This is an optimization exercise on Yosys and OpenROAD, whose aim is small area, a short achievable clock period and few clock cycles per item, not a production implementation.
Where RTL was checked, it was by simulation tests only, not by an equivalence proof against the original.
Some runs may be left out. An edit can pass the tests and still lose a function that they never use.
Function not checked in run 2: the RTL went through the layout flow alone.

==> flow/design.v <==
module window #(
    parameter Q_IN  = 15,
    parameter Q_COEFF = 15, 
    parameter Q_OUT = 15,
    parameter N     = 256
)(
    input wire clk,
    input wire reset,
    input wire valid_in,
    input wire valid_packet,
    input wire signed [Q_IN:0] data_in,
    output reg valid_request,
    output reg valid_out,
    output reg signed [Q_OUT:0] data_out_0,
    output reg signed [Q_OUT:0] data_out_1
);
    localparam INIT =    3'b000;
    localparam WAITING = 3'b001;
    localparam REQUEST = 3'b010;
    localparam COMPUTE = 3'b011;
    localparam SEND =    3'b100;
    localparam DONE =    3'b101;
    reg [2:0] state;
    reg signed [Q_COEFF:0] window_coeff [0:N-1];
    reg signed [Q_IN:0] data ;
    reg signed [Q_IN + Q_COEFF + 1:0] tmp_0 ;
    reg signed [Q_IN + Q_COEFF + 1:0] tmp_1 ;
    reg [7:0] counter;
    reg [1:0] flag;
    initial begin
        $readmemh("window_hamming.mem", window_coeff);
    end
    always @(posedge clk)
    begin
        if (reset) begin
            state     <= INIT;
            valid_out <= 1'b0;
            data_out_0  <= '0;
            data_out_1  <= '0;
            counter   <= 0;
            data      <= '0;
            valid_request <= 1'b0;
            tmp_0       <= '0;
            tmp_1       <= '0;
            flag      <= 1'b0;
        end
        else begin
            case (state)
                INIT: begin
                    state <= WAITING;
                end
                WAITING: begin
                    valid_out <= 1'b0;
                    if (valid_packet) begin
                        counter <= 0;
                        state <= REQUEST;
                        valid_request <= 1'b1;
                    end
                end
                REQUEST: begin
                    valid_out <= 1'b0;
                    valid_request <= 1'b1;
                    if (valid_in) begin
                        state <= COMPUTE;
                        data <= data_in;
                        valid_request <= 1'b0;
                    end
                end
                COMPUTE: begin
                    valid_request <= 1'b0;
                    if (flag == 0) begin
                        tmp_0 <= (data * window_coeff[counter]);
                        flag <= 1'b1;
                    end
                    else begin
                        tmp_1 <= (data * window_coeff[N - counter - 1]);
                        flag <= 1'b0;
                        state <= SEND;
                    end
                end
                SEND: begin
                    valid_out <= 1'b1;
                    data_out_0 <= (tmp_0 >>> Q_COEFF);
                    data_out_1 <= (tmp_1 >>> Q_COEFF);
                    if (counter == N-1) begin
                        state <= DONE;
                    end
                    else begin
                        counter <= counter + 1;
                        state <= REQUEST;
                        valid_request <= 1'b1;
                    end
                end
                DONE: begin
                    valid_out <= 1'b0;
                    state <= WAITING;
                end
            endcase
        end
    end
endmodule
==> flow/window_hamming.mem <==
0A3D
0A3F
0A42
0A48
0A50
0A5A
0A66
0A75
0A86
0A9A
0AAF
0AC7
0AE1
0AFE
0B1C
0B3D
0B60
0B86
0BAD
0BD7
0C03
0C31
0C62
0C94
0CC9
0D00
0D39
0D74
0DB2
0DF2
0E33
0E77
0EBD
0F05
0F50
0F9C
0FEA
103B
108D
10E2
1138
1191
11EB
1248
12A6
1307
1369
13CD
1433
149B
1505
1571
15DF
164E
16C0
1733
17A8
181E
1897
1911
198D
1A0A
1A89
1B0A
1B8D
1C11
1C96
1D1E
1DA6
1E31
1EBC
1F4A
1FD8
2069
20FA
218D
2222
22B7
234F
23E7
2481
251B
25B8
2655
26F4
2793
2834
28D6
2979
2A1E
2AC3
2B69
2C10
2CB8
2D62
2E0C
2EB7
2F62
300F
30BD
316B
321A
32CA
337A
342B
34DD
358F
3643
36F6
37AA
385F
3914
39CA
3A80
3B36
3BED
3CA5
3D5C
3E14
3ECC
3F85
403D
40F6
41AF
4268
4321
43DA
4494
454D
4606
46C0
4779
4832
48EB
49A4
4A5D
4B15
4BCD
4C85
4D3D
4DF5
4EAC
4F62
5019
50CE
5184
5239
52ED
53A1
5455
5507
55B9
566B
571C
57CC
587B
592A
59D8
5A85
5B31
5BDC
5C87
5D31
5DD9
5E81
5F28
5FCD
6072
6116
61B8
625A
62FA
6399
6437
64D4
6570
660A
66A3
673B
67D1
6866
68FA
698C
6A1D
6AAD
6B3B
6BC7
6C52
6CDC
6D64
6DEA
6E6F
6EF2
6F74
6FF4
7072
70EF
716A
71E3
725B
72D0
7344
73B7
7427
7496
7502
756D
75D6
763D
76A3
7706
7767
77C7
7824
7880
78D9
7931
7986
79DA
7A2B
7A7B
7AC8
7B13
7B5C
7BA3
7BE8
7C2B
7C6C
7CAA
7CE7
7D21
7D59
7D8F
7DC3
7DF4
7E24
7E51
7E7C
7EA4
7ECB
7EEF
7F11
7F31
7F4E
7F6A
7F83
7F99
7FAE
7FC0
7FD0
7FDE
7FE9
7FF2
7FF9
7FFD
7FFF
==> flow/run.sh <==
#!/bin/bash
# synth_recipe.tcl (not shown) runs the flow's synth.tcl, then flattens the netlist and writes it again
# the make line also repeats each setting of config.mk as NAME=value (left out here)
make -C /OpenROAD-flow-scripts/flow DESIGN_CONFIG=/design/flow/config.mk WORK_HOME=/design/flow/orfs CLKGATE_MAP_FILE= SYNTH_SCRIPT=/design/flow/synth_recipe.tcl finish
==> flow/config.mk <==
export PLATFORM = sky130hd
export DESIGN_NAME = window
export DESIGN_NICKNAME = window
export VERILOG_FILES = /design/flow/design.v
export SDC_FILE = /design/flow/constraint.sdc
export NUM_CORES = 4
export LEC_CHECK = 0
export CAP_MARGIN = 20
export CORE_MARGIN = 2
export CORE_UTILIZATION = 40
export PLACE_DENSITY = 0.6
export SLEW_MARGIN = 20
==> flow/constraint.sdc <==
create_clock -name core_clock -period 10.0 [get_ports {clk}]
set_input_delay 2.0000 -clock core_clock [delete_from_list [all_inputs] [get_ports {clk}]]
set_output_delay 2.0000 -clock core_clock [all_outputs]
set_load 0.01 [all_outputs]
==> run_1/port_trees.png <==
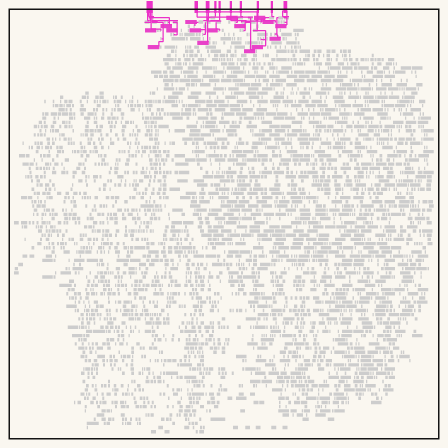
data_out_0 -> magenta  # bits 16, direction output, edge top, end cells 16, buffers 16, wire 478 um

==> run_1/route_heat.png <==
Scale bar: 100 um. The die is cut into 28 by 28 equal tiles; dark purple is low, yellow is high, scaled to the fullest tile. Values are wire area over tile area, all layers added.
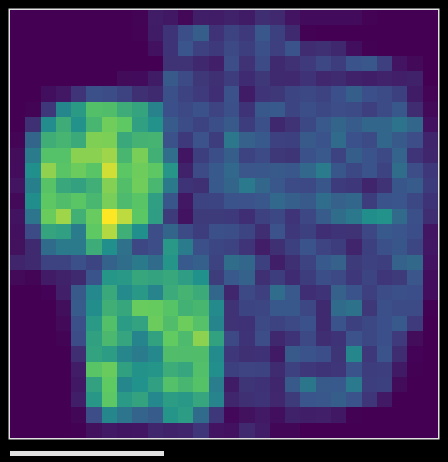
fullest tile = 0.94
tiles over half the peak = 17%
mean over tiles = 0.24

==> impl_metrics.env, run 1 <==
export IMPL_status="complete, no violations"
export IMPL_die_area_sq_um=77500
export IMPL_cts_buffer_depth=2
export IMPL_ys_seq_area_share_pct=7.24
export IMPL_core_area_sq_um=74400
export IMPL_hold_class="flip-flop to flip-flop"
export IMPL_area_growth_syn_to_layout_pct=5.41
export IMPL_clk_share_pct=0.835
export IMPL_top_layer="met4"
export IMPL_ff2ff_setup_slack_ns=0.64
export IMPL_multi_input_area_sq_um=24600
export IMPL_worstSetupEndpointType="flip-flop"
export IMPL_synth_edf_count=0
export IMPL_grt_use_met3_pct=4.82
export IMPL_portBuffers=53
export IMPL_clkSlewWorstSetupHoldPaths_ns=0.09
export IMPL_slew_headroom_pct=24.7
export IMPL_drive_gt1_share_pct=4.33
export IMPL_synth_simple_area_share_pct=19.5
export IMPL_dp_slack_ns=0.669
export IMPL_synth_compound_area_share_pct=19.7
export IMPL_cts_tree="yes"
export IMPL_ioPinCount=54
export IMPL_setup_viol=0
export IMPL_signal_buffers=157
export IMPL_hold_path_depth=2
export IMPL_dp_hpwl_um=79500
export IMPL_multi_input_area_share_pct=77.3
export IMPL_routed_wl_um=108000
export IMPL_final_cell_mix="581 x nand2_1, 576 x inv_1, 480 x fa_1, 291 x a21oi_1, 215 x and2_1"
export IMPL_met1_length_um=44700
export IMPL_fin_area_sq_um=31800
export IMPL_drc=0
export IMPL_post_dp_cell_area_sq_um=31500
export IMPL_crit_cells=32
export IMPL_yosysMostFrequentCell="nand2_1"
export IMPL_min_to="data_out_0[10]"
export IMPL_rsz0062_at_grt="no"
export IMPL_overflow=0
export IMPL_drtIter0Drc=3337
export IMPL_whs_ns=0.457
export IMPL_htreeDepth=3
export IMPL_busiest_layer="met2"
export IMPL_synth_cell_types=86
export IMPL_ant_nets=0
export IMPL_synthArstFlopShare_pct=0
export IMPL_inverters=586
export IMPL_synthCells=3919
export IMPL_start_util_pct=40.5
export IMPL_cts_resized=0
export IMPL_seq_cell_count=109
export IMPL_cts_sinks=109
export IMPL_synth_mux_area_share_pct=0.943
export IMPL_cp_required_ns=10.24
export IMPL_worst_r2r_path_depth=32
export IMPL_avgRoutedWirePerCell_um=22.7
export IMPL_core_rowCount=100
export IMPL_max_stage_delay_ns=0.67
export IMPL_clkbuf_count=10
export IMPL_die_h_um=278
export IMPL_grt_pass1_vias=28700
export IMPL_drv_cap=0
export IMPL_synth_area_sq_um=30100
export IMPL_synthTopCellsByArea="fa_1 32%, ha_1 7.8%, nand2_1 7.3%"
export IMPL_tightest_slew_ns=1.13
export IMPL_tap_cell_count=969
export IMPL_root_buffer="clkbuf_16"
export IMPL_path_common_cell="fa_1"
export IMPL_synth_seq_cells=109
export IMPL_wl_met2_um=47500
export IMPL_bufAreaShareNonClock_pct=4.20
export IMPL_cp_num_buf_inv=6
export IMPL_largestClassByArea="multi-input combinational cells"
export IMPL_cp_slowest_cell="mux4_2"
export IMPL_totalNegativeSetupSlack_ns=0
export IMPL_cts_setup_buffers=0
export IMPL_cp_max_fo=19
export IMPL_min_period_over_period_pct=93.6
export IMPL_worstSkewPairLatency_ns=0.41
export IMPL_antennaDiodeCount=0
export IMPL_grt_pass1_wl_um=170000
export IMPL_grt_max_degree=151
export IMPL_cts_made_buffers=9
export IMPL_synth_top_cell_by_area="fa_1"
export IMPL_synth_xor_area_share_pct=1.51
export IMPL_syn_avg_cell_area_sq_um=7.69
export IMPL_register_area_sq_um=2190
export IMPL_dp_cells=4738
export IMPL_final_min_clock_period_ns=9.36
export IMPL_dr_wl_met3_um=10200
export IMPL_num_multi_input_gates=2917
export IMPL_worstSetupEndpoint="tmp_1[29]"
export IMPL_syn_nets=4608
export IMPL_worstSetupStartpointType="flip-flop"
export IMPL_mostFrequentLayoutCell="nand2_1"
export IMPL_synth_warnings=1
export IMPL_synth_top_cell_area_share_pct=31.9
export IMPL_fin_skew_ns=0.0205
export IMPL_fin_ws_ns=0.640
export IMPL_drt_pre_antenna_iters=7
export IMPL_critPathKind="flip-flop to flip-flop"
export IMPL_crit_family="adder cells"
export IMPL_seq_share_pct=6.90
export IMPL_antenna_found_initial=0
export IMPL_place_gp_congestion=1.03
export IMPL_instances_no_fill=4753
export IMPL_synth_fa_ha_area_share_pct=39.7
export IMPL_dieWidth_um=278
export IMPL_synth_top_flop_cell="dfxtp_1"
export IMPL_finalNetCount=4469
export IMPL_cp_startpoint="counter[1]"
export IMPL_r2r_start="counter[1]"
export IMPL_vias=28500
export IMPL_min_delay_start="data_out_0[10]"
export IMPL_cts_hold_buffers=0
export IMPL_fmax_mhz=107
export IMPL_synthTopCellsByCount="583 x nand2_1, 578 x inv_1, 480 x fa_1, 291 x a21oi_1, 220 x clkbuf_1"
export IMPL_slew_violations=0
export IMPL_r2r_end="tmp_1[29]"
export IMPL_synth_top_family_by_area="adder cells"
export IMPL_hold_viol_final=0
export IMPL_fillers=7678
export IMPL_viasPerCell=5.99
export IMPL_worstPathArrival_ns=9.60
Testbench counts for the RTL of run 1, summed over its fixed seeds: cycles 32,824, items 8,192.
==> run_1/congestion_map.png <==
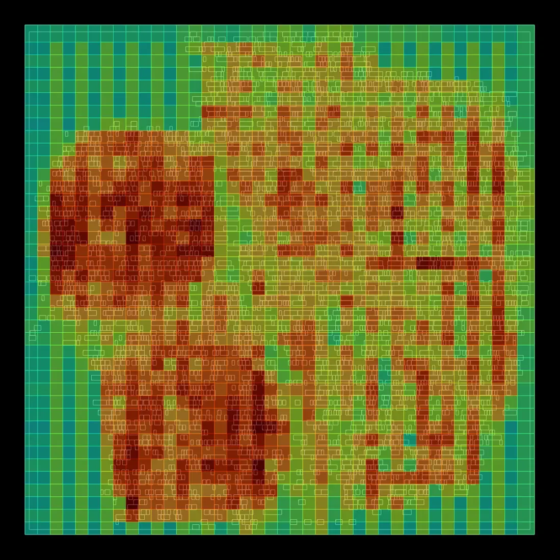
GR Util met2: 43.4%
post-route core utilization: 42.7%
GRT Total Usage: 28.0%
GR Util met1: 38.1%

==> run_1/class_map.png <==
Fill, decap, tap and diode cells in grey.
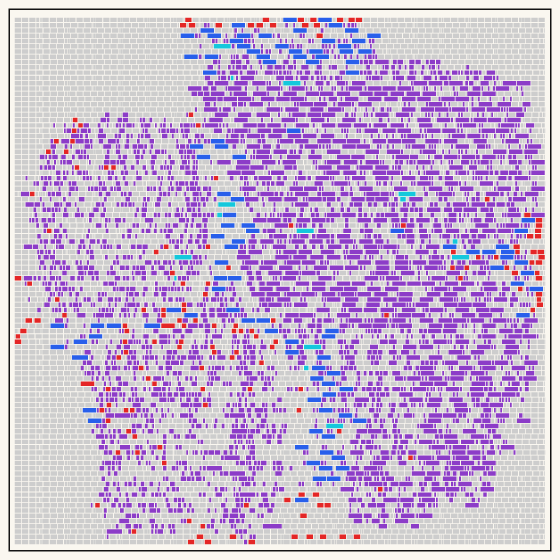

==> run 2: changes to the inputs <==
==> flow/design.v (replaced) <==
module window #(
    parameter Q_IN  = 15,
    parameter Q_COEFF = 15,
    parameter Q_OUT = 15,
    parameter N     = 256
)(
    input wire clk,
    input wire reset,
    input wire valid_in,
    input wire valid_packet,
    input wire signed [Q_IN:0] data_in,
    output reg valid_request,
    output reg valid_out,
    output reg signed [Q_OUT:0] data_out_0,
    output reg signed [Q_OUT:0] data_out_1
);
    reg signed [Q_COEFF:0] window_coeff [0:N-1];
    initial begin
        $readmemh("window_hamming.mem", window_coeff);
    end
    reg [7:0] counter;
    reg signed [Q_IN:0] data;
    reg signed [Q_COEFF:0] coeff_0;
    reg signed [Q_COEFF:0] coeff_1;
    reg valid_data;
    wire accept = valid_request & valid_in;
    wire signed [Q_IN + Q_COEFF + 1:0] prod_0 = data * coeff_0;
    wire signed [Q_IN + Q_COEFF + 1:0] prod_1 = data * coeff_1;
    always @(posedge clk) begin
        data    <= data_in;
        coeff_0 <= window_coeff[counter];
        coeff_1 <= window_coeff[~counter];
        data_out_0 <= prod_0[Q_IN + Q_COEFF:Q_COEFF];
        data_out_1 <= prod_1[Q_IN + Q_COEFF:Q_COEFF];
        if (reset) begin
            valid_request <= 1'b0;
            valid_data    <= 1'b0;
            valid_out     <= 1'b0;
            counter       <= 8'd0;
        end else begin
            valid_data <= accept;
            valid_out  <= valid_data;
            if (accept) begin
                counter <= counter + 8'd1;
                if (counter == N-1)
                    valid_request <= 1'b0;
            end else if (!valid_request && valid_packet) begin
                valid_request <= 1'b1;
            end
        end
    end
endmodule
==> run_2/class_map.png <==
Fill, decap, tap and diode cells in grey.
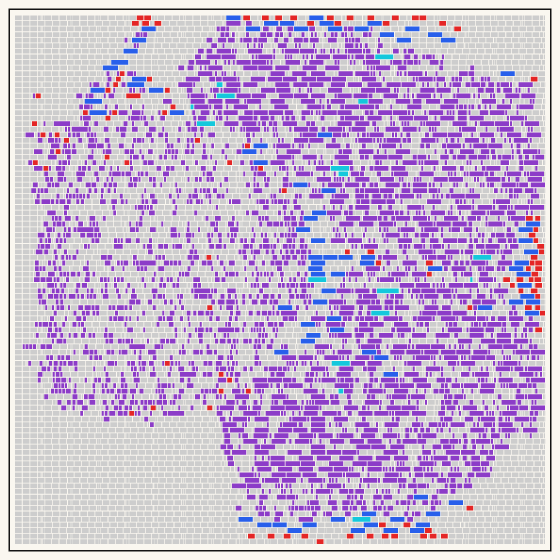
remaining buffers and delay cells -> red  # cells 106, share of their area 3.5%
remaining logic cells -> purple  # cells 3,018, share of their area 89%
registers -> blue  # cells 89, share of their area 6.6%
clock drivers and dummy loads -> cyan  # cells 16, share of their area 1.1%

==> run_2/congestion_map.png <==
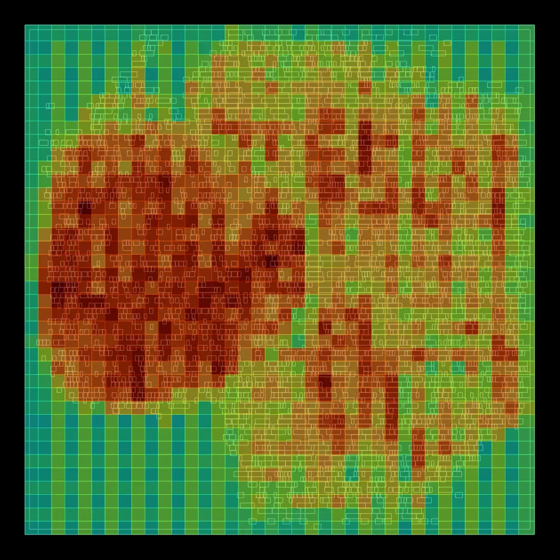
routed len/inst: 24.0 um
GRT Total Usage: 28.7%
GRT Max-Usage Layer: met2
met3 usage in global routing: 6.69%

==> run_2/closeup.png <==
Scale bar: 20 um. Window x 107 to 157, y 159 to 209 um. Cells in grey, sequential cells in the stronger grey; small squares are vias.
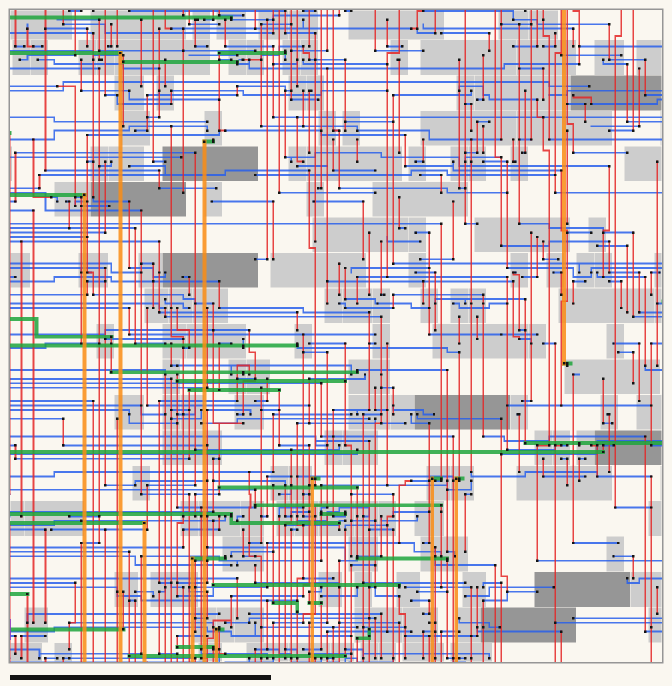
M1 -> blue
M5 -> purple
M3 -> green
M4 -> orange
M2 -> red
cells with their middle in the window = 149
most frequent = nand2_1 (32), inv_1 (19), fa_1 (17)
sequential cells in the window = 8
netlist names of flops here include = coeff_0 (8)

==> run_2/route_heat.png <==
Scale bar: 100 um. The die is cut into 26 by 26 equal tiles; dark purple is low, yellow is high, scaled to the fullest tile. Values are wire area over tile area, all layers added.
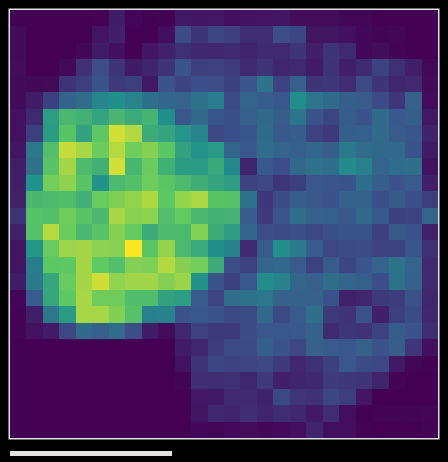
densest ninth of the die = middle left
mean over tiles = 0.25
fullest tile = 0.89
tiles over half the peak = 20%
nearly empty tiles = 18%

==> run 2 against run 1 <==
Clock-buffer cell count up 2. Worst hold slack worse by 0.014 ns. Synthesized cell count down 14%. Critical endpoint is now data_out_1[14].
==> impl_metrics.env, run 2 <==
export IMPL_synth_top_family_by_area="adder cells"
export IMPL_synth_warnings=1
export IMPL_drt_pre_antenna_iters=6
export IMPL_worstSetupEndpoint="data_out_1[14]"
export IMPL_cts_hold_buffers=0
export IMPL_core_rowCount=95
export IMPL_syn_nets=4030
export IMPL_slew_violations=0
export IMPL_cts_setup_buffers=0
export IMPL_synthArstFlopShare_pct=0
export IMPL_finalNetCount=3900
export IMPL_ff2ff_setup_slack_ns=3.45
export IMPL_num_multi_input_gates=2460
export IMPL_met1_length_um=39300
export IMPL_tap_cell_count=873
export IMPL_synth_top_cell_by_area="fa_1"
export IMPL_ant_nets=0
export IMPL_synth_mux_area_share_pct=1.10
export IMPL_min_period_over_period_pct=65.5
export IMPL_synth_simple_area_share_pct=18.4
export IMPL_dp_slack_ns=3.43
export IMPL_max_stage_delay_ns=0.71
export IMPL_grt_pass1_wl_um=152000
export IMPL_cp_slowest_cell="dfxtp_1"
export IMPL_status="complete, no violations"
export IMPL_largestClassByArea="multi-input combinational cells"
export IMPL_cts_made_buffers=9
export IMPL_worst_r2r_path_depth=19
export IMPL_fin_ws_ns=3.45
export IMPL_yosysMostFrequentCell="inv_1"
export IMPL_inverters=558
export IMPL_die_h_um=264
export IMPL_vias=24500
export IMPL_dr_wl_met3_um=9570
export IMPL_hold_class="flip-flop to flip-flop"
export IMPL_synth_fa_ha_area_share_pct=43.8
export IMPL_final_util_pct=42.2
export IMPL_cp_required_ns=10.28
export IMPL_dieWidth_um=264
export IMPL_cts_tree="yes"
export IMPL_synth_compound_area_share_pct=16.4
export IMPL_ioPinCount=54
export IMPL_totalNegativeSetupSlack_ns=0
export IMPL_cp_startpoint="coeff_1[1]"
export IMPL_final_min_clock_period_ns=6.55
export IMPL_hold_viol_final=0
export IMPL_synth_top_flop_cell="dfxtp_1"
export IMPL_min_delay_start="valid_data"
export IMPL_antennaDiodeCount=5
export IMPL_wl_met2_um=43400
export IMPL_synth_cell_types=84
export IMPL_layout_top_registers="data: 16 flops, data_out_0: 16 flops, data_out_1: 16 flops"
export IMPL_grt_max_degree=169
export IMPL_overflow=0
export IMPL_cp_max_fo=15
export IMPL_worstSkewPairLatency_ns=0.40
export IMPL_crit_family="adder cells"
export IMPL_die_area_sq_um=69500
export IMPL_rsz0062_at_grt="no"
export IMPL_drive_gt1_share_pct=3.56
export IMPL_r2r_start="coeff_1[1]"
export IMPL_fin_skew_ns=0.0205
export IMPL_fin_area_sq_um=28200
export IMPL_clk_share_pct=1.09
export IMPL_synth_edf_count=0
export IMPL_r2r_end="data_out_1[14]"
export IMPL_htreeDepth=3
export IMPL_tightest_slew_ns=1.24
export IMPL_cts_sinks=89
export IMPL_instances_no_fill=4107
export IMPL_synth_top_cell_area_share_pct=35.7
export IMPL_mostFrequentLayoutCell="inv_1"
export IMPL_worstPathCellList="nand2_1 > fa_1 > fa_1 > inv_1 > fa_1 > fa_1 > fa_1 > inv_1 > fa_1 > inv_1 > ha_1 > o21a_1 > or2_0 > a31o_1 > a21oi_2 > a21oi_2 > or3_4 > a21o_1 > xor2_1"
export IMPL_gr_usage_met2_pct=43.3
export IMPL_syn_avg_cell_area_sq_um=8.04
export IMPL_synthTopCellsByArea="fa_1 36%, ha_1 8.2%, inv_1 7.7%"
export IMPL_cp_num_buf_inv=3
export IMPL_path_common_cell="fa_1"
export IMPL_synthCells=3354
export IMPL_synth_area_sq_um=26900
export IMPL_synthTopCellsByCount="552 x inv_1, 480 x fa_1, 425 x nand2_1, 244 x and2_1, 181 x a21oi_1"
export IMPL_grt_pass1_vias=24600
export IMPL_antenna_found_initial=5
export IMPL_whs_ns=0.442
export IMPL_worstPathArrival_ns=6.83
export IMPL_clkSlewWorstSetupHoldPaths_ns=0.07
export IMPL_worstSetupEndpointType="flip-flop"
export IMPL_min_to="valid_out"
export IMPL_multi_input_area_sq_um=22000
export IMPL_fillers=6922
export IMPL_viasPerCell=5.97
export IMPL_use_met1_pct=37.8
export IMPL_signal_buffers=106
export IMPL_drc=0
export IMPL_fmax_mhz=153
export IMPL_drv_cap=0
export IMPL_start_util_pct=40.3
export IMPL_dp_cells=4086
export IMPL_portBuffers=53
export IMPL_routed_wl_um=98600
export IMPL_root_buffer="clkbuf_16"
export IMPL_top_layer="met5"
export IMPL_place_gp_congestion=1.06
export IMPL_synth_xor_area_share_pct=1.75
export IMPL_synth_seq_cells=89
export IMPL_drtIter0Drc=3024
export IMPL_setup_viol=0
export IMPL_multi_input_area_share_pct=77.9
export IMPL_crit_cells=19
export IMPL_critPathKind="flip-flop to flip-flop"
export IMPL_worstSetupStartpointType="flip-flop"
export IMPL_core_area_sq_um=66900
export IMPL_cts_resized=0
export IMPL_cts_buffer_depth=2
export IMPL_seq_share_pct=6.37
export IMPL_clkbuf_count=12
export IMPL_ys_seq_area_share_pct=6.61
export IMPL_final_cell_mix="552 x inv_1, 480 x fa_1, 425 x nand2_1, 244 x and2_1, 181 x a21oi_1"
export IMPL_hold_path_depth=1
export IMPL_post_dp_cell_area_sq_um=27900
export IMPL_bufAreaShareNonClock_pct=3.34
export IMPL_area_growth_syn_to_layout_pct=4.67
export IMPL_slew_headroom_pct=17.5
export IMPL_dp_hpwl_um=71200
export IMPL_seq_cell_count=89
export IMPL_register_area_sq_um=1800
==> run_2/port_trees.png <==
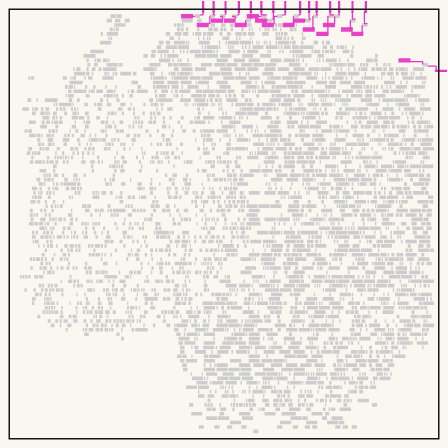

## Run 3: large edit since run 2, in outline
flow/design.v: 52 -> 430 lines; modules unchanged: 0
  window: edited, 52 -> 430 lines
--- a/flow/config.mk
+++ b/flow/config.mk
@@ -10,3 +10,4 @@
 export CORE_UTILIZATION = 40
 export PLACE_DENSITY = 0.6
+export SETUP_SLACK_MARGIN = 5
 export SLEW_MARGIN = 20
removed: flow/window_hamming.mem
==> run_3/port_trees.png <==
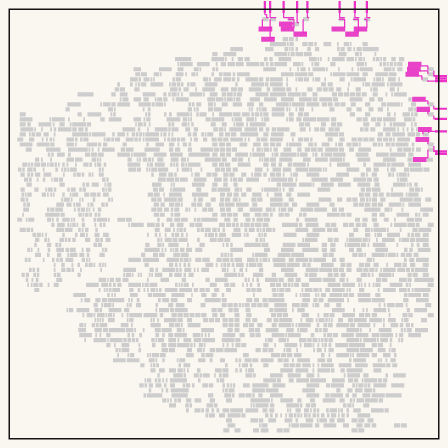
data_out_0 -> magenta  # bits 16, direction output, edge 8 top, 8 right, end cells 16, buffers 16, wire 182 um
port bufs: 53
IO Pins: 54

==> run_3/route_heat.png <==
Scale bar: 50 um. The die is cut into 23 by 23 equal tiles; dark purple is low, yellow is high, scaled to the fullest tile. Values are wire area over tile area, all layers added.
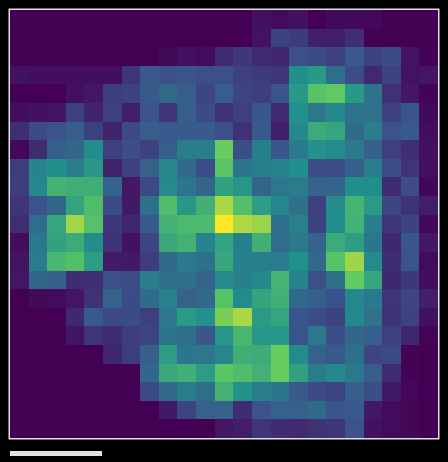
nearly empty tiles = 20%
densest ninth of the die = centre
emptiest ninth of the die = lower left

==> run 3 against run 2 <==
Still clean on timing, DRC and antenna. Sequential cell count is 117 higher. Final cell count is 24% lower. Worst setup slack better by 1.7 ns. Largest cell class unchanged.
==> impl_metrics.env, run 3 <==
export IMPL_cp_startpoint="coeff_0[1]"
export IMPL_synth_compound_area_share_pct=25.6
export IMPL_hold_class="flip-flop to flip-flop"
export IMPL_synth_top_family_by_area="compound AO/OA/AOI/OAI gates"
export IMPL_synth_top_cell_area_share_pct=19.8
export IMPL_grt_pass1_vias=17500
export IMPL_synth_seq_cells=206
export IMPL_busiest_layer="met2"
export IMPL_cts_buffer_depth=3
export IMPL_avgRoutedWirePerCell_um=20.3
export IMPL_bufAreaShareNonClock_pct=5.29
export IMPL_cts_made_buffers=26
export IMPL_whs_ns=0.404
export IMPL_die_h_um=232
export IMPL_top_layer="met4"
export IMPL_fmax_mhz=207
export IMPL_cp_slowest_cell="o41a_1"
export IMPL_synthTopCellsByCount="210 x inv_1, 206 x dfxtp_1, 180 x clkbuf_1, 173 x xnor2_1, 163 x ha_1"
export IMPL_cp_num_buf_inv=3
export IMPL_fillers=4922
export IMPL_yosysMostFrequentCell="inv_1"
export IMPL_tap_cell_count=680
export IMPL_gr_usage_met2_pct=36.6
export IMPL_antenna_found_initial=1
export IMPL_synthArstFlopShare_pct=0
export IMPL_rsz0062_at_grt="no"
export IMPL_synth_top_cell_by_area="dfxtp_1"
export IMPL_synth_area_sq_um=20800
export IMPL_worstSetupEndpointType="flip-flop"
export IMPL_dp_hpwl_um=42100
export IMPL_dr_wl_met3_um=4470
export IMPL_setup_viol=0
export IMPL_slew_violations=0
export IMPL_antennaDiodeCount=1
export IMPL_multi_input_area_sq_um=15300
export IMPL_drtIter0Drc=1971
export IMPL_drt_pre_antenna_iters=9
export IMPL_viasPerCell=5.95
export IMPL_grt_max_degree=69
export IMPL_cts_sinks=206
export IMPL_status="complete, no violations"
export IMPL_inverters=221
export IMPL_grt_use_met3_pct=3.47
export IMPL_use_met1_pct=29.3
export IMPL_worst_r2r_path_depth=19
export IMPL_dp_cells=3027
export IMPL_cts_hold_buffers=0
export IMPL_met1_length_um=26900
export IMPL_vias=18500
export IMPL_min_to="high_0[9]"
export IMPL_r2r_end="part_0[15]"
export IMPL_syn_avg_cell_area_sq_um=8.42
export IMPL_overflow=0
export IMPL_register_area_sq_um=4150
export IMPL_worstPathArrival_ns=5.25
export IMPL_drive_gt1_share_pct=9.75
export IMPL_clk_share_pct=3.86
Testbench counts for the RTL of run 3, summed over its fixed seeds: cycles 8,240, items 8,192.
==> run_3/class_map.png <==
Fill, decap, tap and diode cells in grey.
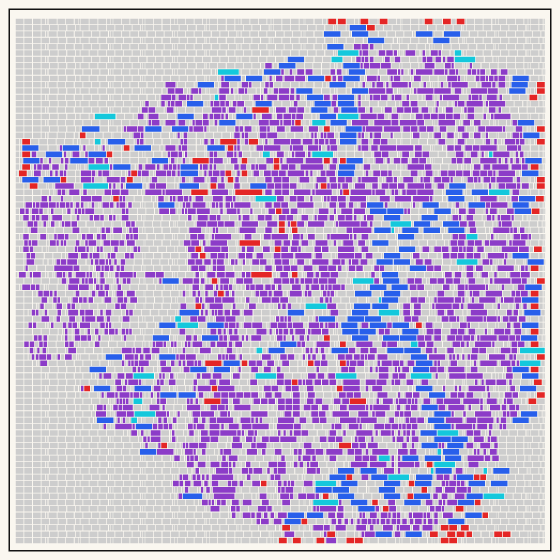
clock drivers and dummy loads -> cyan  # cells 48, share of their area 4.0%
remaining logic cells -> purple  # cells 2,052, share of their area 72%
remaining buffers and delay cells -> red  # cells 125, share of their area 5.5%
registers -> blue  # cells 206, share of their area 18%
Core ar.: 51,400 sq um
fraction of area in registers: 17.8%
Finished Cell Area: 23,300 sq um
post-route core utilization: 45.3%
FP Rows: 83

==> run_3/closeup.png <==
Scale bar: 20 um. Window x 91 to 141, y 137 to 187 um. Cells in grey, sequential cells in the stronger grey; small squares are vias.
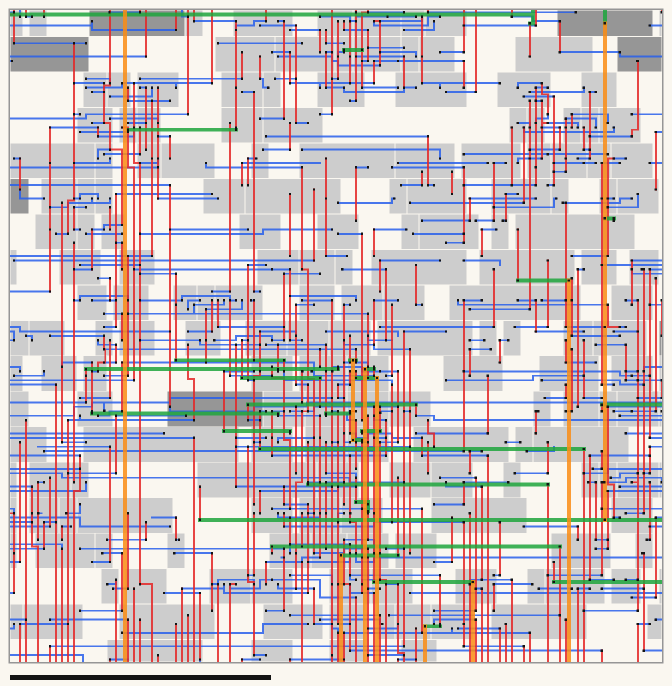
M3 -> green
M4 -> orange
M2 -> red
M1 -> blue
sequential cells in the window = 4
most frequent = inv_1 (21), xnor2_1 (18)
cells with their middle in the window = 177
netlist names of flops here include = coeff_0 (2), part_0 (2)

==> run_3/congestion_map.png <==
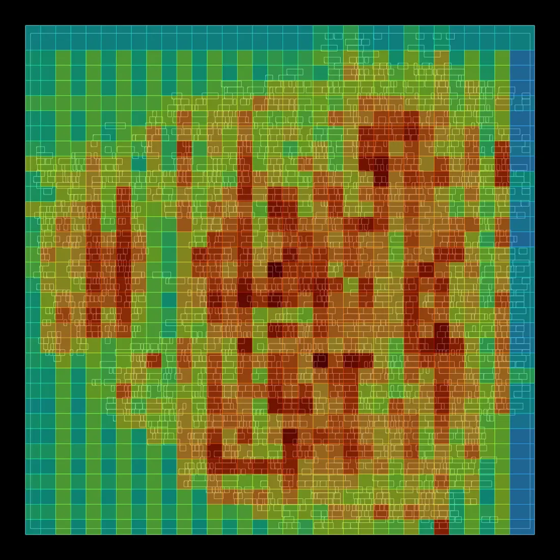

==> run 4: too many edits to list; what changed since run 3 <==
flow/design.v: 430 -> 450 lines; modules unchanged: 0
  window: edited, 430 -> 450 lines
==> flow/flow/run.sh (new file) <==
#!/bin/bash
# The standard layout (standard.sh, unchanged synthesis), except that
# timing repair aims for 7 ns of setup slack at the 10 ns clock instead of
# stopping once the 10 ns clock is met, so the multiplier paths get sized
# for speed.  Each step's full output goes to its own log in this folder.
set -euo pipefail
bash standard.sh synth > synth.log 2>&1
bash standard.sh SETUP_SLACK_MARGIN=7 finish > layout.log 2>&1
==> flow/standard.sh (new file) <==
#!/bin/bash
# synth_recipe.tcl (not shown) runs the flow's synth.tcl, then flattens the netlist and writes it again
# the make line also repeats each setting of config.mk as NAME=value (left out here)
make -C /OpenROAD-flow-scripts/flow DESIGN_CONFIG=/design/flow/config.mk WORK_HOME=/design/flow/orfs CLKGATE_MAP_FILE= SYNTH_SCRIPT=/design/flow/synth_recipe.tcl "${@:-finish}"
--- a/flow/config.mk
+++ b/flow/config.mk
@@ -10,4 +10,3 @@
 export CORE_UTILIZATION = 40
 export PLACE_DENSITY = 0.6
-export SETUP_SLACK_MARGIN = 5
 export SLEW_MARGIN = 20
removed: flow/run.sh
==> run_4/congestion_map.png <==
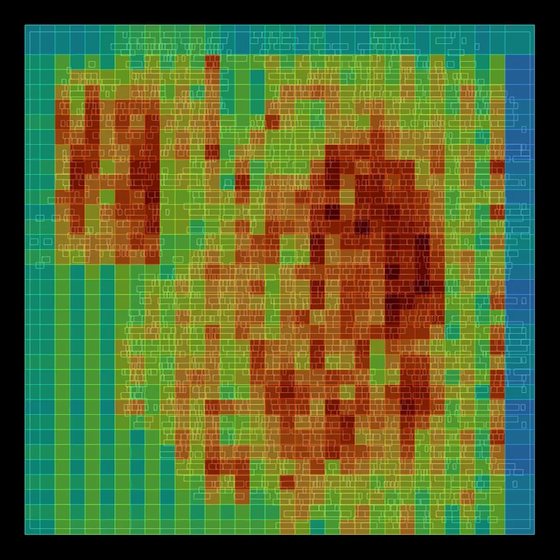
GR Util met1: 29.6%
GRT Total Usage: 22.9%
GR Util met2: 38.0%

==> run_4/closeup.png <==
Scale bar: 20 um. Window x 92 to 142, y 139 to 189 um. Cells in grey, sequential cells in the stronger grey; small squares are vias.
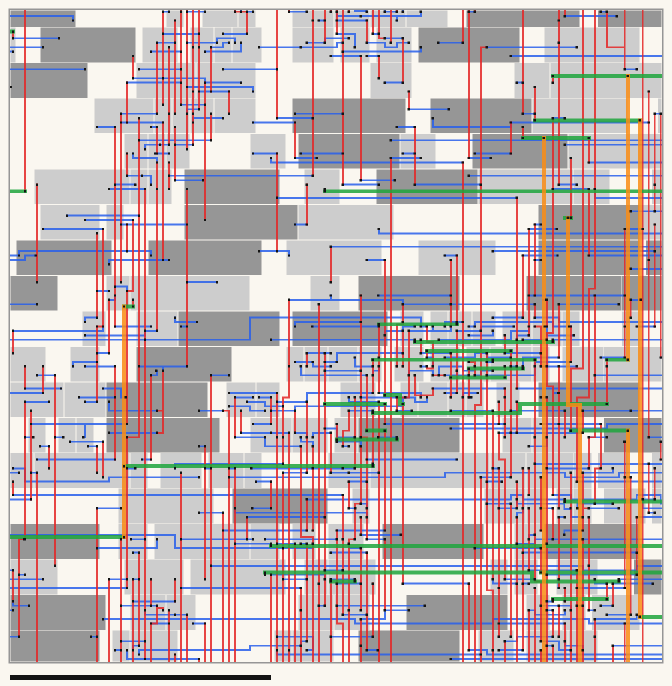
M1 -> blue
M3 -> green
M4 -> orange
M2 -> red
netlist names of flops here include = data_x3 (10), coeff_0 (6), data_x (6)
cells with their middle in the window = 160
sequential cells in the window = 32
most frequent = dfxtp_2 (14), dfxtp_1 (13), inv_1 (10)

==> run_4/port_trees.png <==
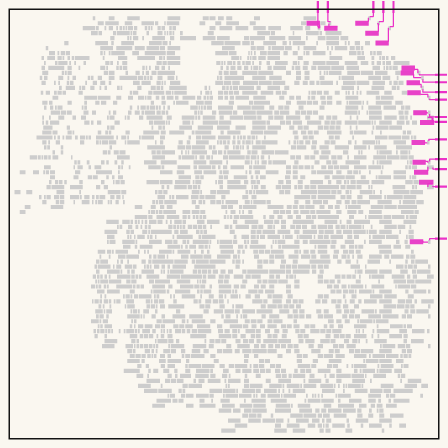
data_out_0 -> magenta  # bits 16, direction output, edge 11 right, 5 top, end cells 16, buffers 16, wire 171 um

==> run_4/route_heat.png <==
Scale bar: 50 um. The die is cut into 23 by 23 equal tiles; dark purple is low, yellow is high, scaled to the fullest tile. Values are wire area over tile area, all layers added.
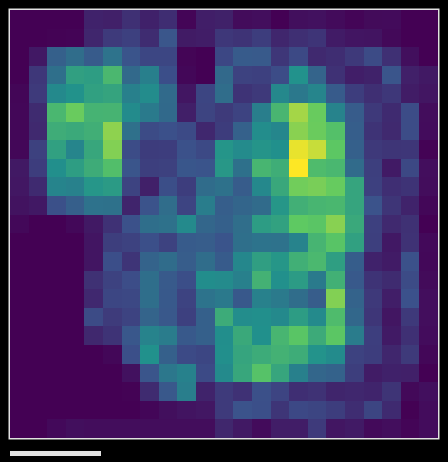
fullest tile = 0.78
emptiest ninth of the die = lower left
mean over tiles = 0.20
tiles over half the peak = 16%
nearly empty tiles = 17%

==> run 4 against run 3 <==
Still clean. Maximum frequency grew 57%. Cell area up 8.7%. Synthesized area increased by 2.1%. First-iteration DRC count down 15%. Die area up 2.0%. Utilization rose by 2.8 points. Largest cell class unchanged.
==> impl_metrics.env, run 4 <==
export IMPL_status="complete, no violations"
export IMPL_hold_path_depth=0
export IMPL_synth_top_cell_area_share_pct=26.1
export IMPL_vias=18500
export IMPL_clkSlewWorstSetupHoldPaths_ns=0.06
export IMPL_multi_input_area_share_pct=59.9
export IMPL_mostFrequentLayoutCell="dfxtp_1"
export IMPL_busiest_layer="met2"
export IMPL_place_gp_congestion=0.893
export IMPL_core_rowCount=84
export IMPL_synthArstFlopShare_pct=0
export IMPL_ff2ff_setup_slack_ns=6.92
export IMPL_cts_sinks=277
export IMPL_bufAreaShareNonClock_pct=7.45
export IMPL_dp_cells=2928
export IMPL_synth_seq_cells=277
export IMPL_start_util_pct=40.4
export IMPL_setup_viol=0
export IMPL_synth_compound_area_share_pct=25.0
export IMPL_die_h_um=234
export IMPL_portBuffers=53
export IMPL_synth_area_sq_um=21200
export IMPL_synth_top_family_by_area="compound AO/OA/AOI/OAI gates"
export IMPL_fillers=4882
export IMPL_cp_startpoint="data_x3[8]"
export IMPL_register_area_sq_um=5670
export IMPL_dp_hpwl_um=41100
export IMPL_ant_nets=0
export IMPL_grt_pass1_wl_um=99900
export IMPL_synth_xor_area_share_pct=11.0
export IMPL_viasPerCell=6.04
export IMPL_synth_cell_types=78
export IMPL_path_common_cell="fa_2"
export IMPL_cts_setup_buffers=37
export IMPL_tap_cell_count=688
export IMPL_fin_area_sq_um=25300
export IMPL_cp_max_fo=10
export IMPL_routed_wl_um=65300
export IMPL_rsz0062_at_grt="yes"
export IMPL_ioPinCount=54
export IMPL_cts_hold_buffers=0
export IMPL_dieWidth_um=234
export IMPL_met1_length_um=26800
export IMPL_dr_wl_met3_um=4910
export IMPL_drc=0
export IMPL_hold_viol_final=0
export IMPL_post_dp_cell_area_sq_um=22200
export IMPL_slew_violations=0
export IMPL_cts_resized=312
export IMPL_drtIter0Drc=1677
export IMPL_finalNetCount=2618
export IMPL_dp_slack_ns=5.74
export IMPL_worstPathCellList="a221oi_1 > xor2_1 > fa_2 > inv_1 > fa_1 > ha_1 > fa_2"
export IMPL_signal_buffers=163
export IMPL_tightest_slew_ns=0.871
export IMPL_seq_cell_count=277
export IMPL_critPathKind="flip-flop to flip-flop"
export IMPL_drv_cap=0
export IMPL_inverters=183
export IMPL_crit_family="adder cells"
export IMPL_synth_fa_ha_area_share_pct=19.5
export IMPL_final_min_clock_period_ns=3.08
export IMPL_wl_met2_um=30600
export IMPL_synthCells=2368
export IMPL_synth_warnings=1
export IMPL_avgRoutedWirePerCell_um=21.3
export IMPL_synth_mux_area_share_pct=0.778
export IMPL_fin_skew_ns=0.0258
export IMPL_synth_simple_area_share_pct=10.5
export IMPL_synthTopCellsByArea="dfxtp_1 26%, fa_1 13%, xnor2_1 7.3%"
export IMPL_slew_headroom_pct=41.5
export IMPL_fmax_mhz=325
export IMPL_syn_nets=2637
export IMPL_antennaDiodeCount=0
export IMPL_cts_tree="yes"
export IMPL_clk_share_pct=4.09
export IMPL_min_period_over_period_pct=30.8
export IMPL_multi_input_area_sq_um=15100
export IMPL_largestClassByArea="multi-input combinational cells"
export IMPL_area_growth_syn_to_layout_pct=19.1
export IMPL_hold_class="flip-flop to flip-flop"
export IMPL_syn_avg_cell_area_sq_um=8.96
export IMPL_worstSetupStartpointType="flip-flop"
export IMPL_cp_num_buf_inv=1
export IMPL_die_area_sq_um=54900
export IMPL_totalNegativeSetupSlack_ns=0
export IMPL_crit_cells=7
export IMPL_cts_made_buffers=31
export IMPL_cts_buffer_depth=3
export IMPL_yosysMostFrequentCell="dfxtp_1"
export IMPL_overflow=0
export IMPL_final_cell_mix="207 x dfxtp_1, 169 x inv_1, 167 x xnor2_1, 139 x a22o_1, 133 x nand2_1"
export IMPL_synth_edf_count=0
export IMPL_cp_slowest_cell="dfxtp_1"
export IMPL_cp_required_ns=10.53
export IMPL_min_to="data_x[15]"
export IMPL_clkbuf_count=36
export IMPL_synth_top_cell_by_area="dfxtp_1"
export IMPL_worstSetupEndpoint="high_a_1[4]"
export IMPL_r2r_start="data_x3[8]"
export IMPL_min_delay_start="data[15]"
export IMPL_grt_max_degree=40
export IMPL_core_area_sq_um=52600
export IMPL_max_stage_delay_ns=0.83
export IMPL_worst_r2r_path_depth=7
export IMPL_whs_ns=0.367
export IMPL_root_buffer="clkbuf_16"
export IMPL_drt_pre_antenna_iters=8
export IMPL_top_layer="met4"
export IMPL_r2r_end="high_a_1[4]"
Testbench counts for the RTL of run 4, summed over its fixed seeds: cycles 8,248, items 8,192.
==> run_4/class_map.png <==
Fill, decap, tap and diode cells in grey.
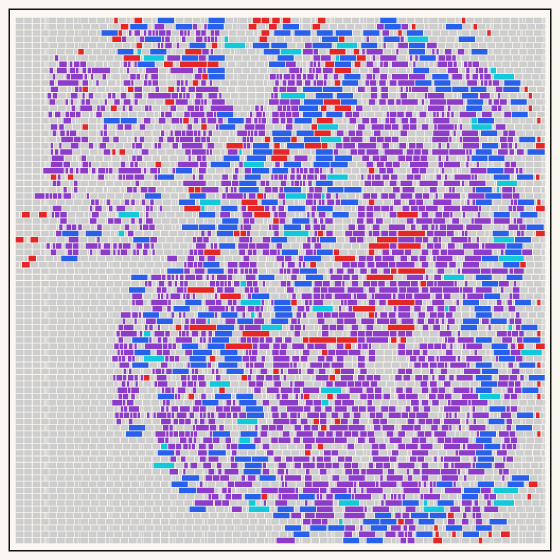

==> run 5: changes to the inputs <==
--- a/flow/config.mk
+++ b/flow/config.mk
@@ -8,5 +8,7 @@
 export CAP_MARGIN = 20
 export CORE_MARGIN = 2
-export CORE_UTILIZATION = 40
-export PLACE_DENSITY = 0.6
+export CORE_UTILIZATION = 65
+export CTS_CLUSTER_DIAMETER = 100
+export CTS_CLUSTER_SIZE = 20
+export PLACE_DENSITY = 0.75
 export SLEW_MARGIN = 20
==> run_5/class_map.png <==
Fill, decap, tap and diode cells in grey.
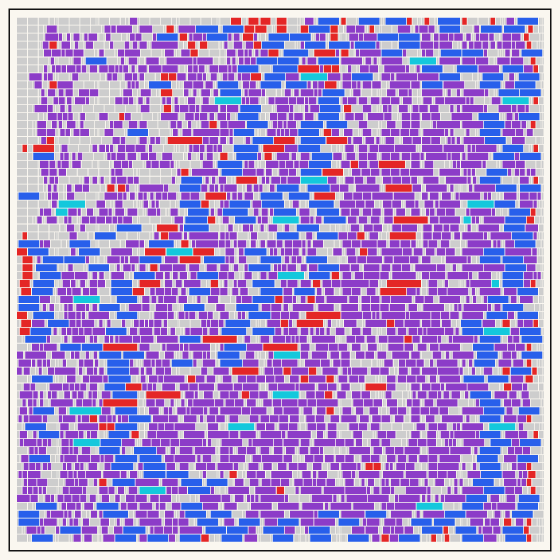
clock drivers and dummy loads -> cyan  # cells 23, share of their area 2.3%
remaining buffers and delay cells -> red  # cells 157, share of their area 7.2%
remaining logic cells -> purple  # cells 1,875, share of their area 66%
registers -> blue  # cells 277, share of their area 24%

==> run_5/congestion_map.png <==
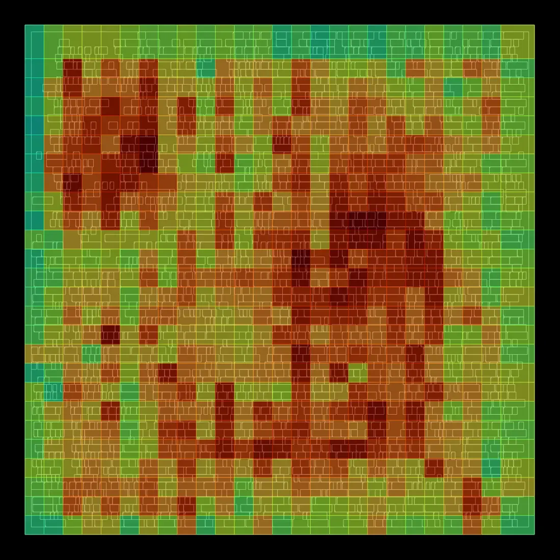
post-route core utilization: 74.3%
GR Util met1: 46.3%
routed len/inst: 22.3 um
GR Util met2: 55.5%

==> run 5 against run 4 <==
Still clean on timing, DRC and antenna. Worst hold slack improved by 0.013 ns. Routed wire length fell by 5.0%. Global-route usage rose by 12 points. Cell area fell by 4.9%. Largest cell class unchanged. Clock skew fell by 0.012 ns.
==> impl_metrics.env, run 5 <==
export IMPL_start_util_pct=65.6
export IMPL_cts_hold_buffers=0
export IMPL_grt_pass1_vias=17600
export IMPL_antenna_found_initial=0
export IMPL_clkbuf_count=19
export IMPL_drv_cap=0
export IMPL_whs_ns=0.379
export IMPL_fin_ws_ns=6.92
export IMPL_antennaDiodeCount=0
export IMPL_ioPinCount=54
export IMPL_portBuffers=53
export IMPL_overflow=0
export IMPL_crit_cells=11
export IMPL_largestClassByArea="multi-input combinational cells"
export IMPL_seq_cell_count=277
export IMPL_drc=0
export IMPL_root_buffer="clkbuf_16"
export IMPL_die_area_sq_um=34100
export IMPL_ff2ff_setup_slack_ns=6.92
export IMPL_cts_resized=286
export IMPL_synth_edf_count=0
export IMPL_synthTopCellsByCount="277 x dfxtp_1, 197 x clkbuf_1, 179 x inv_1, 178 x xnor2_1, 147 x a221oi_1"
export IMPL_layout_top_registers="high_a_0: 22 flops, high_a_1: 22 flops"
export IMPL_synthArstFlopShare_pct=0
export IMPL_grt_pass1_wl_um=94200
export IMPL_num_multi_input_gates=1692
export IMPL_synth_warnings=1
export IMPL_mostFrequentLayoutCell="dfxtp_1"
export IMPL_clk_share_pct=2.21
export IMPL_synth_top_flop_cell="dfxtp_1"
export IMPL_tightest_slew_ns=0.877
export IMPL_dp_hpwl_um=39000
export IMPL_core_rowCount=66
export IMPL_critPathKind="flip-flop to flip-flop"
export IMPL_clkSlewWorstSetupHoldPaths_ns=0.08
export IMPL_ant_nets=0
export IMPL_cts_setup_buffers=27
export IMPL_cts_buffer_depth=3
export IMPL_hold_path_depth=0
export IMPL_synth_xor_area_share_pct=11.0
export IMPL_busiest_layer="met2"
export IMPL_top_layer="met4"
export IMPL_r2r_start="data_x[11]"
export IMPL_worstPathArrival_ns=3.50
export IMPL_synth_cell_types=78
export IMPL_inverters=183
export IMPL_die_h_um=185
export IMPL_crit_family="adder cells"
export IMPL_yosysMostFrequentCell="dfxtp_1"
export IMPL_cp_num_buf_inv=4
export IMPL_synth_mux_area_share_pct=0.778
export IMPL_bufAreaShareNonClock_pct=7.02
export IMPL_worstSetupStartpointType="flip-flop"
export IMPL_totalNegativeSetupSlack_ns=0
export IMPL_dieWidth_um=185
export IMPL_max_stage_delay_ns=0.51
export IMPL_place_gp_congestion=0.994
export IMPL_synth_simple_area_share_pct=10.5
export IMPL_synth_top_cell_by_area="dfxtp_1"
export IMPL_cts_sinks=277
export IMPL_synth_top_cell_area_share_pct=26.1
export IMPL_setup_viol=0
export IMPL_cp_required_ns=10.41
export IMPL_worstSkewPairLatency_ns=0.52
export IMPL_cts_tree="yes"
export IMPL_worstSetupEndpointType="flip-flop"
export IMPL_hold_viol_final=0
export IMPL_synth_seq_cells=277
export IMPL_tap_cell_count=442
export IMPL_wl_met2_um=27900
export IMPL_synthCells=2368
export IMPL_seq_share_pct=23.5
export IMPL_dp_cells=2683
export IMPL_fin_skew_ns=0.0143
export IMPL_instances_no_fill=2774
export IMPL_signal_buffers=157
export IMPL_synth_top_family_by_area="compound AO/OA/AOI/OAI gates"
export IMPL_drive_gt1_share_pct=16.0
export IMPL_min_to="data_x[15]"
export IMPL_synth_compound_area_share_pct=25.0
export IMPL_core_area_sq_um=32400
export IMPL_min_delay_start="data[15]"
export IMPL_dp_slack_ns=5.79
export IMPL_hold_class="flip-flop to flip-flop"
export IMPL_cts_made_buffers=18
export IMPL_worst_r2r_path_depth=11
export IMPL_r2r_end="high_a_1[5]"
export IMPL_rsz0062_at_grt="yes"
export IMPL_final_cell_mix="215 x dfxtp_1, 171 x inv_1, 169 x xnor2_1, 139 x a22o_1, 134 x nand2_1"
export IMPL_status="complete, no violations"
export IMPL_min_period_over_period_pct=30.8
export IMPL_fin_area_sq_um=24100
export IMPL_cp_slowest_cell="fa_2"
export IMPL_synth_fa_ha_area_share_pct=19.5
export IMPL_cp_max_fo=5
export IMPL_grtUsageTotal_pct=34.6
export IMPL_drt_pre_antenna_iters=8
export IMPL_routed_wl_um=62000
export IMPL_dr_wl_met3_um=6400
export IMPL_grt_max_degree=40
export IMPL_ys_seq_area_share_pct=26.1
export IMPL_area_growth_syn_to_layout_pct=13.3
export IMPL_final_min_clock_period_ns=3.08
export IMPL_synth_area_sq_um=21200
export IMPL_grt_use_met3_pct=6.28
export IMPL_slew_violations=0
export IMPL_fmax_mhz=325
export IMPL_drtIter0Drc=2297
export IMPL_syn_nets=2637
export IMPL_finalNetCount=2598
export IMPL_worstPathCellList="buf_12 > buf_4 > a22o_1 > a221oi_2 > xnor2_2 > fa_2 > fa_1 > inv_1 > fa_2 > inv_1 > ha_1"
export IMPL_cp_startpoint="data_x[11]"
export IMPL_viasPerCell=6.74
export IMPL_htreeDepth=1
export IMPL_syn_avg_cell_area_sq_um=8.96
export IMPL_fillers=2373
export IMPL_multi_input_area_share_pct=62.0
export IMPL_met1_length_um=24800
export IMPL_register_area_sq_um=5660
export IMPL_worstSetupEndpoint="high_a_1[5]"
export IMPL_synthTopCellsByArea="dfxtp_1 26%, fa_1 13%, xnor2_1 7.3%"
export IMPL_slew_headroom_pct=41.1
export IMPL_vias=18700
export IMPL_multi_input_area_sq_um=14900
export IMPL_post_dp_cell_area_sq_um=21900
==> run_5/closeup.png <==
Scale bar: 20 um. Window x 67 to 117, y 104 to 154 um. Cells in grey, sequential cells in the stronger grey; small squares are vias.
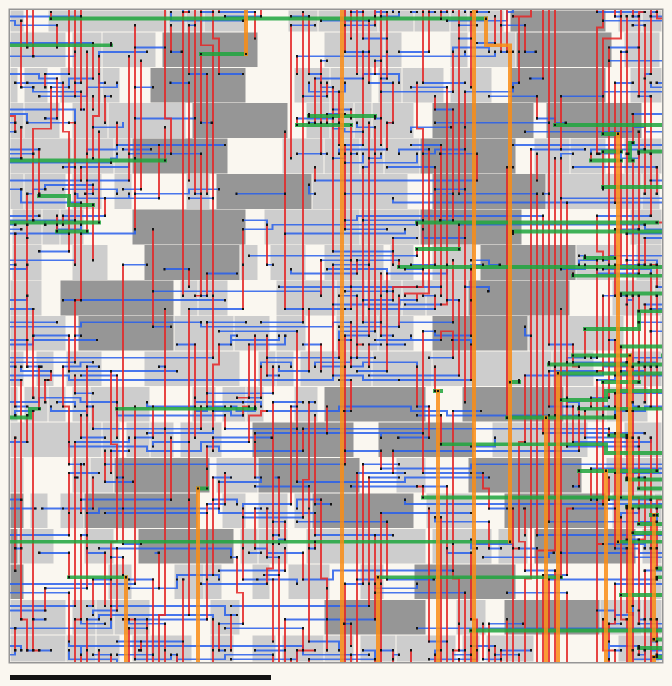
M4 -> orange
M2 -> red
M1 -> blue
M3 -> green
sequential cells in the window = 35
cells with their middle in the window = 194
netlist names of flops here include = data_x3 (12), data_x (6), mag_0_3 (4)
most frequent = dfxtp_1 (18), nand2_1 (14), nor2_1 (14)

==> run_5/port_trees.png <==
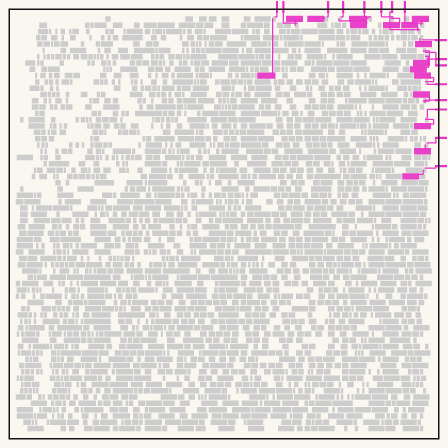
data_out_0 -> magenta  # bits 16, direction output, edge 8 right, 8 top, end cells 16, buffers 16, wire 232 um

==> run_5/route_heat.png <==
Scale bar: 50 um. The die is cut into 37 by 37 equal tiles; dark purple is low, yellow is high, scaled to the fullest tile. Values are wire area over tile area, all layers added.
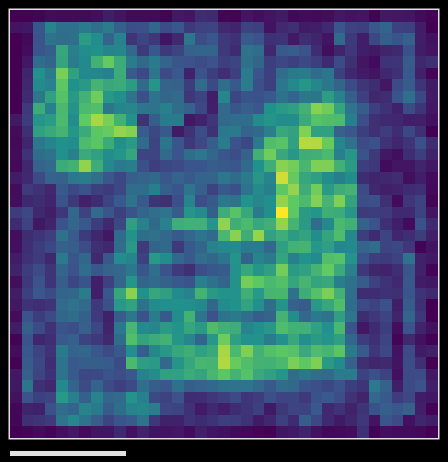

==> run 6: changes to the inputs <==
--- a/flow/design.v
+++ b/flow/design.v
@@ -15,5 +15,4 @@
     output reg signed [Q_OUT:0] data_out_1
 );
-    reg [7:0]  counter;         
     reg        valid_data;
     reg [15:0] data;
@@ -32,4 +31,6 @@
     localparam [767:0] DD_0 = 768'h035daed7dbeed7dd7ddb5f76db6befbefbf5fb7beff7edf6fbedfedfeff7fbfff0dc6e371ffe3fe0603f38fe001c00391c8001e41e480413d024120a04224844a08308309061861929228b28b29249165965968b4994d24cb49969969969a499;
     localparam [767:0] DD_1 = 768'h00b4934cb4cb4cb49969268b4994cb2cb2ca49245945945244b0c30c2418418411281250211048242e482013c83c8001e0f000e001f9c7f0301ff1ffe3e1f0f86fffdfeff7fb7fb7df6fb7bfdf7edeef7df7df76db6beedafbafbb5f6fbb5dae;
+    wire last_sample = valid_data ? (valid_x3 ? index == 8'd253 : index == 8'd254)
+                                  : (valid_x3 ? index == 8'd254 : index == 8'd255);
     wire       load_coeff = reset || (valid_x3 && index == 8'd255);
     wire [7:0] index_step = index + {7'd0, valid_x3};    
@@ -433,5 +434,4 @@
             valid_tree    <= 1'b0;
             valid_out     <= 1'b0;
-            counter       <= 8'd0;
         end else begin
             valid_data <= accept;
@@ -440,6 +440,5 @@
             valid_out  <= valid_tree;
             if (accept) begin
-                counter <= counter + 8'd1;
-                if (counter == N-1)
+                if (last_sample)
                     valid_request <= 1'b0;
             end else if (!valid_request && valid_packet) begin
==> run_6/route_heat.png <==
Scale bar: 50 um. The die is cut into 37 by 37 equal tiles; dark purple is low, yellow is high, scaled to the fullest tile. Values are wire area over tile area, all layers added.
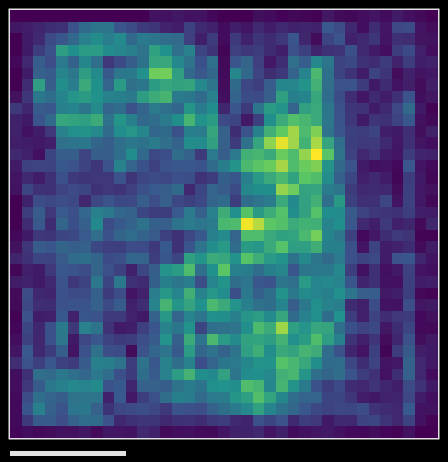
mean over tiles = 0.32
fullest tile = 1.1
nearly empty tiles = 3.1%
tiles over half the peak = 15%
routed vias: 18,800
Routed WL: 62,200 um

==> run_6/port_trees.png <==
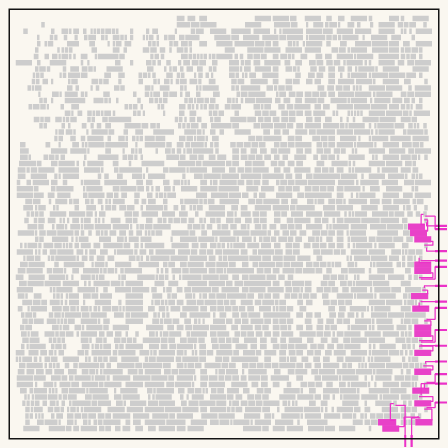
data_out_0 -> magenta  # bits 16, direction output, edge 14 right, 2 bottom, end cells 16, buffers 16, wire 265 um

==> run 6 against run 5 <==
Synthesized cell count increased by 1.2%. Largest cell class unchanged. Critical endpoint is now carry_1. Via count rose by 0.77%. Final cell count increased by 1.2%. Cell area increased by 0.12%. Critical path type unchanged. Die area shrank 0.17%. Sequential cell count decreased by 8. Worst setup slack lost 0.060 ns.
==> impl_metrics.env, run 6 <==
export IMPL_syn_avg_cell_area_sq_um=8.84
export IMPL_drv_cap=0
export IMPL_hold_path_depth=0
export IMPL_drtIter0Drc=2036
export IMPL_tap_cell_count=442
export IMPL_crit_cells=11
export IMPL_cp_num_buf_inv=2
export IMPL_num_multi_input_gates=1734
export IMPL_cts_tree="yes"
export IMPL_worstPathCellList="buf_12 > buf_6 > a22o_1 > a221oi_2 > xor2_1 > fa_1 > fa_1 > nand3b_1 > a221oi_2 > nand4_1 > o22ai_2"
export IMPL_fin_ws_ns=6.86
export IMPL_synth_top_family_by_area="compound AO/OA/AOI/OAI gates"
export IMPL_min_period_over_period_pct=31.4
export IMPL_fmax_mhz=318
export IMPL_status="complete, no violations"
export IMPL_overflow=0
export IMPL_synthCells=2396
export IMPL_drive_gt1_share_pct=17.2
export IMPL_synth_mux_area_share_pct=1.62
export IMPL_ff2ff_setup_slack_ns=6.86
export IMPL_worstSkewPairLatency_ns=0.52
export IMPL_tightest_slew_ns=0.741
export IMPL_register_area_sq_um=5520
export IMPL_wl_met2_um=27300
export IMPL_final_min_clock_period_ns=3.14
export IMPL_cts_buffer_depth=3
export IMPL_clkSlewWorstSetupHoldPaths_ns=0.09
export IMPL_synth_top_flop_cell="dfxtp_1"
export IMPL_worst_r2r_path_depth=11
export IMPL_synth_warnings=1
export IMPL_cts_sinks=269
export IMPL_start_util_pct=65.6
export IMPL_fin_skew_ns=0.0189
export IMPL_synth_xor_area_share_pct=11.4
export IMPL_hold_class="flip-flop to flip-flop"
export IMPL_synth_top_cell_by_area="dfxtp_1"
export IMPL_dp_cells=2702
export IMPL_mostFrequentLayoutCell="dfxtp_1"
export IMPL_drt_pre_antenna_iters=8
export IMPL_htreeDepth=1
export IMPL_grt_use_met3_pct=6.76
export IMPL_finalNetCount=2629
export IMPL_synthTopCellsByCount="269 x dfxtp_1, 198 x clkbuf_1, 188 x xnor2_1, 169 x inv_1, 148 x nand2_1"
export IMPL_yosysMostFrequentCell="dfxtp_1"
export IMPL_cts_made_buffers=17
export IMPL_busiest_layer="met2"
export IMPL_synth_simple_area_share_pct=11.2
export IMPL_fillers=2313
export IMPL_inverters=175
export IMPL_ys_seq_area_share_pct=25.4
export IMPL_die_h_um=185
export IMPL_final_cell_mix="200 x dfxtp_1, 177 x xnor2_1, 164 x inv_1, 146 x nand2_1, 139 x a22o_1"
export IMPL_worstSetupEndpointType="flip-flop"
export IMPL_use_met1_pct=49.9
export IMPL_grt_max_degree=63
export IMPL_clk_share_pct=1.87
export IMPL_synth_area_sq_um=21200
export IMPL_top_layer="met4"
export IMPL_worstSetupStartpointType="flip-flop"
export IMPL_min_to="data_x[15]"
export IMPL_area_growth_syn_to_layout_pct=13.7
export IMPL_post_dp_cell_area_sq_um=21800
export IMPL_layout_top_registers="high_a_0: 22 flops, high_a_1: 22 flops"
export IMPL_critPathKind="flip-flop to flip-flop"
export IMPL_dieWidth_um=185
export IMPL_synth_seq_cells=269
export IMPL_bufAreaShareNonClock_pct=6.97
export IMPL_synth_fa_ha_area_share_pct=19.3
export IMPL_slew_violations=0
export IMPL_place_gp_congestion=0.933
export IMPL_crit_family="adder cells"
export IMPL_ant_nets=0
export IMPL_dp_slack_ns=5.52
export IMPL_synth_cell_types=75
export IMPL_synth_edf_count=0
export IMPL_antennaDiodeCount=0
export IMPL_signal_buffers=168
export IMPL_dp_hpwl_um=40000
export IMPL_cp_required_ns=10.42
export IMPL_grt_pass1_wl_um=97500
export IMPL_whs_ns=0.362
export IMPL_ioPinCount=54
export IMPL_seq_cell_count=269
export IMPL_slew_headroom_pct=50.6
export IMPL_cts_hold_buffers=0
export IMPL_setup_viol=0
export IMPL_die_area_sq_um=34100
export IMPL_rsz0062_at_grt="yes"
export IMPL_cts_resized=325
export IMPL_r2r_end="carry_1"
export IMPL_hold_viol_final=0
Testbench counts for the RTL of run 6, summed over its fixed seeds: cycles 8,248, items 8,192.
==> run_6/closeup.png <==
Scale bar: 20 um. Window x 67 to 117, y 104 to 154 um. Cells in grey, sequential cells in the stronger grey; small squares are vias.
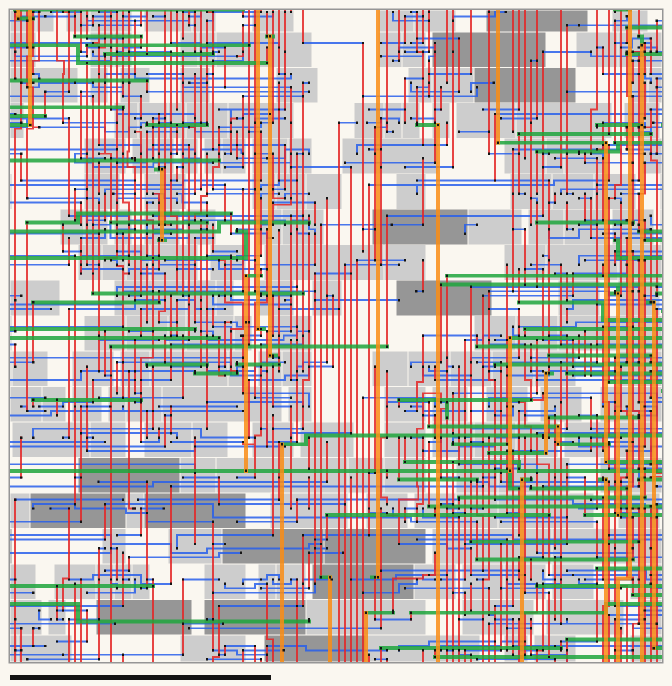
M2 -> red
M1 -> blue
M3 -> green
M4 -> orange
netlist names of flops here include = coeff_1 (3), data_x3 (3), mag_1_3 (3)
cells with their middle in the window = 194
sequential cells in the window = 14
most frequent = a22o_1 (19)

==> run_6/class_map.png <==
Fill, decap, tap and diode cells in grey.
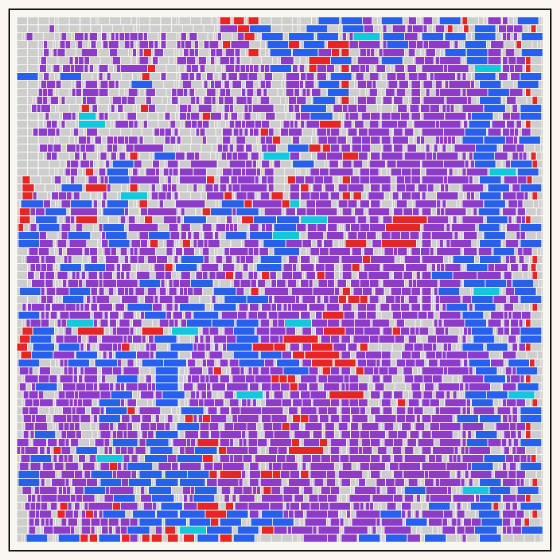
registers -> blue  # cells 269, share of their area 23%
clock drivers and dummy loads -> cyan  # cells 19, share of their area 1.9%
remaining logic cells -> purple  # cells 1,909, share of their area 68%
remaining buffers and delay cells -> red  # cells 168, share of their area 7.1%
post-route core utilization: 74.6%
Finished Cell Area: 24,100 sq um
fraction of area in registers: 22.9%
FP Rows: 66

[re-timing with driven ports]
No port has a modelled driver above. Below, the same layouts with a new extraction and two added sets of constraints. Step 1 assumes that a clkbuf_16 drives the clock port and a buf_2 every other input. Step 2, shift: input delay + t, output delay - t, t = (earliest + latest rising clock arrival at the registers) / 2. This alone moves slack from input paths to output paths. Slacks: no drivers / after step 1 / after step 2; pairs: no drivers / after step 1.
run	t (ns)	slack for setup (ns)	worst register clock-pin slew, ns	worst data-port slew with drivers (ns)
run 1	0.451	0.640 / 0.639 / 0.639	0.09 / 0.09	0.05
run 2	0.461	3.446 / 3.446 / 3.446	0.09 / 0.09	0.10
run 3	0.611	5.173 / 5.173 / 5.053	0.07 / 0.07	0.04
run 4	0.632	6.923 / 6.908 / 6.474	0.07 / 0.07	0.03
run 5	0.571	6.919 / 6.919 / 6.490	0.09 / 0.09	0.04
run 6	0.557	6.858 / 6.858 / 6.496	0.09 / 0.09	0.05
After both steps setup and hold are still met in every run listed. For run 4, which loses most, drivers alone change the setup slack by -0.015 ns; drivers and shift together by -0.449 ns.
